Source: an optimization exercise on an open RTL-to-GDS flow (aim: small area, a short achievable clock period and few clock cycles). Production flows keep margins and buffers that such runs may drop.
In this exercise RTL edits were held to simulation tests only and were not proved equivalent to the original.
Not every run is shown, and edits may drop behaviour that the tests do not exercise.

==> design/flow/design.v <==
module alu (
    input logic [2:0] ALUOp,
    input logic [31:0] a,b,
    output logic [31:0] out,
    output logic zero
);
logic [31:0] res;
always_comb begin : ALU
    case (ALUOp)
        3'b000 : res = a & b;
        3'b001 : res = a | b;
        3'b010 : res = a + b;
        3'b110 : res = a - b;
        3'b111 : res = (a < b) ? 32'h0000_0001 : 32'h0000_0000;
        default: res = 32'h0000_0000;
    endcase
end
always_comb begin
    zero = (res == '0) ? 1'b1 : 1'b0;
    out = res;
end
endmodule
module ALUcontrol (
    input   logic [5:0] func,
    input   logic [1:0] ALUCtrl,
    output  logic [2:0] ALUOp
);
always_comb begin : FunctionControl
    case (ALUCtrl)
        2'b00 : begin 
				case (func)
					6'b100000: ALUOp = 3'b010;  
                    6'b100010: ALUOp = 3'b110;  
                    6'b100100: ALUOp = 3'b000;  
                    6'b100101: ALUOp = 3'b001;  
                    6'b101010: ALUOp = 3'b111;  
					default : ALUOp = 3'b000;
				endcase
				end
        2'b01 : ALUOp = 3'b010;  
        2'b10 : ALUOp = 3'b110;  
        2'b11 : ALUOp = 3'b000;  
        default : ALUOp = 3'b000;
    endcase
end
endmodule
module pc (
	input logic clk, rst, PCSrc, Branch,
    input logic [31:0] pc_offset,pc_jmp,
	output logic [31:0] pc
);
logic [31:0] pc_d,pc_inc;
logic [9:0] pc_q;  
logic [31:0] offshift;
always_comb begin : PCoffset
    offshift = pc_offset;  
end
always_comb begin : ADD
    pc_inc  = {22'b0, pc_q} + 1;  
end
always_comb begin : mux
    case ({PCSrc,Branch})
        2'b00: pc_d = pc_inc;
        2'b01: pc_d = offshift + pc_inc;
        2'b10: pc_d = pc_jmp;
        default: pc_d = pc_inc;
    endcase
end
always_ff @( posedge clk ) begin : PC
    if (rst) begin
        pc_q <= 0;
    end else begin
        pc_q <= pc_d[9:0];
    end
end
always_comb pc = {22'b0, pc_q};
endmodule
module instmem (
   input logic clk,rst,
   input logic [31:0] read_addr,
   input logic [31:0] mem_data,
   output logic [31:0] inst
);
   always_ff @(posedge clk ) begin : InstructionMemory
      if (rst) begin
         inst <= 0;
      end 
      else begin
         inst <= mem_data;
      end
   end
endmodule
module regmem 
#(parameter SIZE = 31)  
(
		input  logic 		clk,
		input  logic   		rst,
		input  logic [4:0]  R_reg1,R_reg2,W_reg,
		input  logic 		regWrite,
		input  logic [31:0]	W_data,
		output logic [31:0]	R_data1,R_data2
		);
	logic [32*(SIZE+1)-1:0] mem_array;
	genvar g;
	generate
		for (g = 0; g <= SIZE; g = g+1) begin : regs
			always_ff @(posedge clk) begin : RegMem
				if (rst)
					mem_array[32*g +: 32] <= 0;
				else if (regWrite && (W_reg == g))
					mem_array[32*g +: 32] <= W_data;
			end
		end
	endgenerate
      always_comb begin : RegRead
         if (rst) begin
            R_data1 = 0;
            R_data2 = 0;
         end else begin
            R_data1 = mem_array[32*R_reg1 +: 32];
            R_data2 = mem_array[32*R_reg2 +: 32];
         end
      end
endmodule
module datapath (
    input logic clk,rst,
    input logic RegWrite,RegDst,MemRead,MemWrite,ALUSrc,MemToReg,PCSrc,Branch,
	 input logic [2:0] ALUOp,
	output logic zero,
	output logic [5:0] func, opcode,
    output logic [9:0]  imem_addr,
    input  logic [31:0] imem_data,
    output logic [9:0]  d_addr,
    output logic        d_wr,
    output logic [31:0] d_wdata,
    input  logic [31:0] d_rdata
);
logic [31:0] instruction,sign_extend;
logic [25:0] pc_jmp;
logic [31:0] pc_fetch;
logic [31:0] toW_data,toA,toB,r_data2,alu_out,toMemMux;
logic [4:0] toW_reg;
pc InstructionFetch(
	.clk(clk),
	.rst(rst), 
	.PCSrc(PCSrc),
	.Branch(Branch),
    .pc_offset(sign_extend),
	.pc_jmp(pc_jmp),
	.pc(pc_fetch)
);
instmem InstructionMemory(
	.clk(clk),
	.rst(rst),
	.read_addr(pc_fetch), 
	.mem_data(imem_data),
    .inst(instruction)
); 
always_comb begin : muxW_reg
    toW_reg = (RegDst) ? instruction[15:11] : instruction[20:16];
end
regmem Registers(
		.clk(clk),
		.rst(rst),
		.R_reg1(instruction[25:21]),
        .R_reg2(instruction[20:16]),
        .W_reg(toW_reg),
		.regWrite(RegWrite),  
		.W_data(toW_data),
		.R_data1(toA),
        .R_data2(r_data2)
		);
always_comb begin : signExtend
	sign_extend = (instruction[15]==0) ? {16'h0000,instruction[15:0]} : {16'hFFFF,instruction[15:0]};
end
always_comb begin : muxtoALU
    toB = (ALUSrc) ? sign_extend : r_data2;
end
alu ALU(
    .ALUOp(ALUOp),  
    .a(toA),
    .b(toB),
    .out(alu_out),
	.zero(zero)
);
always_comb begin : DataMemory
    d_addr   = alu_out[9:0];
    d_wr     = MemWrite;
    d_wdata  = r_data2;
    toMemMux = d_rdata;
end
always_comb imem_addr = pc_fetch[9:0];
always_comb begin : muxMemToReg
    toW_data = (MemToReg) ? toMemMux : alu_out;
end
always_comb begin : assignations
	opcode = instruction[31:26];
	func = instruction[5:0];
	pc_jmp = instruction[25:0];
end
endmodule
module controlunit (
    input logic clk,rst,
    input logic [5:0] opcode,
    input logic zero,
    output logic RegDst,
    output logic Branch,
    output logic MemRead,
    output logic MemToReg,
    output logic [1:0]ALUCtrl,
    output logic MemWrite,
    output logic ALUSrc,
    output logic RegWrite,
    output logic PCSrc
);
localparam logic [5:0] RType = 6'h00;
localparam logic [5:0] ADDI  = 6'h08;
localparam logic [5:0] LW    = 6'h23;
localparam logic [5:0] SW    = 6'h2B;
localparam logic [5:0] BEQ   = 6'h04;
localparam logic [5:0] JMP   = 6'h02;
		always_comb begin
		Branch      = '0;  
		RegDst      = '0;
		RegWrite    = '0;
		ALUSrc      = '0;
		ALUCtrl     = 2'b00;
		MemWrite    = '0;
		MemRead     = '0;
		MemToReg    = '0;
		PCSrc       = '0;
			case (opcode)
					RType: begin
                        Branch    = 1'b0;
                        RegDst    = 1'b1;
                        RegWrite  = 1'b1;
                        ALUSrc    = 1'b0;
                        ALUCtrl   = 2'b00;
                        MemWrite  = 1'b0;
                        MemRead   = 1'b0;
                        MemToReg  = 1'b0;
					end
                    ADDI: begin
                        Branch  = 1'b0;
                        RegDst  = 1'b0;
                        RegWrite = 1'b1;
                        ALUSrc = 1'b1;
                        ALUCtrl = 2'b01;
                        MemWrite = 1'b0;
                        MemRead = 1'b0;
                        MemToReg = 1'b0;
                    end
                    LW: begin
                        Branch = 1'b0;
                        RegDst = 1'b0;
                        RegWrite = 1'b1;
                        ALUSrc = 1'b1;
                        ALUCtrl = 2'b01;
                        MemWrite = 1'b0;
                        MemRead = 1'b1;
                        MemToReg = 1'b1;
                    end
                    SW: begin
                        Branch = 1'b0;
                        RegDst = 1'b0;
                        RegWrite = 1'b0;
                        ALUSrc = 1'b1;
                        ALUCtrl = 2'b01;
                        MemWrite = 1'b1;
                        MemRead = 1'b0;
                        MemToReg = 1'b0;
                    end
                    BEQ: begin
                        RegDst = 1'b0;
                        RegWrite = 1'b0;
                        ALUSrc = 1'b0;
                        ALUCtrl = 2'b10;
                        MemWrite = 1'b0;
                        MemRead = 1'b0;
                        MemToReg = 1'b0;
                        PCSrc = 1'b0;
                        Branch = (zero=='1);
                    end
                    JMP: begin
                        PCSrc = 1'b1;
                        RegDst = 1'b0;
                        RegWrite = 1'b0;
                        ALUSrc = 1'b1;
                        ALUCtrl = 2'b10;
                        MemWrite = 1'b0;
                        MemRead = 1'b0;
                        MemToReg = 1'b0;
                    end
                    default: begin
                        Branch = 1'b0;
                        RegDst = 1'b0;
                        RegWrite = 1'b0;
                        ALUSrc = 1'b0;
                        ALUCtrl = 2'b00;
                        MemWrite = 1'b0;
                        MemRead = 1'b0;
                        MemToReg = 1'b0;
                        PCSrc = 1'b0;
                    end
			endcase
		end
endmodule
module mips (
    input  logic        clk,rst,
    output logic [9:0]  imem_addr,
    input  logic [31:0] imem_data,
    output logic [9:0]  d_addr,
    output logic        d_wr,
    output logic [31:0] d_wdata,
    input  logic [31:0] d_rdata
);
logic RegWrite,RegDst,MemRead,MemWrite,ALUSrc,MemToReg,PCSrc,zero,Branch;
logic [2:0] ALUOp;
logic [1:0] ALUCtrl;
logic [5:0] func, opcode;
datapath Datapath(.*);
controlunit ControlUnit(.*);
ALUcontrol ALUControl(.*);
endmodule
==> design/flow/run.sh <==
#!/bin/bash
# synth_recipe.tcl (not shown) runs the flow's synth.tcl, then flattens the netlist and writes it again
# the make line also repeats each setting of config.mk as NAME=value (left out here)
make -C /OpenROAD-flow-scripts/flow DESIGN_CONFIG=/design/flow/config.mk WORK_HOME=/design/flow/orfs CLKGATE_MAP_FILE= SYNTH_SCRIPT=/design/flow/synth_recipe.tcl finish
==> design/flow/config.mk <==
export PLATFORM = sky130hd
export DESIGN_NAME = mips
export DESIGN_NICKNAME = mips
export VERILOG_FILES = /design/flow/design.v
export SDC_FILE = /design/flow/constraint.sdc
export NUM_CORES = 4
export LEC_CHECK = 0
export CAP_MARGIN = 20
export CORE_MARGIN = 2
export CORE_UTILIZATION = 40
export PLACE_DENSITY = 0.6
export SLEW_MARGIN = 20
==> design/flow/constraint.sdc <==
create_clock -name core_clock -period 10.0 [get_ports {clk}]
set_input_delay 2.0000 -clock core_clock [delete_from_list [all_inputs] [get_ports {clk}]]
set_output_delay 2.0000 -clock core_clock [all_outputs]
set_load 0.01 [all_outputs]
**Run 1: cells coloured by class**

(1.5 px per um)
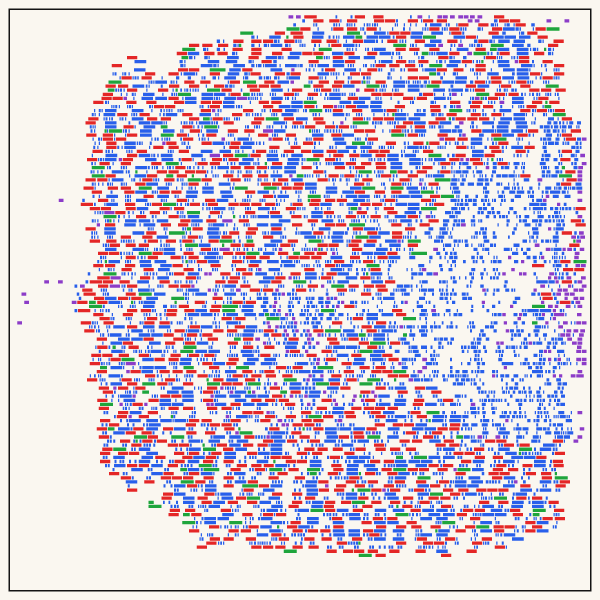
| class | colour | cells |
|---|---|---|
| clock drivers and dummy loads | green | 216 |
| flops | red | 1,066 |
| other buffers and delay cells | purple | 275 |
| all other logic | blue | 4,766 |
Seq area share: 0.326
final core occ: 0.450

**Run 1: routed metal per tile**

(1 px per um) The die is cut into 39 by 39 equal tiles; black is low, pale yellow is high, scaled to the fullest tile. Values are wire area over tile area, all layers added.
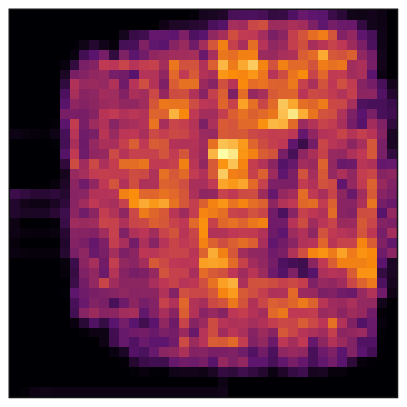
mean over tiles: 0.26
emptiest ninth of the die: bottom left
tiles over half the peak: 29%
fullest tile: 0.76
nearly empty tiles: 21%
densest ninth of the die: middle
All-Layer GR Usage: 0.292
total wire length: 226,000 um
vias: 51.5k

==> metrics.csv, run 1 <==
stage,metric,value,unit
flow_run,cap_violations,0,
synth,synth_edf_count,0,
final_layout,fillers,13800,
critical_path,path_max_fanout,47,
placed_design,io_buffer_count,118,
sta,slew_headroom,0.242,
die,rows,140,
worst_hold_path,whs_endpoint,Datapath.Registers.mem_array[463],
synth,syn_nets,6650,
drt,highest_layer,met5,
die,die_w,387,um
synth,yosys.area_share.simple,0.167,
global_route,use_met3,0.0671,
final_layout,largest_reg_flops,1024,
global_route,grt_pass1_vias,48341,
synth,seq_area_frac_synth,0.364,
final_layout,final_layout_size_suffix_gt1_frac,0.177,
final_layout,final_cell_mix,"nand2_1 (1,229), dfxtp_1 (1,057), a21oi_1 (870), mux4_2 (640), nor2_1 (565)",
global_route,met1_usage,0.394,
synth,synth.mux.area_fraction,0.250,
die,io_pins,119,
synth,synth_top_cell_area_share,0.364,
critical_path,crit_path_max_incr_delay,930,ps
placed_design,dp_slack,1570,ps
drt,drt_iter0_markers,6532,
synth,synth_area_leaders,"dfxtp_1 (36%), mux4_2 (25%), nand2_1 (8.1%), a21oi_1 (7.5%), nor2_1 (3.9%)",
sta,rsz0062_at_grt,no,
sta,fmax,110,MHz
synth,yosysMostFrequentCell,nand2_1,
status,outcome,finished clean,
critical_path,crit_type,flip-flop to primary output,
sta,final_hold_viol_count,0,
synth,yosys.area.top_type,dfxtp_1,
cts,clk_path_buf_depth,3,
die,dieArea,150000,um2
cts,cts_tree,built,
critical_path,r2r_cells,25,
final_layout,multi_input_area,34800,um2
die,core,146000,um2
drt,viasPerCell,6.25,
placed_design,placed_area,61500,um2
critical_path,cp-end-kind,primary output,
synth,synth_cell_types,77,
critical_path,endpoint,d_addr[0],
synth,synth_ff_type,dfxtp_1,
Testbench counts for the RTL of run 1, summed over its fixed seeds: cycles 101,700.
**Run 1: cells by drive strength**

(1.5 px per um)
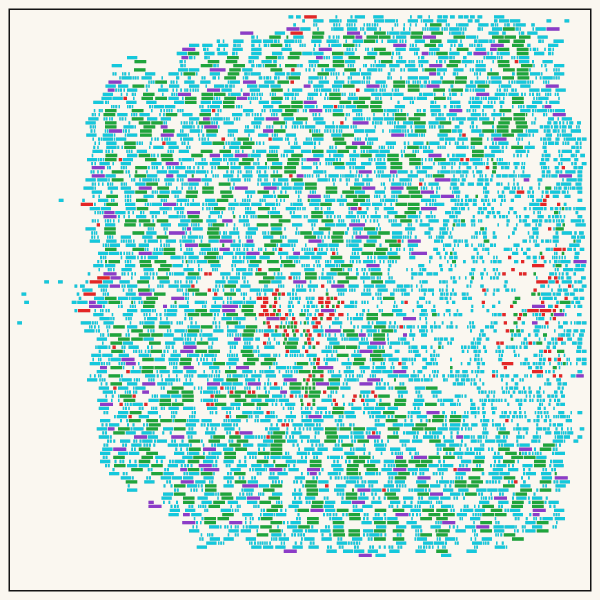
| size | colour | cells | share |
|---|---|---|---|
| drive 1 or less | cyan | 5,205 | 82% |
| drive 6 and up | purple | 179 | 2.8% |
| drive 2 | green | 751 | 12% |
| drive 3 to 4 | red | 188 | 3.0% |
Final Instance Area: 65,600 um2
Signal buffers: 275

==> run 2: a larger rewrite; changed files in full <==
==> design/flow/design.v <==
module alu (
    input  logic [3:0]  alusel,    
    input  logic        sub,
    input  logic [31:0] a, b,
    output logic [31:0] out,
    output logic        eq
);
logic [32:0] sum;
always_comb begin
    sum = {1'b0, a} + {1'b0, b ^ {32{sub}}} + {32'b0, sub};
    out = ({32{alusel[0]}} & sum[31:0])
        | ({32{alusel[1]}} & (a & b))
        | ({32{alusel[2]}} & (a | b))
        | ({32{alusel[3]}} & {31'b0, ~sum[32]});
    eq  = (a == b);
end
endmodule
module ALUcontrol (
    input  logic [31:0] instr,
    output logic [3:0]  alusel,
    output logic        sub
);
wire [5:0] op = instr[31:26];
wire [5:0] fn = instr[5:0];
always_comb begin
    alusel = 4'b0001;                
    sub    = 1'b0;
    if (op == 6'h00) begin
        case (fn)
            6'h20: alusel = 4'b0001;               
            6'h22: begin alusel = 4'b0001; sub = 1'b1; end  
            6'h25: alusel = 4'b0100;               
            6'h2A: begin alusel = 4'b1000; sub = 1'b1; end  
            default: alusel = 4'b0010;             
        endcase
    end
end
endmodule
module pc (
    input  logic [9:0] F,
    input  logic [9:0] offset,
    output logic [9:0] inc,
    output logic [9:0] tgt
);
always_comb begin
    inc = F + 10'd1;
    tgt = F + 10'd1 + offset;
end
endmodule
module instmem (
    input  logic        clk, rst,
    input  logic        load,       
    input  logic        squash,     
    input  logic [31:0] mem_data,
    output logic [31:0] inst,
    output logic        valid
);
always_ff @(posedge clk) begin
    if (rst)          valid <= 1'b0;
    else if (squash)  valid <= valid & ~load;
    else if (load)    valid <= 1'b1;
end
always_ff @(posedge clk) begin
    if (load) inst <= mem_data;
end
endmodule
module regmem (
    input  logic        clk, rst,
    input  logic [4:0]  R_reg1, R_reg2, W_reg,
    input  logic        regWrite,
    input  logic [31:0] W_data,
    output logic [31:0] R_data1, R_data2
);
logic [32*32-1:0] mem_array;
wire  [31:0] wd = rst ? 32'd0 : W_data;
genvar g;
generate
    for (g = 0; g < 32; g = g + 1) begin : regs
        wire en = rst | (regWrite && (W_reg == g));
        always_ff @(posedge clk) begin : RegMem
            if (en)
                mem_array[32*g +: 32] <= wd;
        end
    end
endgenerate
logic [31:0] sel1, sel2;
always_comb begin : RegRead
    sel1 = (32'd1 << R_reg1);
    sel2 = (32'd1 << R_reg2);
    R_data1 = 32'd0;
    R_data2 = 32'd0;
    for (int i = 0; i < 32; i++) begin
        R_data1 = R_data1 | ({32{sel1[i]}} & mem_array[32*i +: 32]);
        R_data2 = R_data2 | ({32{sel2[i]}} & mem_array[32*i +: 32]);
    end
end
endmodule
module datapath (
    input  logic        clk,rst,
    output logic [9:0]  imem_addr,
    input  logic [31:0] imem_data,
    output logic [9:0]  d_addr,
    output logic        d_wr,
    output logic [31:0] d_wdata,
    input  logic [31:0] d_rdata
);
logic [9:0]  F;
assign imem_addr = F;
logic [31:0] IR;
logic        id_v;
logic        id_we, id_lw, id_sw, id_beq, id_j, id_use_rs, id_use_rt, id_imm_b;
logic [3:0]  id_alusel;
logic        id_sub;
logic [4:0]  id_wa;
controlunit ControlUnit (
    .instr(IR),
    .we(id_we), .lw(id_lw), .sw(id_sw), .beq(id_beq), .j(id_j),
    .use_rs(id_use_rs), .use_rt(id_use_rt), .imm_b(id_imm_b),
    .wa(id_wa)
);
ALUcontrol ALUControl (
    .instr(IR),
    .alusel(id_alusel),
    .sub(id_sub)
);
wire [4:0]  rs = IR[25:21];
wire [4:0]  rt = IR[20:16];
wire [31:0] imm = {{16{IR[15]}}, IR[15:0]};
logic        m_we, m_lw;
logic [4:0]  m_wa;
logic [31:0] m_res;
wire  [31:0] m_wdata = m_lw ? d_rdata : m_res;
logic [31:0] rf_a, rf_b;
regmem Registers (
    .clk(clk), .rst(rst),
    .R_reg1(rs), .R_reg2(rt),
    .W_reg(m_wa), .regWrite(m_we), .W_data(m_wdata),
    .R_data1(rf_a), .R_data2(rf_b)
);
logic        ex_v, ex_we, ex_lw, ex_sw, ex_beq, ex_pred, ex_sub, ex_fa, ex_fb;
logic [3:0]  ex_alusel;
logic [4:0]  ex_wa;
logic [31:0] ex_a, ex_b;
logic [9:0]  ex_imm, ex_alt;
wire ex_wr  = ex_v & ex_we;
wire load_use = id_v & ex_v & ex_lw &
                ((id_use_rs & (ex_wa == rs)) | (id_use_rt & (ex_wa == rt)));
logic redirect;
logic [9:0] redirect_pc;
wire hold_id  = redirect & id_v & (id_beq | id_j);
wire stall    = load_use | hold_id;
wire        pred = id_beq & (IR[15] | (rs == rt));
logic [9:0] f_inc, f_tgt;
pc InstructionFetch (
    .F(F), .offset(IR[9:0]), .inc(f_inc), .tgt(f_tgt)
);
always_ff @(posedge clk) begin
    if (rst) F <= 10'd0;
    else if (redirect) F <= redirect_pc;
    else if (!stall) begin
        if (id_v & id_j)         F <= IR[9:0];
        else if (id_v & pred)    F <= f_tgt;
        else                     F <= f_inc;
    end
end
instmem InstructionMemory (
    .clk(clk), .rst(rst),
    .load(!stall), .squash(redirect),
    .mem_data(imem_data),
    .inst(IR), .valid(id_v)
);
always_ff @(posedge clk) begin
    if (rst) ex_v <= 1'b0;
    else     ex_v <= id_v & ~stall;
end
always_ff @(posedge clk) begin
    begin
        ex_we     <= id_we;
        ex_lw     <= id_lw;
        ex_sw     <= id_sw;
        ex_beq    <= id_beq;
        ex_pred   <= pred;
        ex_sub    <= id_sub;
        ex_alusel <= id_alusel;
        ex_wa     <= id_wa;
        ex_imm    <= IR[9:0];
        ex_alt    <= pred ? f_inc : f_tgt;
        ex_fa     <= ex_wr & (ex_wa == rs);
        ex_fb     <= ex_wr & (ex_wa == rt) & ~id_imm_b;
        ex_a      <= (m_we & (m_wa == rs)) ? m_wdata : rf_a;
        ex_b      <= id_imm_b ? imm : ((m_we & (m_wa == rt)) ? m_wdata : rf_b);
    end
end
wire [31:0] opa = ex_fa ? m_res : ex_a;
wire [31:0] opb = ex_fb ? m_res : ex_b;
logic [31:0] alu_out;
logic        eq;
alu ALU (
    .alusel(ex_alusel), .sub(ex_sub),
    .a(opa), .b(opb),
    .out(alu_out), .eq(eq)
);
always_comb begin
    redirect    = ex_v & ex_beq & (eq ^ ex_pred);
    redirect_pc = ex_alt;
end
always_ff @(posedge clk) begin
    if (rst) begin
        m_we <= 1'b0;
        d_wr <= 1'b0;
    end else begin
        m_we <= ex_v & ex_we;
        d_wr <= ex_v & ex_sw;
    end
end
always_ff @(posedge clk) begin
    m_lw    <= ex_lw;
    m_wa    <= ex_wa;
    m_res   <= alu_out;
    d_addr  <= opa[9:0] + ex_imm;
    d_wdata <= opb;
end
endmodule
module controlunit (
    input  logic [31:0] instr,
    output logic        we,       
    output logic        lw, sw, beq, j,
    output logic        use_rs, use_rt,
    output logic        imm_b,    
    output logic [4:0]  wa
);
localparam logic [5:0] RType = 6'h00;
localparam logic [5:0] ADDI  = 6'h08;
localparam logic [5:0] LW    = 6'h23;
localparam logic [5:0] SW    = 6'h2B;
localparam logic [5:0] BEQ   = 6'h04;
localparam logic [5:0] JMP   = 6'h02;
wire [5:0] op = instr[31:26];
wire rtype = (op == RType);
wire addi  = (op == ADDI);
always_comb begin
    lw     = (op == LW);
    sw     = (op == SW);
    beq    = (op == BEQ);
    j      = (op == JMP);
    we     = rtype | addi | lw;
    use_rs = rtype | addi | lw | sw | beq;
    use_rt = rtype | sw | beq;
    imm_b  = addi;
    wa     = rtype ? instr[15:11] : instr[20:16];
end
endmodule
module mips (
    input  logic        clk,rst,
    output logic [9:0]  imem_addr,
    input  logic [31:0] imem_data,
    output logic [9:0]  d_addr,
    output logic        d_wr,
    output logic [31:0] d_wdata,
    input  logic [31:0] d_rdata
);
datapath Datapath(.*);
endmodule
==> design/flow/config.mk <==
export PLATFORM = sky130hd
export DESIGN_NAME = mips
export DESIGN_NICKNAME = mips
export VERILOG_FILES = /design/flow/design.v
export SDC_FILE = /design/flow/constraint.sdc
export NUM_CORES = 4
export LEC_CHECK = 0
export ABC_CLOCK_PERIOD_IN_PS = 3000
export CAP_MARGIN = 20
export CORE_MARGIN = 2
export CORE_UTILIZATION = 40
export PLACE_DENSITY = 0.6
export SETUP_SLACK_MARGIN = 5
export SLEW_MARGIN = 20
**Run 2: clock distribution**

(1 px per um)
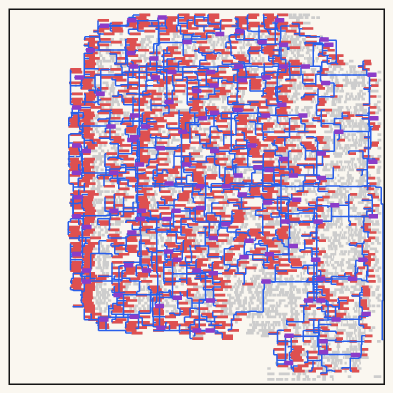
[flip-flops] red | count: 1,251
[cells driving clock nets] purple | count: 120
[clock wires] blue | length: 14,700 um
flops lie: spread over the die

**Run 2: cells coloured by class**

(2 px per um)
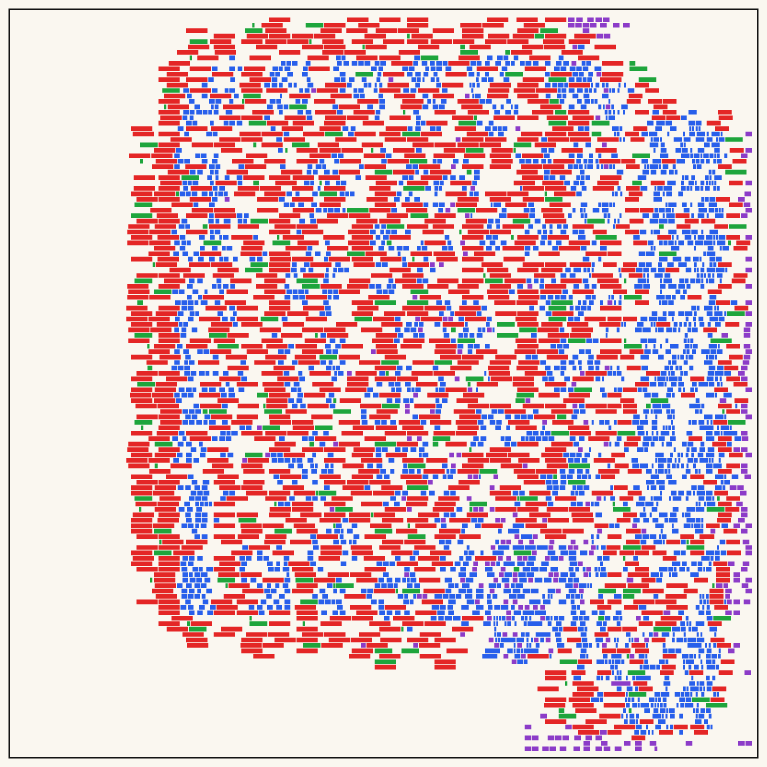
| class | colour | cells |
|---|---|---|
| other buffers and delay cells | purple | 285 |
| flops | red | 1,251 |
| clock drivers and dummy loads | green | 228 |
| all other logic | blue | 2,408 |
Seq area share: 0.564
final core occ: 0.466
Site Rows: 135
Core Area: 135,000 um2

==> metrics.csv, run 2 <==
stage,metric,value,unit
global_route,grt_pass1_vias,41770,
synth,yosys.area.top_type,edfxtp_1,
global_route,globalRouteTotalUtil,0.346,
synth,seq_area_frac_synth,0.652,
status,outcome,finished clean,
synth,synth_cell_types,66,
final_layout,final_cell_mix,"edfxtp_1 (1,056), a22o_1 (410), a221oi_1 (410), a22oi_1 (205), dfxtp_1 (191)",
final_layout,fillers,11863,
die,die_w,373,um
synth,synth_top_cell_area_share,0.581,
sta,fmax,232,MHz
placed_design,placed_area,58900,um2
final_layout,fin_area,63100,um2
final_layout,signal_buffers,285,
drt,drt_iter0_markers,9679,
flow_run,cap_violations,0,
cts,clk_path_buf_depth,3,
sta,final_hold_viol_count,0,
critical_path,r2r_cells,11,
die,dieArea,139000,um2
synth,synth_area_leaders,"edfxtp_1 (58%), dfxtp_1 (7.1%), a221oi_1 (6.6%), a22o_1 (6.6%), a22oi_1 (2.8%)",
global_route,met1_usage,0.417,
final_layout,multi_input_area,18400,um2
placed_design,io_buffer_count,118,
worst_hold_path,whs_endpoint,Datapath.m_lw,
critical_path,path_max_fanout,36,
Testbench counts for the RTL of run 2, summed over its fixed seeds: cycles 106,156.
==> run 3, diff against run 2 <==
==> design/flow/flow/run.sh (new file) <==
#!/bin/bash
set -euo pipefail
bash standard.sh SETUP_SLACK_MARGIN=6.5 finish > standard_flow.log 2>&1
==> design/flow/standard.sh (new file) <==
#!/bin/bash
# synth_recipe.tcl (not shown) runs the flow's synth.tcl, then flattens the netlist and writes it again
# the make line also repeats each setting of config.mk as NAME=value (left out here)
make -C /OpenROAD-flow-scripts/flow DESIGN_CONFIG=/design/flow/config.mk WORK_HOME=/design/flow/orfs CLKGATE_MAP_FILE= SYNTH_SCRIPT=/design/flow/synth_recipe.tcl "${@:-finish}"
--- a/design/flow/config.mk
+++ b/design/flow/config.mk
@@ -11,4 +11,3 @@
 export CORE_UTILIZATION = 40
 export PLACE_DENSITY = 0.6
-export SETUP_SLACK_MARGIN = 5
 export SLEW_MARGIN = 20
removed: design/flow/run.sh
**Run 3: the whole layout, all layers**

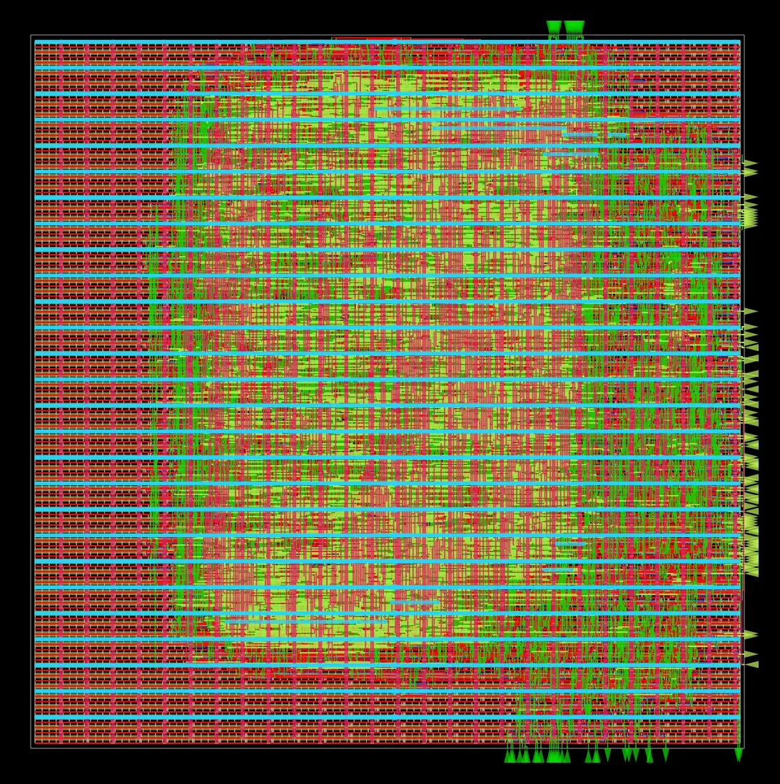
final core occ: 0.481
Final Instance Area: 65,200 um2

**Run 3: cells by drive strength**

(2 px per um)
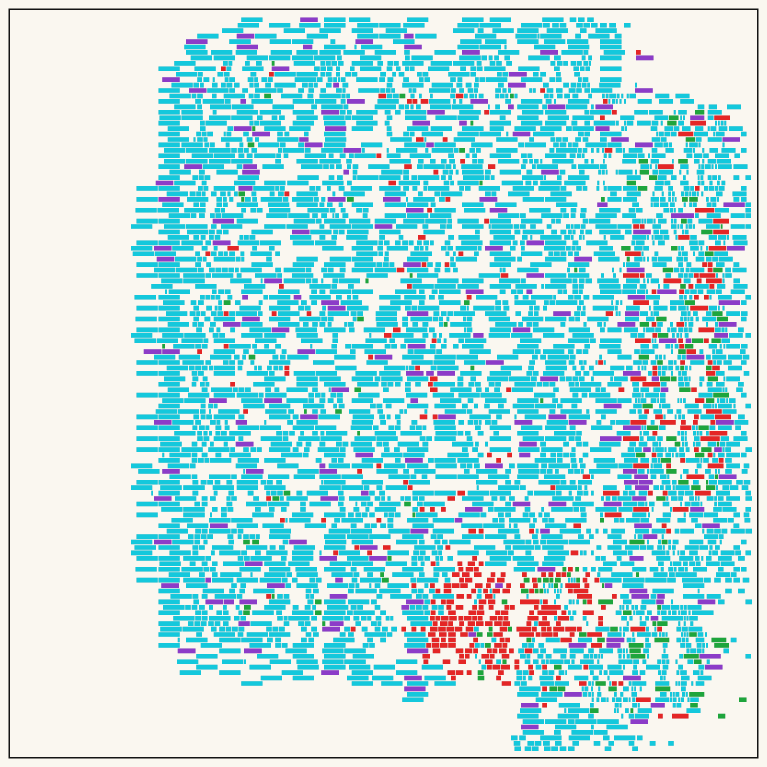
| size | colour | cells | share |
|---|---|---|---|
| drive 1 or less | cyan | 3,523 | 83% |
| drive 3 to 4 | red | 370 | 8.7% |
| drive 2 | green | 160 | 3.8% |
| drive 6 and up | purple | 204 | 4.8% |
Signal buffers: 359
worst setup margin: 6280 ps
area grow syn2layout: 19.3%

==> metrics.csv, run 3 <==
stage,metric,value,unit
drt,viasPerCell,7.47,
global_route,globalRouteTotalUtil,0.357,
synth,synth_area_leaders,"edfxtp_1 (58%), dfxtp_1 (7.1%), a221oi_1 (6.6%), a22o_1 (6.6%), a22oi_1 (2.8%)",
final_layout,seq_area_frac,0.547,
die,die_w,373,um
sta,slew_headroom,0.209,
final_layout,fillers,11635,
synth,yosys.area.top_type,edfxtp_1,
global_route,grt_pass1_vias,42064,
critical_path,path_max_fanout,33,
final_layout,final_layout_size_suffix_gt1_frac,0.172,
status,outcome,finished clean,
final_layout,final_cell_mix,"edfxtp_1 (1,056), a22o_1 (410), a221oi_1 (410), a22oi_1 (204), buf_4 (204)",
die,io_pins,119,
final_layout,largest_reg_flops,1024,
critical_path,cp-end-kind,flip-flop,
global_route,use_met3,0.165,
worst_hold_path,whs_endpoint,Datapath.m_lw,
drt,vias,45147,
critical_path,crit_path_max_incr_delay,810,ps
synth,yosys.area_share.simple,0.0593,
critical_path,endpoint,Datapath.ex_a[17],
==> run 4, diff against run 3 <==
--- a/design/flow/design.v
+++ b/design/flow/design.v
@@ -73,9 +73,11 @@
 );
 logic [32*32-1:0] mem_array;
-wire  [31:0] wd = rst ? 32'd0 : W_data;
+logic rst_q;
+always_ff @(posedge clk) rst_q <= rst;
+wire  [31:0] wd = rst_q ? 32'd0 : W_data;
 genvar g;
 generate
     for (g = 0; g < 32; g = g + 1) begin : regs
-        wire en = rst | (regWrite && (W_reg == g));
+        wire en = rst_q | (regWrite && (W_reg == g));
         always_ff @(posedge clk) begin : RegMem
             if (en)
@@ -147,4 +149,5 @@
                 ((id_use_rs & (ex_wa == rs)) | (id_use_rt & (ex_wa == rt)));
 logic redirect;
+logic id_fma, id_fmb;
 logic [9:0] redirect_pc;
 wire hold_id  = redirect & id_v & (id_beq | id_j);
@@ -188,7 +191,13 @@
         ex_fa     <= ex_wr & (ex_wa == rs);
         ex_fb     <= ex_wr & (ex_wa == rt) & ~id_imm_b;
-        ex_a      <= (m_we & (m_wa == rs)) ? m_wdata : rf_a;
-        ex_b      <= id_imm_b ? imm : ((m_we & (m_wa == rt)) ? m_wdata : rf_b);
-    end
+        ex_a      <= id_fma ? m_wdata : rf_a;
+        ex_b      <= id_imm_b ? imm : (id_fmb ? m_wdata : rf_b);
+    end
+end
+wire [4:0] nx_rs = imem_data[25:21];
+wire [4:0] nx_rt = imem_data[20:16];
+always_ff @(posedge clk) begin
+    id_fma <= ex_wr & (stall ? (ex_wa == rs) : (ex_wa == nx_rs));
+    id_fmb <= ex_wr & (stall ? (ex_wa == rt) : (ex_wa == nx_rt));
 end
 wire [31:0] opa = ex_fa ? m_res : ex_a;
--- a/design/flow/config.mk
+++ b/design/flow/config.mk
@@ -10,4 +10,6 @@
 export CORE_MARGIN = 2
 export CORE_UTILIZATION = 40
+export CTS_CLUSTER_DIAMETER = 100
+export CTS_CLUSTER_SIZE = 20
 export PLACE_DENSITY = 0.6
 export SLEW_MARGIN = 20
**Run 4: the whole layout, all layers**

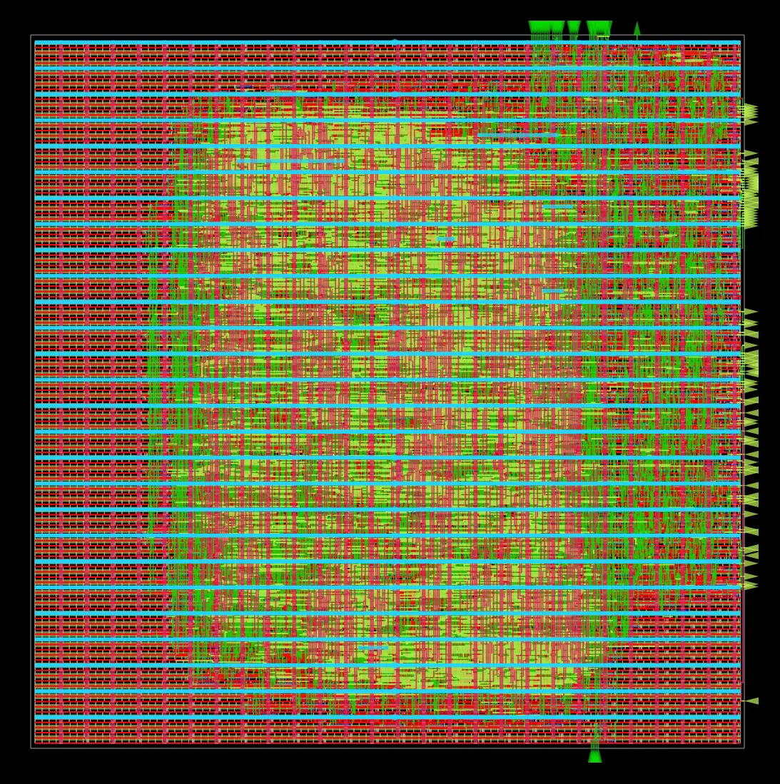
die area: 140,000 um2
final core occ: 0.460
Post-Layout Cell Count: 5,962
die height: 374 um

**Run 4: routed metal per tile**

(1 px per um) The die is cut into 37 by 37 equal tiles; black is low, pale yellow is high, scaled to the fullest tile. Values are wire area over tile area, all layers added.
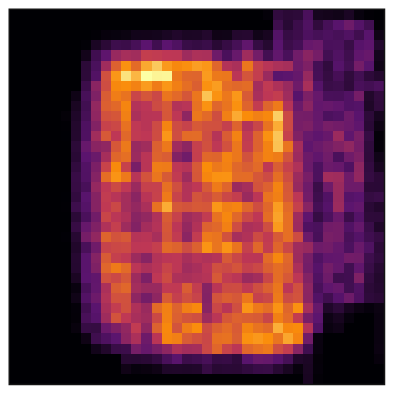
tiles over half the peak: 30%
emptiest ninth of the die: bottom left
mean over tiles: 0.34
nearly empty tiles: 26%
fullest tile: 1.1
total wire length: 250,000 um
vias: 44.4k
Avg WL per Cell: 42.0 um

==> metrics.csv, run 4 <==
stage,metric,value,unit
synth,seq_area_frac_synth,0.652,
cts,cts_tree,built,
global_route,use_met3,0.157,
drt,viasPerCell,7.45,
synth,synth_area_leaders,"edfxtp_1 (58%), dfxtp_1 (7.2%), a221oi_1 (5.1%), a22o_1 (4.6%), a22oi_1 (4.1%)",
synth,synth_top_cell_area_share,0.580,
final_layout,fin_area,62400,um2
die,io_pins,119,
critical_path,crit_path_max_incr_delay,510,ps
synth,synth_ff_type,edfxtp_1,
final_layout,multi_input_area,19100,um2
placed_design,io_buffer_count,118,
cts,clk_path_buf_depth,3,
critical_path,path_max_fanout,8,
status,outcome,finished clean,
sta,timing.final.ws_setup,6390,ps
placed_design,dp_slack,5350,ps
synth,yosys.area_share.simple,0.0608,
synth,yosysMostFrequentCell,edfxtp_1,
flow_run,cap_violations,0,
sta,fmax,277,MHz
final_layout,final_cell_mix,"edfxtp_1 (1,056), a221oi_1 (316), a22oi_1 (298), a22o_1 (285), buf_4 (198)",
global_route,grt_pass1_vias,41677,
final_layout,fillers,11898,
final_layout,final_layout_size_suffix_gt1_frac,0.132,
final_layout,area_growth,14.1,%
Testbench counts for the RTL of run 4, summed over its fixed seeds: cycles 106,156.
==> run 5, diff against run 4 <==
--- a/design/flow/design.v
+++ b/design/flow/design.v
@@ -2,15 +2,15 @@
     input  logic [3:0]  alusel,    
     input  logic        sub,
-    input  logic [31:0] a, b,
+    input  logic [31:0] a, b,      
     output logic [31:0] out,
     output logic        eq
 );
-logic [32:0] sum;
-always_comb begin
-    sum = {1'b0, a} + {1'b0, b ^ {32{sub}}} + {32'b0, sub};
-    out = ({32{alusel[0]}} & sum[31:0])
+logic [33:0] sum;
+always_comb begin
+    sum = {1'b0, a, 1'b1} + {1'b0, b, sub};
+    out = ({32{alusel[0]}} & sum[32:1])
         | ({32{alusel[1]}} & (a & b))
         | ({32{alusel[2]}} & (a | b))
-        | ({32{alusel[3]}} & {31'b0, ~sum[32]});
+        | ({32{alusel[3]}} & {31'b0, ~sum[33]});
     eq  = (a == b);
 end
@@ -67,5 +67,6 @@
 module regmem (
     input  logic        clk, rst,
-    input  logic [4:0]  R_reg1, R_reg2, W_reg,
+    input  logic [31:0] R_sel1, R_sel2,    
+    input  logic [4:0]  W_reg,
     input  logic        regWrite,
     input  logic [31:0] W_data,
@@ -86,13 +87,10 @@
     end
 endgenerate
-logic [31:0] sel1, sel2;
 always_comb begin : RegRead
-    sel1 = (32'd1 << R_reg1);
-    sel2 = (32'd1 << R_reg2);
     R_data1 = 32'd0;
     R_data2 = 32'd0;
     for (int i = 0; i < 32; i++) begin
-        R_data1 = R_data1 | ({32{sel1[i]}} & mem_array[32*i +: 32]);
-        R_data2 = R_data2 | ({32{sel2[i]}} & mem_array[32*i +: 32]);
+        R_data1 = R_data1 | ({32{R_sel1[i]}} & mem_array[32*i +: 32]);
+        R_data2 = R_data2 | ({32{R_sel2[i]}} & mem_array[32*i +: 32]);
     end
 end
@@ -134,31 +132,38 @@
 wire  [31:0] m_wdata = m_lw ? d_rdata : m_res;
 logic [31:0] rf_a, rf_b;
+logic [31:0] rsel_a, rsel_b;    
 regmem Registers (
     .clk(clk), .rst(rst),
-    .R_reg1(rs), .R_reg2(rt),
+    .R_sel1(rsel_a), .R_sel2(rsel_b),
     .W_reg(m_wa), .regWrite(m_we), .W_data(m_wdata),
     .R_data1(rf_a), .R_data2(rf_b)
 );
-logic        ex_v, ex_we, ex_lw, ex_sw, ex_beq, ex_pred, ex_sub, ex_fa, ex_fb;
+logic        ex_v, ex_we, ex_lw, ex_sw, ex_beq, ex_pred, ex_sub;
+logic [31:0] alu_out;
 logic [3:0]  ex_alusel;
 logic [4:0]  ex_wa;
 logic [31:0] ex_a, ex_b;
 logic [9:0]  ex_imm, ex_alt;
-wire ex_wr  = ex_v & ex_we;
-wire load_use = id_v & ex_v & ex_lw &
-                ((id_use_rs & (ex_wa == rs)) | (id_use_rt & (ex_wa == rt)));
-logic redirect;
+wire ex_wr = ex_v & ex_we;
+wire stall = id_v & ex_v & ex_lw &
+             ((id_use_rs & (ex_wa == rs)) | (id_use_rt & (ex_wa == rt)));
+wire fwd_ex_a = ex_wr & ~ex_lw & (ex_wa == rs);
+wire fwd_ex_b = ex_wr & ~ex_lw & (ex_wa == rt);
 logic id_fma, id_fmb;
-logic [9:0] redirect_pc;
-wire hold_id  = redirect & id_v & (id_beq | id_j);
-wire stall    = load_use | hold_id;
+logic ex_j, ex_lost;
+logic mis, lost_beq, lost_j, eq;
 wire        pred = id_beq & (IR[15] | (rs == rt));
-logic [9:0] f_inc, f_tgt;
+logic [9:0] f_inc, f_tgt, f_tgt_ex;
 pc InstructionFetch (
     .F(F), .offset(IR[9:0]), .inc(f_inc), .tgt(f_tgt)
 );
+pc LostTarget (
+    .F(F), .offset(ex_imm), .inc(), .tgt(f_tgt_ex)
+);
 always_ff @(posedge clk) begin
     if (rst) F <= 10'd0;
-    else if (redirect) F <= redirect_pc;
+    else if (mis)      F <= ex_alt;
+    else if (lost_beq) F <= eq ? f_tgt_ex : f_inc;
+    else if (lost_j)   F <= ex_alt;
     else if (!stall) begin
         if (id_v & id_j)         F <= IR[9:0];
@@ -169,5 +174,5 @@
 instmem InstructionMemory (
     .clk(clk), .rst(rst),
-    .load(!stall), .squash(redirect),
+    .load(!stall), .squash(mis),
     .mem_data(imem_data),
     .inst(IR), .valid(id_v)
@@ -188,9 +193,9 @@
         ex_wa     <= id_wa;
         ex_imm    <= IR[9:0];
-        ex_alt    <= pred ? f_inc : f_tgt;
-        ex_fa     <= ex_wr & (ex_wa == rs);
-        ex_fb     <= ex_wr & (ex_wa == rt) & ~id_imm_b;
-        ex_a      <= id_fma ? m_wdata : rf_a;
-        ex_b      <= id_imm_b ? imm : (id_fmb ? m_wdata : rf_b);
+        ex_j      <= id_j;
+        ex_lost   <= mis;
+        ex_alt    <= id_j ? IR[9:0] : (pred ? f_inc : f_tgt);
+        ex_a      <= fwd_ex_a ? alu_out : (id_fma ? m_wdata : rf_a);
+        ex_b      <= id_imm_b ? imm : ((fwd_ex_b ? alu_out : (id_fmb ? m_wdata : rf_b)) ^ {32{id_sub}});
     end
 end
@@ -201,16 +206,19 @@
     id_fmb <= ex_wr & (stall ? (ex_wa == rt) : (ex_wa == nx_rt));
 end
-wire [31:0] opa = ex_fa ? m_res : ex_a;
-wire [31:0] opb = ex_fb ? m_res : ex_b;
-logic [31:0] alu_out;
-logic        eq;
+wire [4:0] sel_rs = stall ? rs : nx_rs;
+wire [4:0] sel_rt = stall ? rt : nx_rt;
+always_ff @(posedge clk) begin
+    rsel_a <= 32'd1 << sel_rs;
+    rsel_b <= 32'd1 << sel_rt;
+end
 alu ALU (
     .alusel(ex_alusel), .sub(ex_sub),
-    .a(opa), .b(opb),
+    .a(ex_a), .b(ex_b),
     .out(alu_out), .eq(eq)
 );
 always_comb begin
-    redirect    = ex_v & ex_beq & (eq ^ ex_pred);
-    redirect_pc = ex_alt;
+    mis      = ex_v & ex_beq & ~ex_lost & (eq ^ ex_pred);
+    lost_beq = ex_v & ex_beq &  ex_lost;
+    lost_j   = ex_v & ex_j   &  ex_lost;
 end
 always_ff @(posedge clk) begin
@@ -227,6 +235,6 @@
     m_wa    <= ex_wa;
     m_res   <= alu_out;
-    d_addr  <= opa[9:0] + ex_imm;
-    d_wdata <= opb;
+    d_addr  <= ex_a[9:0] + ex_imm;
+    d_wdata <= ex_b;
 end
 endmodule
==> design/flow/flow/run.sh (replaced) <==
#!/bin/bash
set -euo pipefail
bash standard.sh SETUP_SLACK_MARGIN=6.85 "BUFFER_PORTS_ARGS=-buffer_cell sky130_fd_sc_hd__buf_2" finish > standard_flow.log 2>&1
**Run 5: clock wiring as the flow saved it**

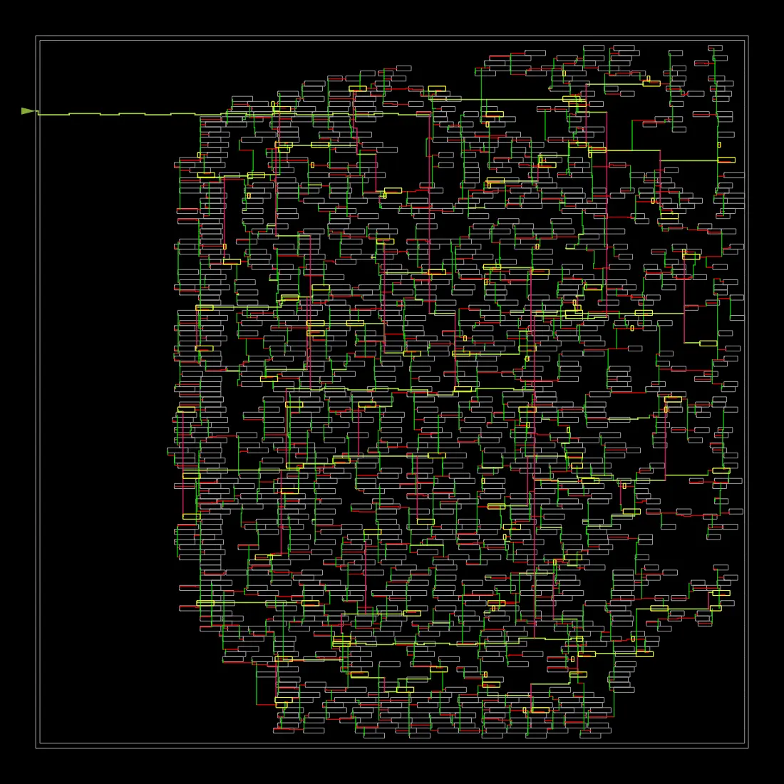
Seq Cell Count: 1,318
# clock sinks: 1,318
Clock buffer cells: 112
clk latency of the worst-skew pair: 750 ps
Num CTS Buffers: 76

**Run 5: cells by drive strength**

(2 px per um)
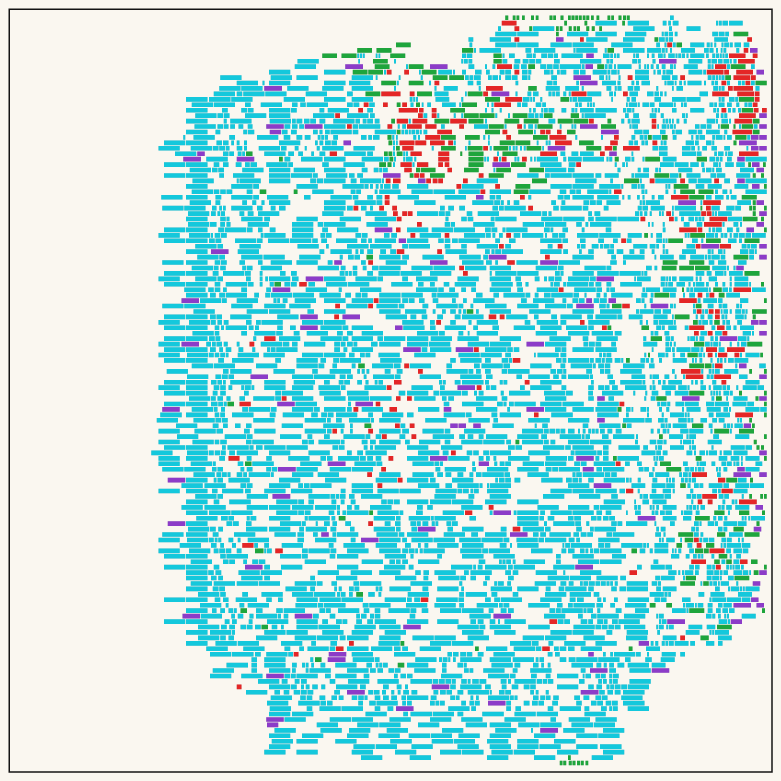
Signal buffers: 303
Final Instance Area: 63,800 um2
area grow syn2layout: 12.4%
worst setup margin: 6740 ps

==> metrics.csv, run 5 <==
stage,metric,value,unit
status,outcome,finished clean,
critical_path,cp-end-kind,primary output,
placed_design,io_buffer_count,118,
synth,yosys.area_share.simple,0.0655,
die,core,141000,um2
cts,clk_path_buf_depth,3,
placed_design,placed_area,59900,um2
placed_design,dp_slack,5880,ps
global_route,grt_pass1_vias,43970,
drt,viasPerCell,7.55,
worst_hold_path,whs_endpoint,Datapath.m_lw,
synth,synth_top_cell_area_share,0.559,
final_layout,final_cell_mix,"edfxtp_1 (1,056), a221oi_1 (330), a22o_1 (315), a22oi_1 (270), a21oi_1 (172)",
final_layout,largest_reg_flops,1024,
critical_path,endpoint,imem_addr[0],
die,rows,138,
final_layout,fillers,12584,
sta,rsz0062_at_grt,yes,
sta,fmax,307,MHz
final_layout,fin_cells,6285,
synth,yosys.area.top_type,edfxtp_1,
critical_path,r2r_cells,7,
final_layout,seq_area_frac,0.583,
final_layout,final_layout_size_suffix_gt1_frac,0.159,
synth,seq_area_frac_synth,0.651,
global_route,globalRouteTotalUtil,0.354,
die,dieArea,145000,um2
synth,yosysMostFrequentCell,edfxtp_1,
final_layout,multi_input_area,19300,um2
die,io_pins,119,
critical_path,crit_type,flip-flop to primary output,
drt,vias,47430,
die,die_w,381,um
synth,synth_ff_type,edfxtp_1,
synth,synth_edf_count,1056,
drt,wire_per_inst,42.5,um
synth,synth_cell_types,86,
flow_run,cap_violations,0,
drt,highest_layer,met5,
Testbench counts for the RTL of run 5, summed over its fixed seeds: cycles 106,009.
==> run 6, diff against run 5 <==
--- a/design/flow/config.mk
+++ b/design/flow/config.mk
@@ -7,5 +7,5 @@
 export LEC_CHECK = 0
 export ABC_CLOCK_PERIOD_IN_PS = 3000
-export CAP_MARGIN = 20
+export CAP_MARGIN = 10
 export CORE_MARGIN = 2
 export CORE_UTILIZATION = 40
@@ -13,3 +13,3 @@
 export CTS_CLUSTER_SIZE = 20
 export PLACE_DENSITY = 0.6
-export SLEW_MARGIN = 20
+export SLEW_MARGIN = 10
**Run 6: cells by drive strength**

(2 px per um)
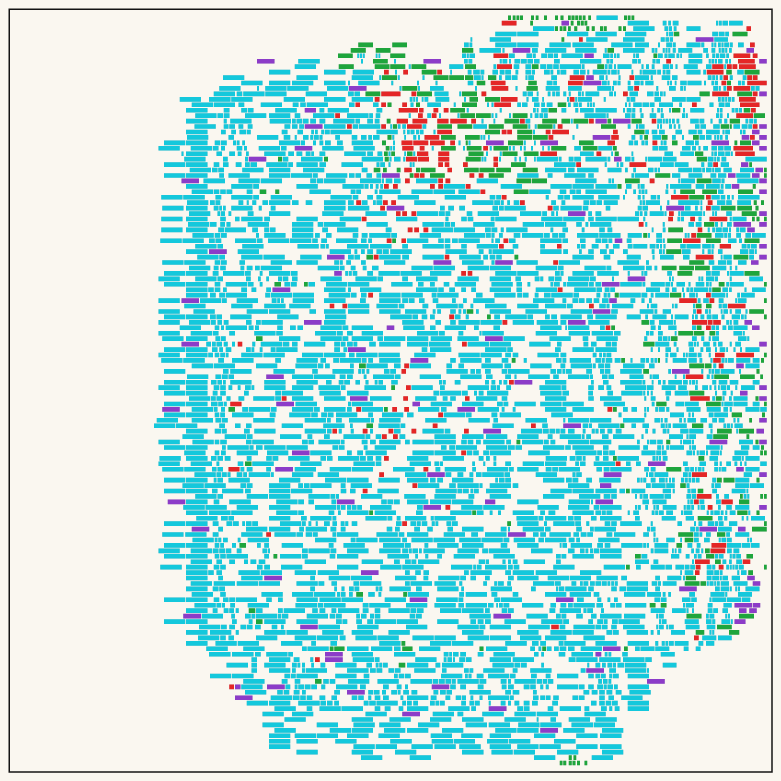
Signal buffers: 290
worst setup margin: 6760 ps
area grow syn2layout: 12.0%

**Run 6: clock wiring as the flow saved it**

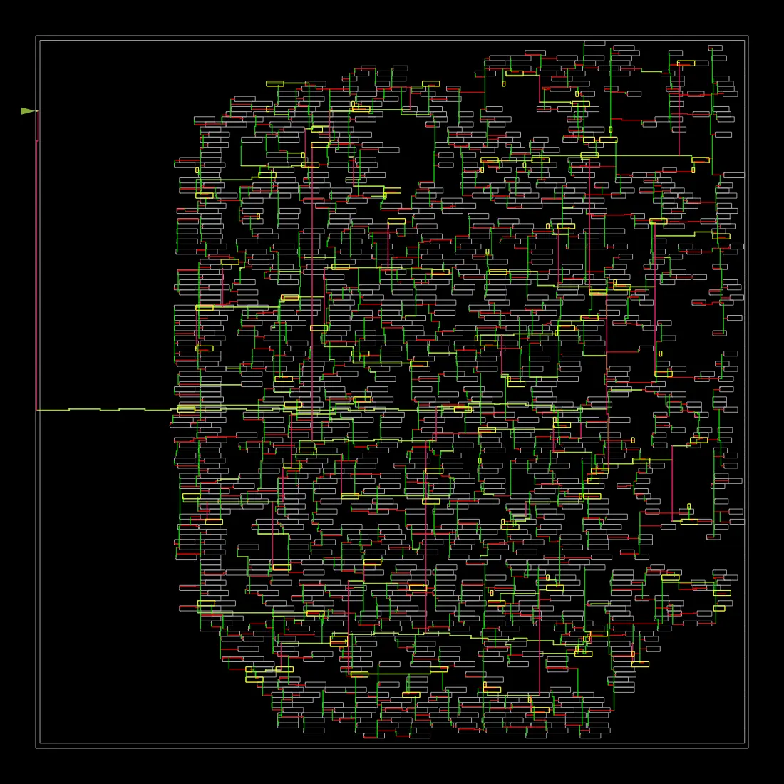
Clock buffer cells: 109
Clock Skews: 50.6 ps

==> metrics.csv, run 6 <==
stage,metric,value,unit
synth,yosys.area_share.simple,0.0655,
die,io_pins,119,
sta,rsz0062_at_grt,yes,
final_layout,postLayoutCoreUtil,0.450,
drt,wirelength,267000,um
global_route,met1_usage,0.428,
final_layout,fin_area,63600,um2
critical_path,r2r_cells,4,
critical_path,crit_type,flip-flop to flip-flop,
global_route,use_met3,0.156,
die,rows,138,
drt,drt_iter0_markers,10105,
synth,synth_cell_types,86,
drt,highest_layer,met5,
critical_path,path_max_fanout,27,
drt,vias,47591,
final_layout,seq_area_frac,0.584,
cts,numCtsBuffers,76,
placed_design,dp_slack,5850,ps
final_layout,multi_input_area,19200,um2
synth,synth_area_leaders,"edfxtp_1 (56%), dfxtp_1 (9.2%), a221oi_1 (5.1%), a22o_1 (4.9%), a22oi_1 (3.6%)",
die,die_w,381,um
cts,clk_latency,750,ps
synth,yosys.area.top_type,edfxtp_1,
global_route,grt_pass1_vias,44080,
flow_run,cap_violations,0,
global_route,globalRouteTotalUtil,0.355,
cts,clk_path_buf_depth,3,
synth,synth.mux.area_fraction,0.00867,
sta,slew_headroom,0.0967,
drt,viasPerCell,7.59,
synth,syn_nets,4424,
die,die_h,381,um
synth,yosysMostFrequentCell,edfxtp_1,
synth,synth_ff_type,edfxtp_1,
final_layout,fillers,12596,
placed_design,io_buffer_count,118,
status,outcome,finished clean,
sta,final_hold_viol_count,0,
final_layout,final_cell_mix,"edfxtp_1 (1,056), a221oi_1 (328), a22o_1 (315), a22oi_1 (270), a21oi_1 (171)",
critical_path,cp-end-kind,flip-flop,
critical_path,crit_path_max_incr_delay,860,ps
die,dieArea,145000,um2
synth,seq_area_frac_synth,0.651,
critical_path,endpoint,Datapath.Registers.mem_array[723],
final_layout,fin_cells,6268,
synth,synth_edf_count,1056,
final_layout,seq_cells,1318,
final_layout,final_layout_size_suffix_gt1_frac,0.159,
final_layout,largest_reg_flops,1024,
==> run 7, diff against run 6 <==
--- a/design/flow/config.mk
+++ b/design/flow/config.mk
@@ -12,4 +12,4 @@
 export CTS_CLUSTER_DIAMETER = 100
 export CTS_CLUSTER_SIZE = 20
-export PLACE_DENSITY = 0.6
+export PLACE_DENSITY = 0.7
 export SLEW_MARGIN = 10
**Run 7: routed metal per tile**

(1 px per um) The die is cut into 38 by 38 equal tiles; black is low, pale yellow is high, scaled to the fullest tile. Values are wire area over tile area, all layers added.
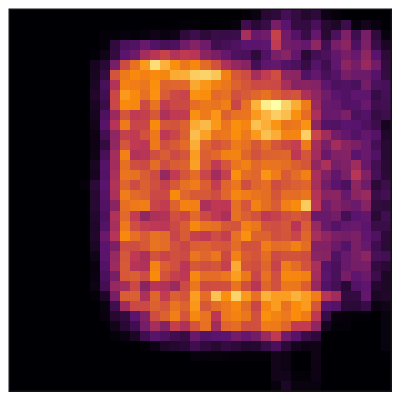
fullest tile: 1.2
nearly empty tiles: 34%
densest ninth of the die: middle
mean over tiles: 0.35
tiles over half the peak: 33%
emptiest ninth of the die: bottom left

**Run 7: cells coloured by class**

(2 px per um)
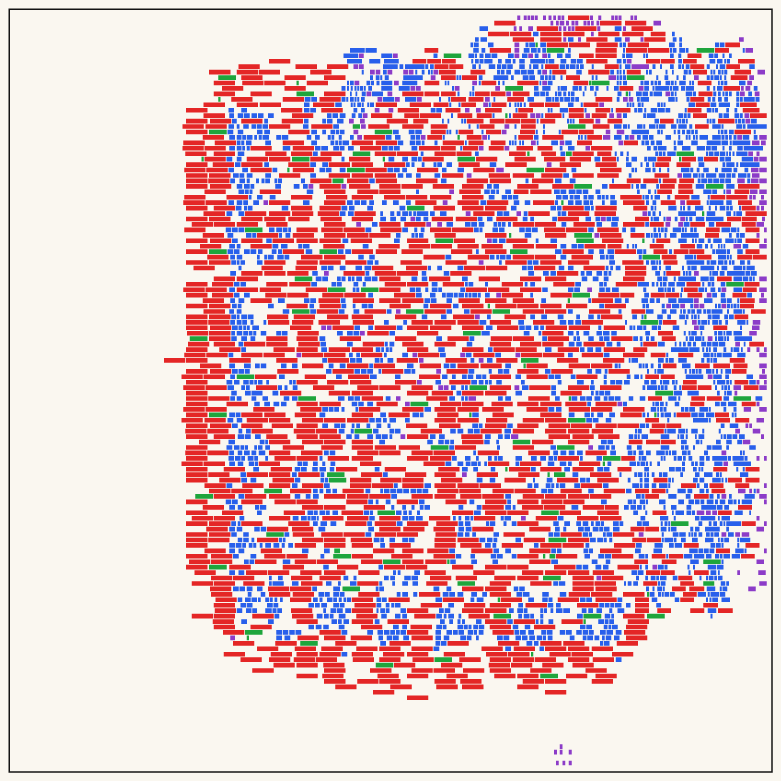
| class | colour | cells |
|---|---|---|
| other buffers and delay cells | purple | 288 |
| flops | red | 1,318 |
| all other logic | blue | 2,647 |
| clock drivers and dummy loads | green | 117 |

==> metrics.csv, run 7 <==
stage,metric,value,unit
worst_hold_path,whs_endpoint,Datapath.m_lw,
final_layout,largest_reg_flops,1024,
final_layout,final_cell_mix,"edfxtp_1 (1,056), a221oi_1 (330), a22o_1 (315), a22oi_1 (270), a21oi_1 (172)",
final_layout,multi_input_area,19100,um2
synth,synth_edf_count,1056,
drt,viasPerCell,7.69,
flow_run,cap_violations,0,
final_layout,fillers,12474,
final_layout,seq_cells,1318,
die,die_w,381,um
final_layout,final_layout_size_suffix_gt1_frac,0.155,
final_layout,fin_area,63400,um2
cts,clk_path_buf_depth,3,
sta,final_hold_viol_count,0,
synth,synth_ff_type,edfxtp_1,
die,die_h,381,um
critical_path,path_max_fanout,18,
global_route,globalRouteTotalUtil,0.335,
final_layout,clock_buffers,109,
cts,numCtsBuffers,76,
synth,synth_area_leaders,"edfxtp_1 (56%), dfxtp_1 (9.2%), a221oi_1 (5.1%), a22o_1 (4.9%), a22oi_1 (3.6%)",
sta,slew_headroom,0.0377,
critical_path,crit_type,flip-flop to flip-flop,
cts,clk_latency,720,ps
drt,wire_per_inst,40.7,um
placed_design,io_buffer_count,118,
final_layout,postLayoutCoreUtil,0.449,
critical_path,r2r_cells,7,
die,rows,138,
synth,seq_area_frac_synth,0.651,
final_layout,fin_cells,6272,
critical_path,crit_path_max_incr_delay,1020,ps
sta,timing.final.ws_setup,6630,ps
final_layout,signal_buffers,288,
synth,synth_top_cell_area_share,0.559,
synth,yosysMostFrequentCell,edfxtp_1,
synth,yosys.area.top_type,edfxtp_1,
drt,drt_iter0_markers,11520,
global_route,use_met3,0.191,
synth,synth.mux.area_fraction,0.00867,
global_route,grt_pass1_vias,43988,
status,outcome,finished clean,
critical_path,cp-end-kind,flip-flop,
final_layout,seq_area_frac,0.586,
sta,rsz0062_at_grt,yes,
sta,fin_skew,36.0,ps
sta,fmax,296,MHz
cts,cts_sinks,1318,
synth,yosys.area_share.simple,0.0655,
drt,highest_layer,met5,
placed_design,dp_hpwl,132000,um
==> run 8, diff against run 7 <==
==> design/flow/flow/run.sh (replaced) <==
#!/bin/bash
set -euo pipefail
bash standard.sh SETUP_SLACK_MARGIN=7 "BUFFER_PORTS_ARGS=-buffer_cell sky130_fd_sc_hd__buf_2" finish > standard_flow.log 2>&1
--- a/design/flow/config.mk
+++ b/design/flow/config.mk
@@ -12,4 +12,4 @@
 export CTS_CLUSTER_DIAMETER = 100
 export CTS_CLUSTER_SIZE = 20
-export PLACE_DENSITY = 0.7
+export PLACE_DENSITY = 0.6
 export SLEW_MARGIN = 10
**Run 8: cells by drive strength**

(2 px per um)
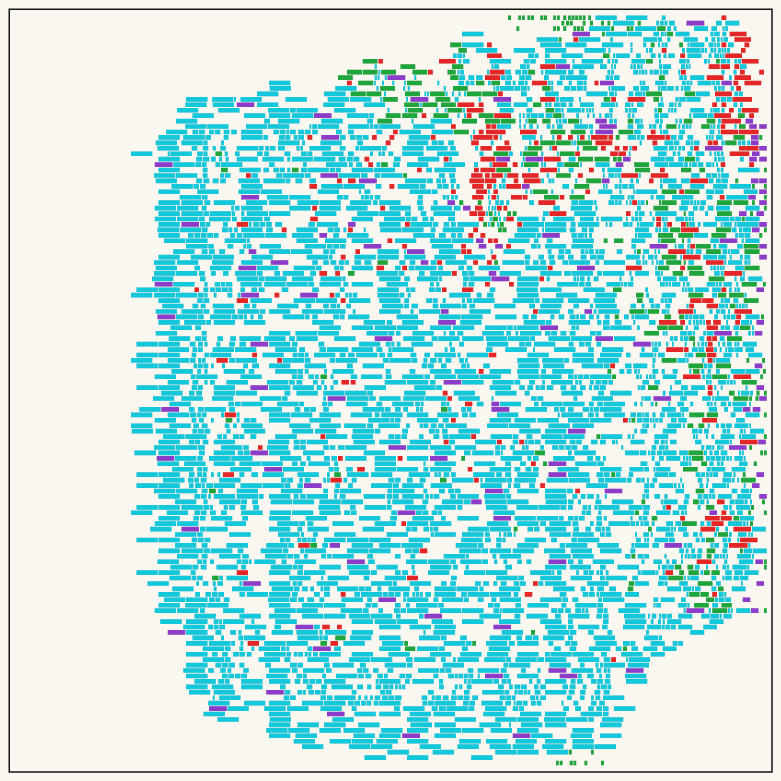
Final Instance Area: 64,200 um2
Signal buffers: 312
worst setup margin: 6780 ps
area grow syn2layout: 13.2%

**Run 8: the whole layout, all layers**

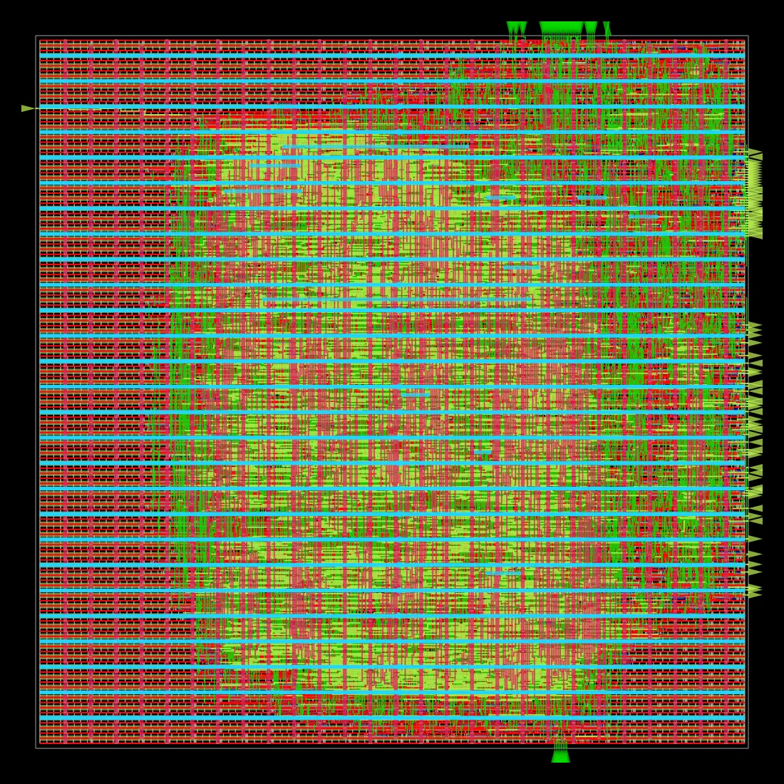
total wire length: 268,000 um
die area: 145,000 um2
IO Count: 119

==> metrics.csv, run 8 <==
stage,metric,value,unit
final_layout,largest_reg_flops,1024,
die,core,141000,um2
synth,syn_nets,4424,
critical_path,crit_path_max_incr_delay,370,ps
worst_hold_path,whs_endpoint,Datapath.d_wdata[30],
drt,drt_iter0_markers,10381,
synth,synth.mux.area_fraction,0.00867,
final_layout,clock_buffers,113,
flow_run,cap_violations,0,
die,die_h,381,um
placed_design,io_buffer_count,118,
sta,fmax,311,MHz
final_layout,final_layout_size_suffix_gt1_frac,0.174,
synth,synth_area_leaders,"edfxtp_1 (56%), dfxtp_1 (9.2%), a221oi_1 (5.1%), a22o_1 (4.9%), a22oi_1 (3.6%)",
synth,synth_top_cell_area_share,0.559,
die,rows,138,
final_layout,final_cell_mix,"edfxtp_1 (1,056), a221oi_1 (327), a22o_1 (315), a22oi_1 (270), buf_4 (169)",
drt,highest_layer,met5,
final_layout,postLayoutCoreUtil,0.455,
global_route,globalRouteTotalUtil,0.356,
global_route,use_met3,0.167,
die,die_w,381,um
cts,clk_latency,750,ps
final_layout,fin_cells,6290,
synth,yosys.area_share.simple,0.0655,
cts,cts_tree,built,
synth,synth_edf_count,1056,
critical_path,r2r_cells,4,
synth,yosysMostFrequentCell,edfxtp_1,
placed_design,placed_area,59900,um2
sta,slew_headroom,0.177,
synth,synth_ff_type,edfxtp_1,
global_route,met1_usage,0.431,
critical_path,required,8000,ps
sta,final_hold_viol_count,0,
final_layout,multi_input_area,19700,um2
placed_design,dp_hpwl,150000,um
synth,synth_cell_types,86,
final_layout,seq_cells,1318,
cts,clk_path_buf_depth,3,
drt,vias,47164,
critical_path,crit_type,flip-flop to primary output,
critical_path,cp-end-kind,primary output,
cts,numCtsBuffers,75,
critical_path,path_max_fanout,1,
synth,seq_area_frac_synth,0.651,
sta,rsz0062_at_grt,yes,
placed_design,dp_slack,5800,ps
synth,synth_xor_area_frac,0.0147,
drt,wire_per_inst,42.6,um
status,outcome,finished clean,
synth,yosys.area.top_type,edfxtp_1,
global_route,grt_pass1_vias,43721,
==> run 9, diff against run 8 <==
--- a/design/flow/design.v
+++ b/design/flow/design.v
@@ -106,5 +106,6 @@
 );
 logic [9:0]  F;
-assign imem_addr = F;
+logic [9:0]  F_n;
+assign imem_addr = ~F_n;
 logic [31:0] IR;
 logic        id_v;
@@ -161,13 +162,21 @@
     .F(F), .offset(ex_imm), .inc(), .tgt(f_tgt_ex)
 );
-always_ff @(posedge clk) begin
-    if (rst) F <= 10'd0;
-    else if (mis)      F <= ex_alt;
-    else if (lost_beq) F <= eq ? f_tgt_ex : f_inc;
-    else if (lost_j)   F <= ex_alt;
-    else if (!stall) begin
-        if (id_v & id_j)         F <= IR[9:0];
-        else if (id_v & pred)    F <= f_tgt;
-        else                     F <= f_inc;
+logic [9:0] F_d;
+always_comb begin
+    if (mis)           F_d = ex_alt;
+    else if (lost_beq) F_d = eq ? f_tgt_ex : f_inc;
+    else if (lost_j)   F_d = ex_alt;
+    else if (stall)    F_d = F;
+    else if (id_v & id_j)  F_d = IR[9:0];
+    else if (id_v & pred)  F_d = f_tgt;
+    else                   F_d = f_inc;
+end
+always_ff @(posedge clk) begin
+    if (rst) begin
+        F   <= 10'd0;
+        F_n <= 10'h3FF;
+    end else begin
+        F   <= F_d;
+        F_n <= ~F_d;
     end
 end
==> design/flow/flow/run.sh (replaced) <==
#!/bin/bash
set -euo pipefail
bash standard.sh SETUP_SLACK_MARGIN=6.85 "BUFFER_PORTS_ARGS=-buffer_cell sky130_fd_sc_hd__buf_2" finish > standard_flow.log 2>&1
--- a/design/flow/config.mk
+++ b/design/flow/config.mk
@@ -7,5 +7,5 @@
 export LEC_CHECK = 0
 export ABC_CLOCK_PERIOD_IN_PS = 3000
-export CAP_MARGIN = 10
+export CAP_MARGIN = 20
 export CORE_MARGIN = 2
 export CORE_UTILIZATION = 40
@@ -13,3 +13,3 @@
 export CTS_CLUSTER_SIZE = 20
 export PLACE_DENSITY = 0.6
-export SLEW_MARGIN = 10
+export SLEW_MARGIN = 20
**Run 9: the whole layout, all layers**

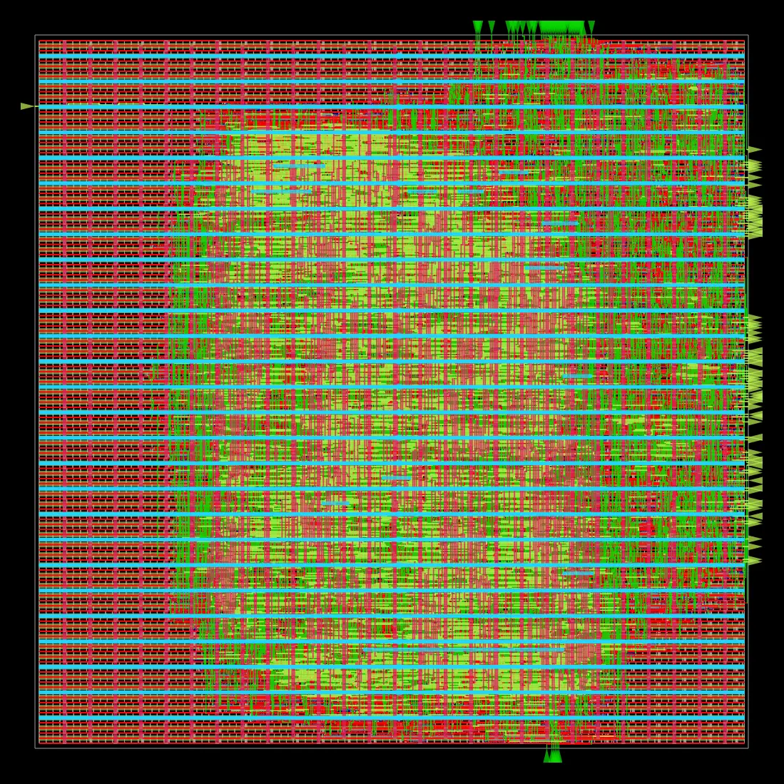
die width: 381 um
total wire length: 264,000 um
Site Rows: 138
die height: 381 um

**Run 9: cells coloured by class**

(2 px per um)
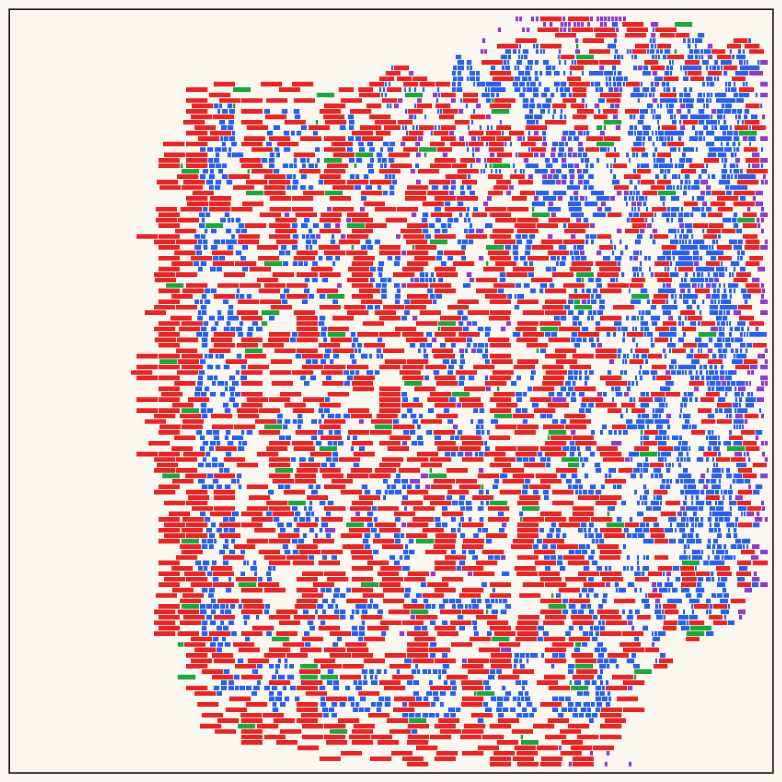
| class | colour | cells |
|---|---|---|
| all other logic | blue | 2,653 |
| flops | red | 1,328 |
| clock drivers and dummy loads | green | 118 |
| other buffers and delay cells | purple | 303 |

==> metrics.csv, run 9 <==
stage,metric,value,unit
synth,synth_area_leaders,"edfxtp_1 (56%), dfxtp_1 (9.6%), a22o_1 (5.0%), a221oi_1 (4.9%), a22oi_1 (3.4%)",
final_layout,largest_reg_flops,1024,
drt,vias,47169,
synth,yosys.area_share.simple,0.0655,
critical_path,cp-end-kind,flip-flop,
placed_design,dp_hpwl,142000,um
final_layout,seq_area_frac,0.582,
final_layout,final_layout_size_suffix_gt1_frac,0.176,
drt,drt_iter0_markers,10262,
critical_path,crit_path_max_incr_delay,570,ps
critical_path,path_max_fanout,8,
final_layout,fin_area,64200,um2
synth,synth_xor_area_frac,0.0135,
worst_hold_path,whs_endpoint,Datapath.d_wdata[19],
synth,syn_nets,4434,
final_layout,clock_buffers,111,
synth,yosysMostFrequentCell,edfxtp_1,
placed_design,placed_area,60200,um2
synth,seq_area_frac_synth,0.653,
placed_design,dp_slack,5940,ps
critical_path,required,10570,ps
final_layout,fillers,12514,
sta,rsz0062_at_grt,yes,
die,core,141000,um2
status,outcome,finished clean,
final_layout,postLayoutCoreUtil,0.454,
sta,final_hold_viol_count,0,
final_layout,multi_input_area,19400,um2
synth,synth.mux.area_fraction,0.0120,
final_layout,signal_buffers,303,
synth,synth_ff_type,edfxtp_1,
worst_hold_path,hold_class,flip-flop to flip-flop,
critical_path,crit_chain,inv_1 -> ha_4 -> a21oi_4 -> o21ai_0 -> o211ai_1 -> or4b_4 -> o211ai_4 -> nand3_2 -> a2111o_1 -> a31oi_4 -> o21a_1 -> o31ai_2,
sta,fin_skew,38.3,ps
global_route,grt_pass1_vias,43540,
synth,yosys.area.top_type,edfxtp_1,
global_route,met1_usage,0.429,
critical_path,r2r_cells,12,
sta,slew_headroom,0.200,
synth,synth_edf_count,1056,
cts,clk_path_buf_depth,3,
global_route,use_met3,0.145,
final_layout,seq_cells,1328,
drt,highest_layer,met5,
drt,wire_per_inst,41.9,um
cts,clk_latency,740,ps
placed_design,io_buffer_count,118,
global_route,globalRouteTotalUtil,0.349,
critical_path,crit_type,flip-flop to flip-flop,
cts,cts_sinks,1328,
cts,numCtsBuffers,76,
die,dieArea,145000,um2
sta,timing.final.ws_setup,6600,ps
Testbench counts for the RTL of run 9, summed over its fixed seeds: cycles 106,009.

==> afterwards: timing with drivers on the ports <==
Ports are ideal in the flow. The routed layouts listed here were re-timed in OpenROAD.
Step 1, drivers: a clkbuf_16 drives clk and a buf_2 each remaining input, both assumed.
Step 2 also shifts input and output timing later by t, the mid clock arrival at the registers, as if the neighbouring blocks saw the same clock.
a / b / c = ideal / step 1 / step 2; a / b = the first two.
| run | t, ns | slack for setup (ns) | latest minus earliest clock arrival (ns) |
|---|---|---|---|
| run 1 | 0.824 | 0.935 / 0.855 / 1.366 | 0.060 / 0.060 |
| run 2 | 0.831 | 5.686 / 5.686 / 5.419 | 0.056 / 0.056 |
| run 3 | 0.865 | 6.281 / 6.281 / 5.644 | 0.042 / 0.042 |
| run 4 | 0.793 | 6.386 / 6.386 / 6.018 | 0.038 / 0.039 |
| run 5 | 0.823 | 6.741 / 6.653 / 6.195 | 0.034 / 0.034 |
| run 6 | 0.806 | 6.764 / 6.708 / 6.138 | 0.053 / 0.053 |
| run 7 | 0.780 | 6.626 / 6.626 / 6.135 | 0.043 / 0.043 |
| run 8 | 0.815 | 6.780 / 6.688 / 6.141 | 0.048 / 0.048 |
| run 9 | 0.812 | 6.604 / 6.604 / 6.225 | 0.040 / 0.041 |
After both steps setup and hold are still met in every run listed. For run 8, which loses most, drivers alone change the setup slack by -0.092 ns; drivers and shift together by -0.639 ns.
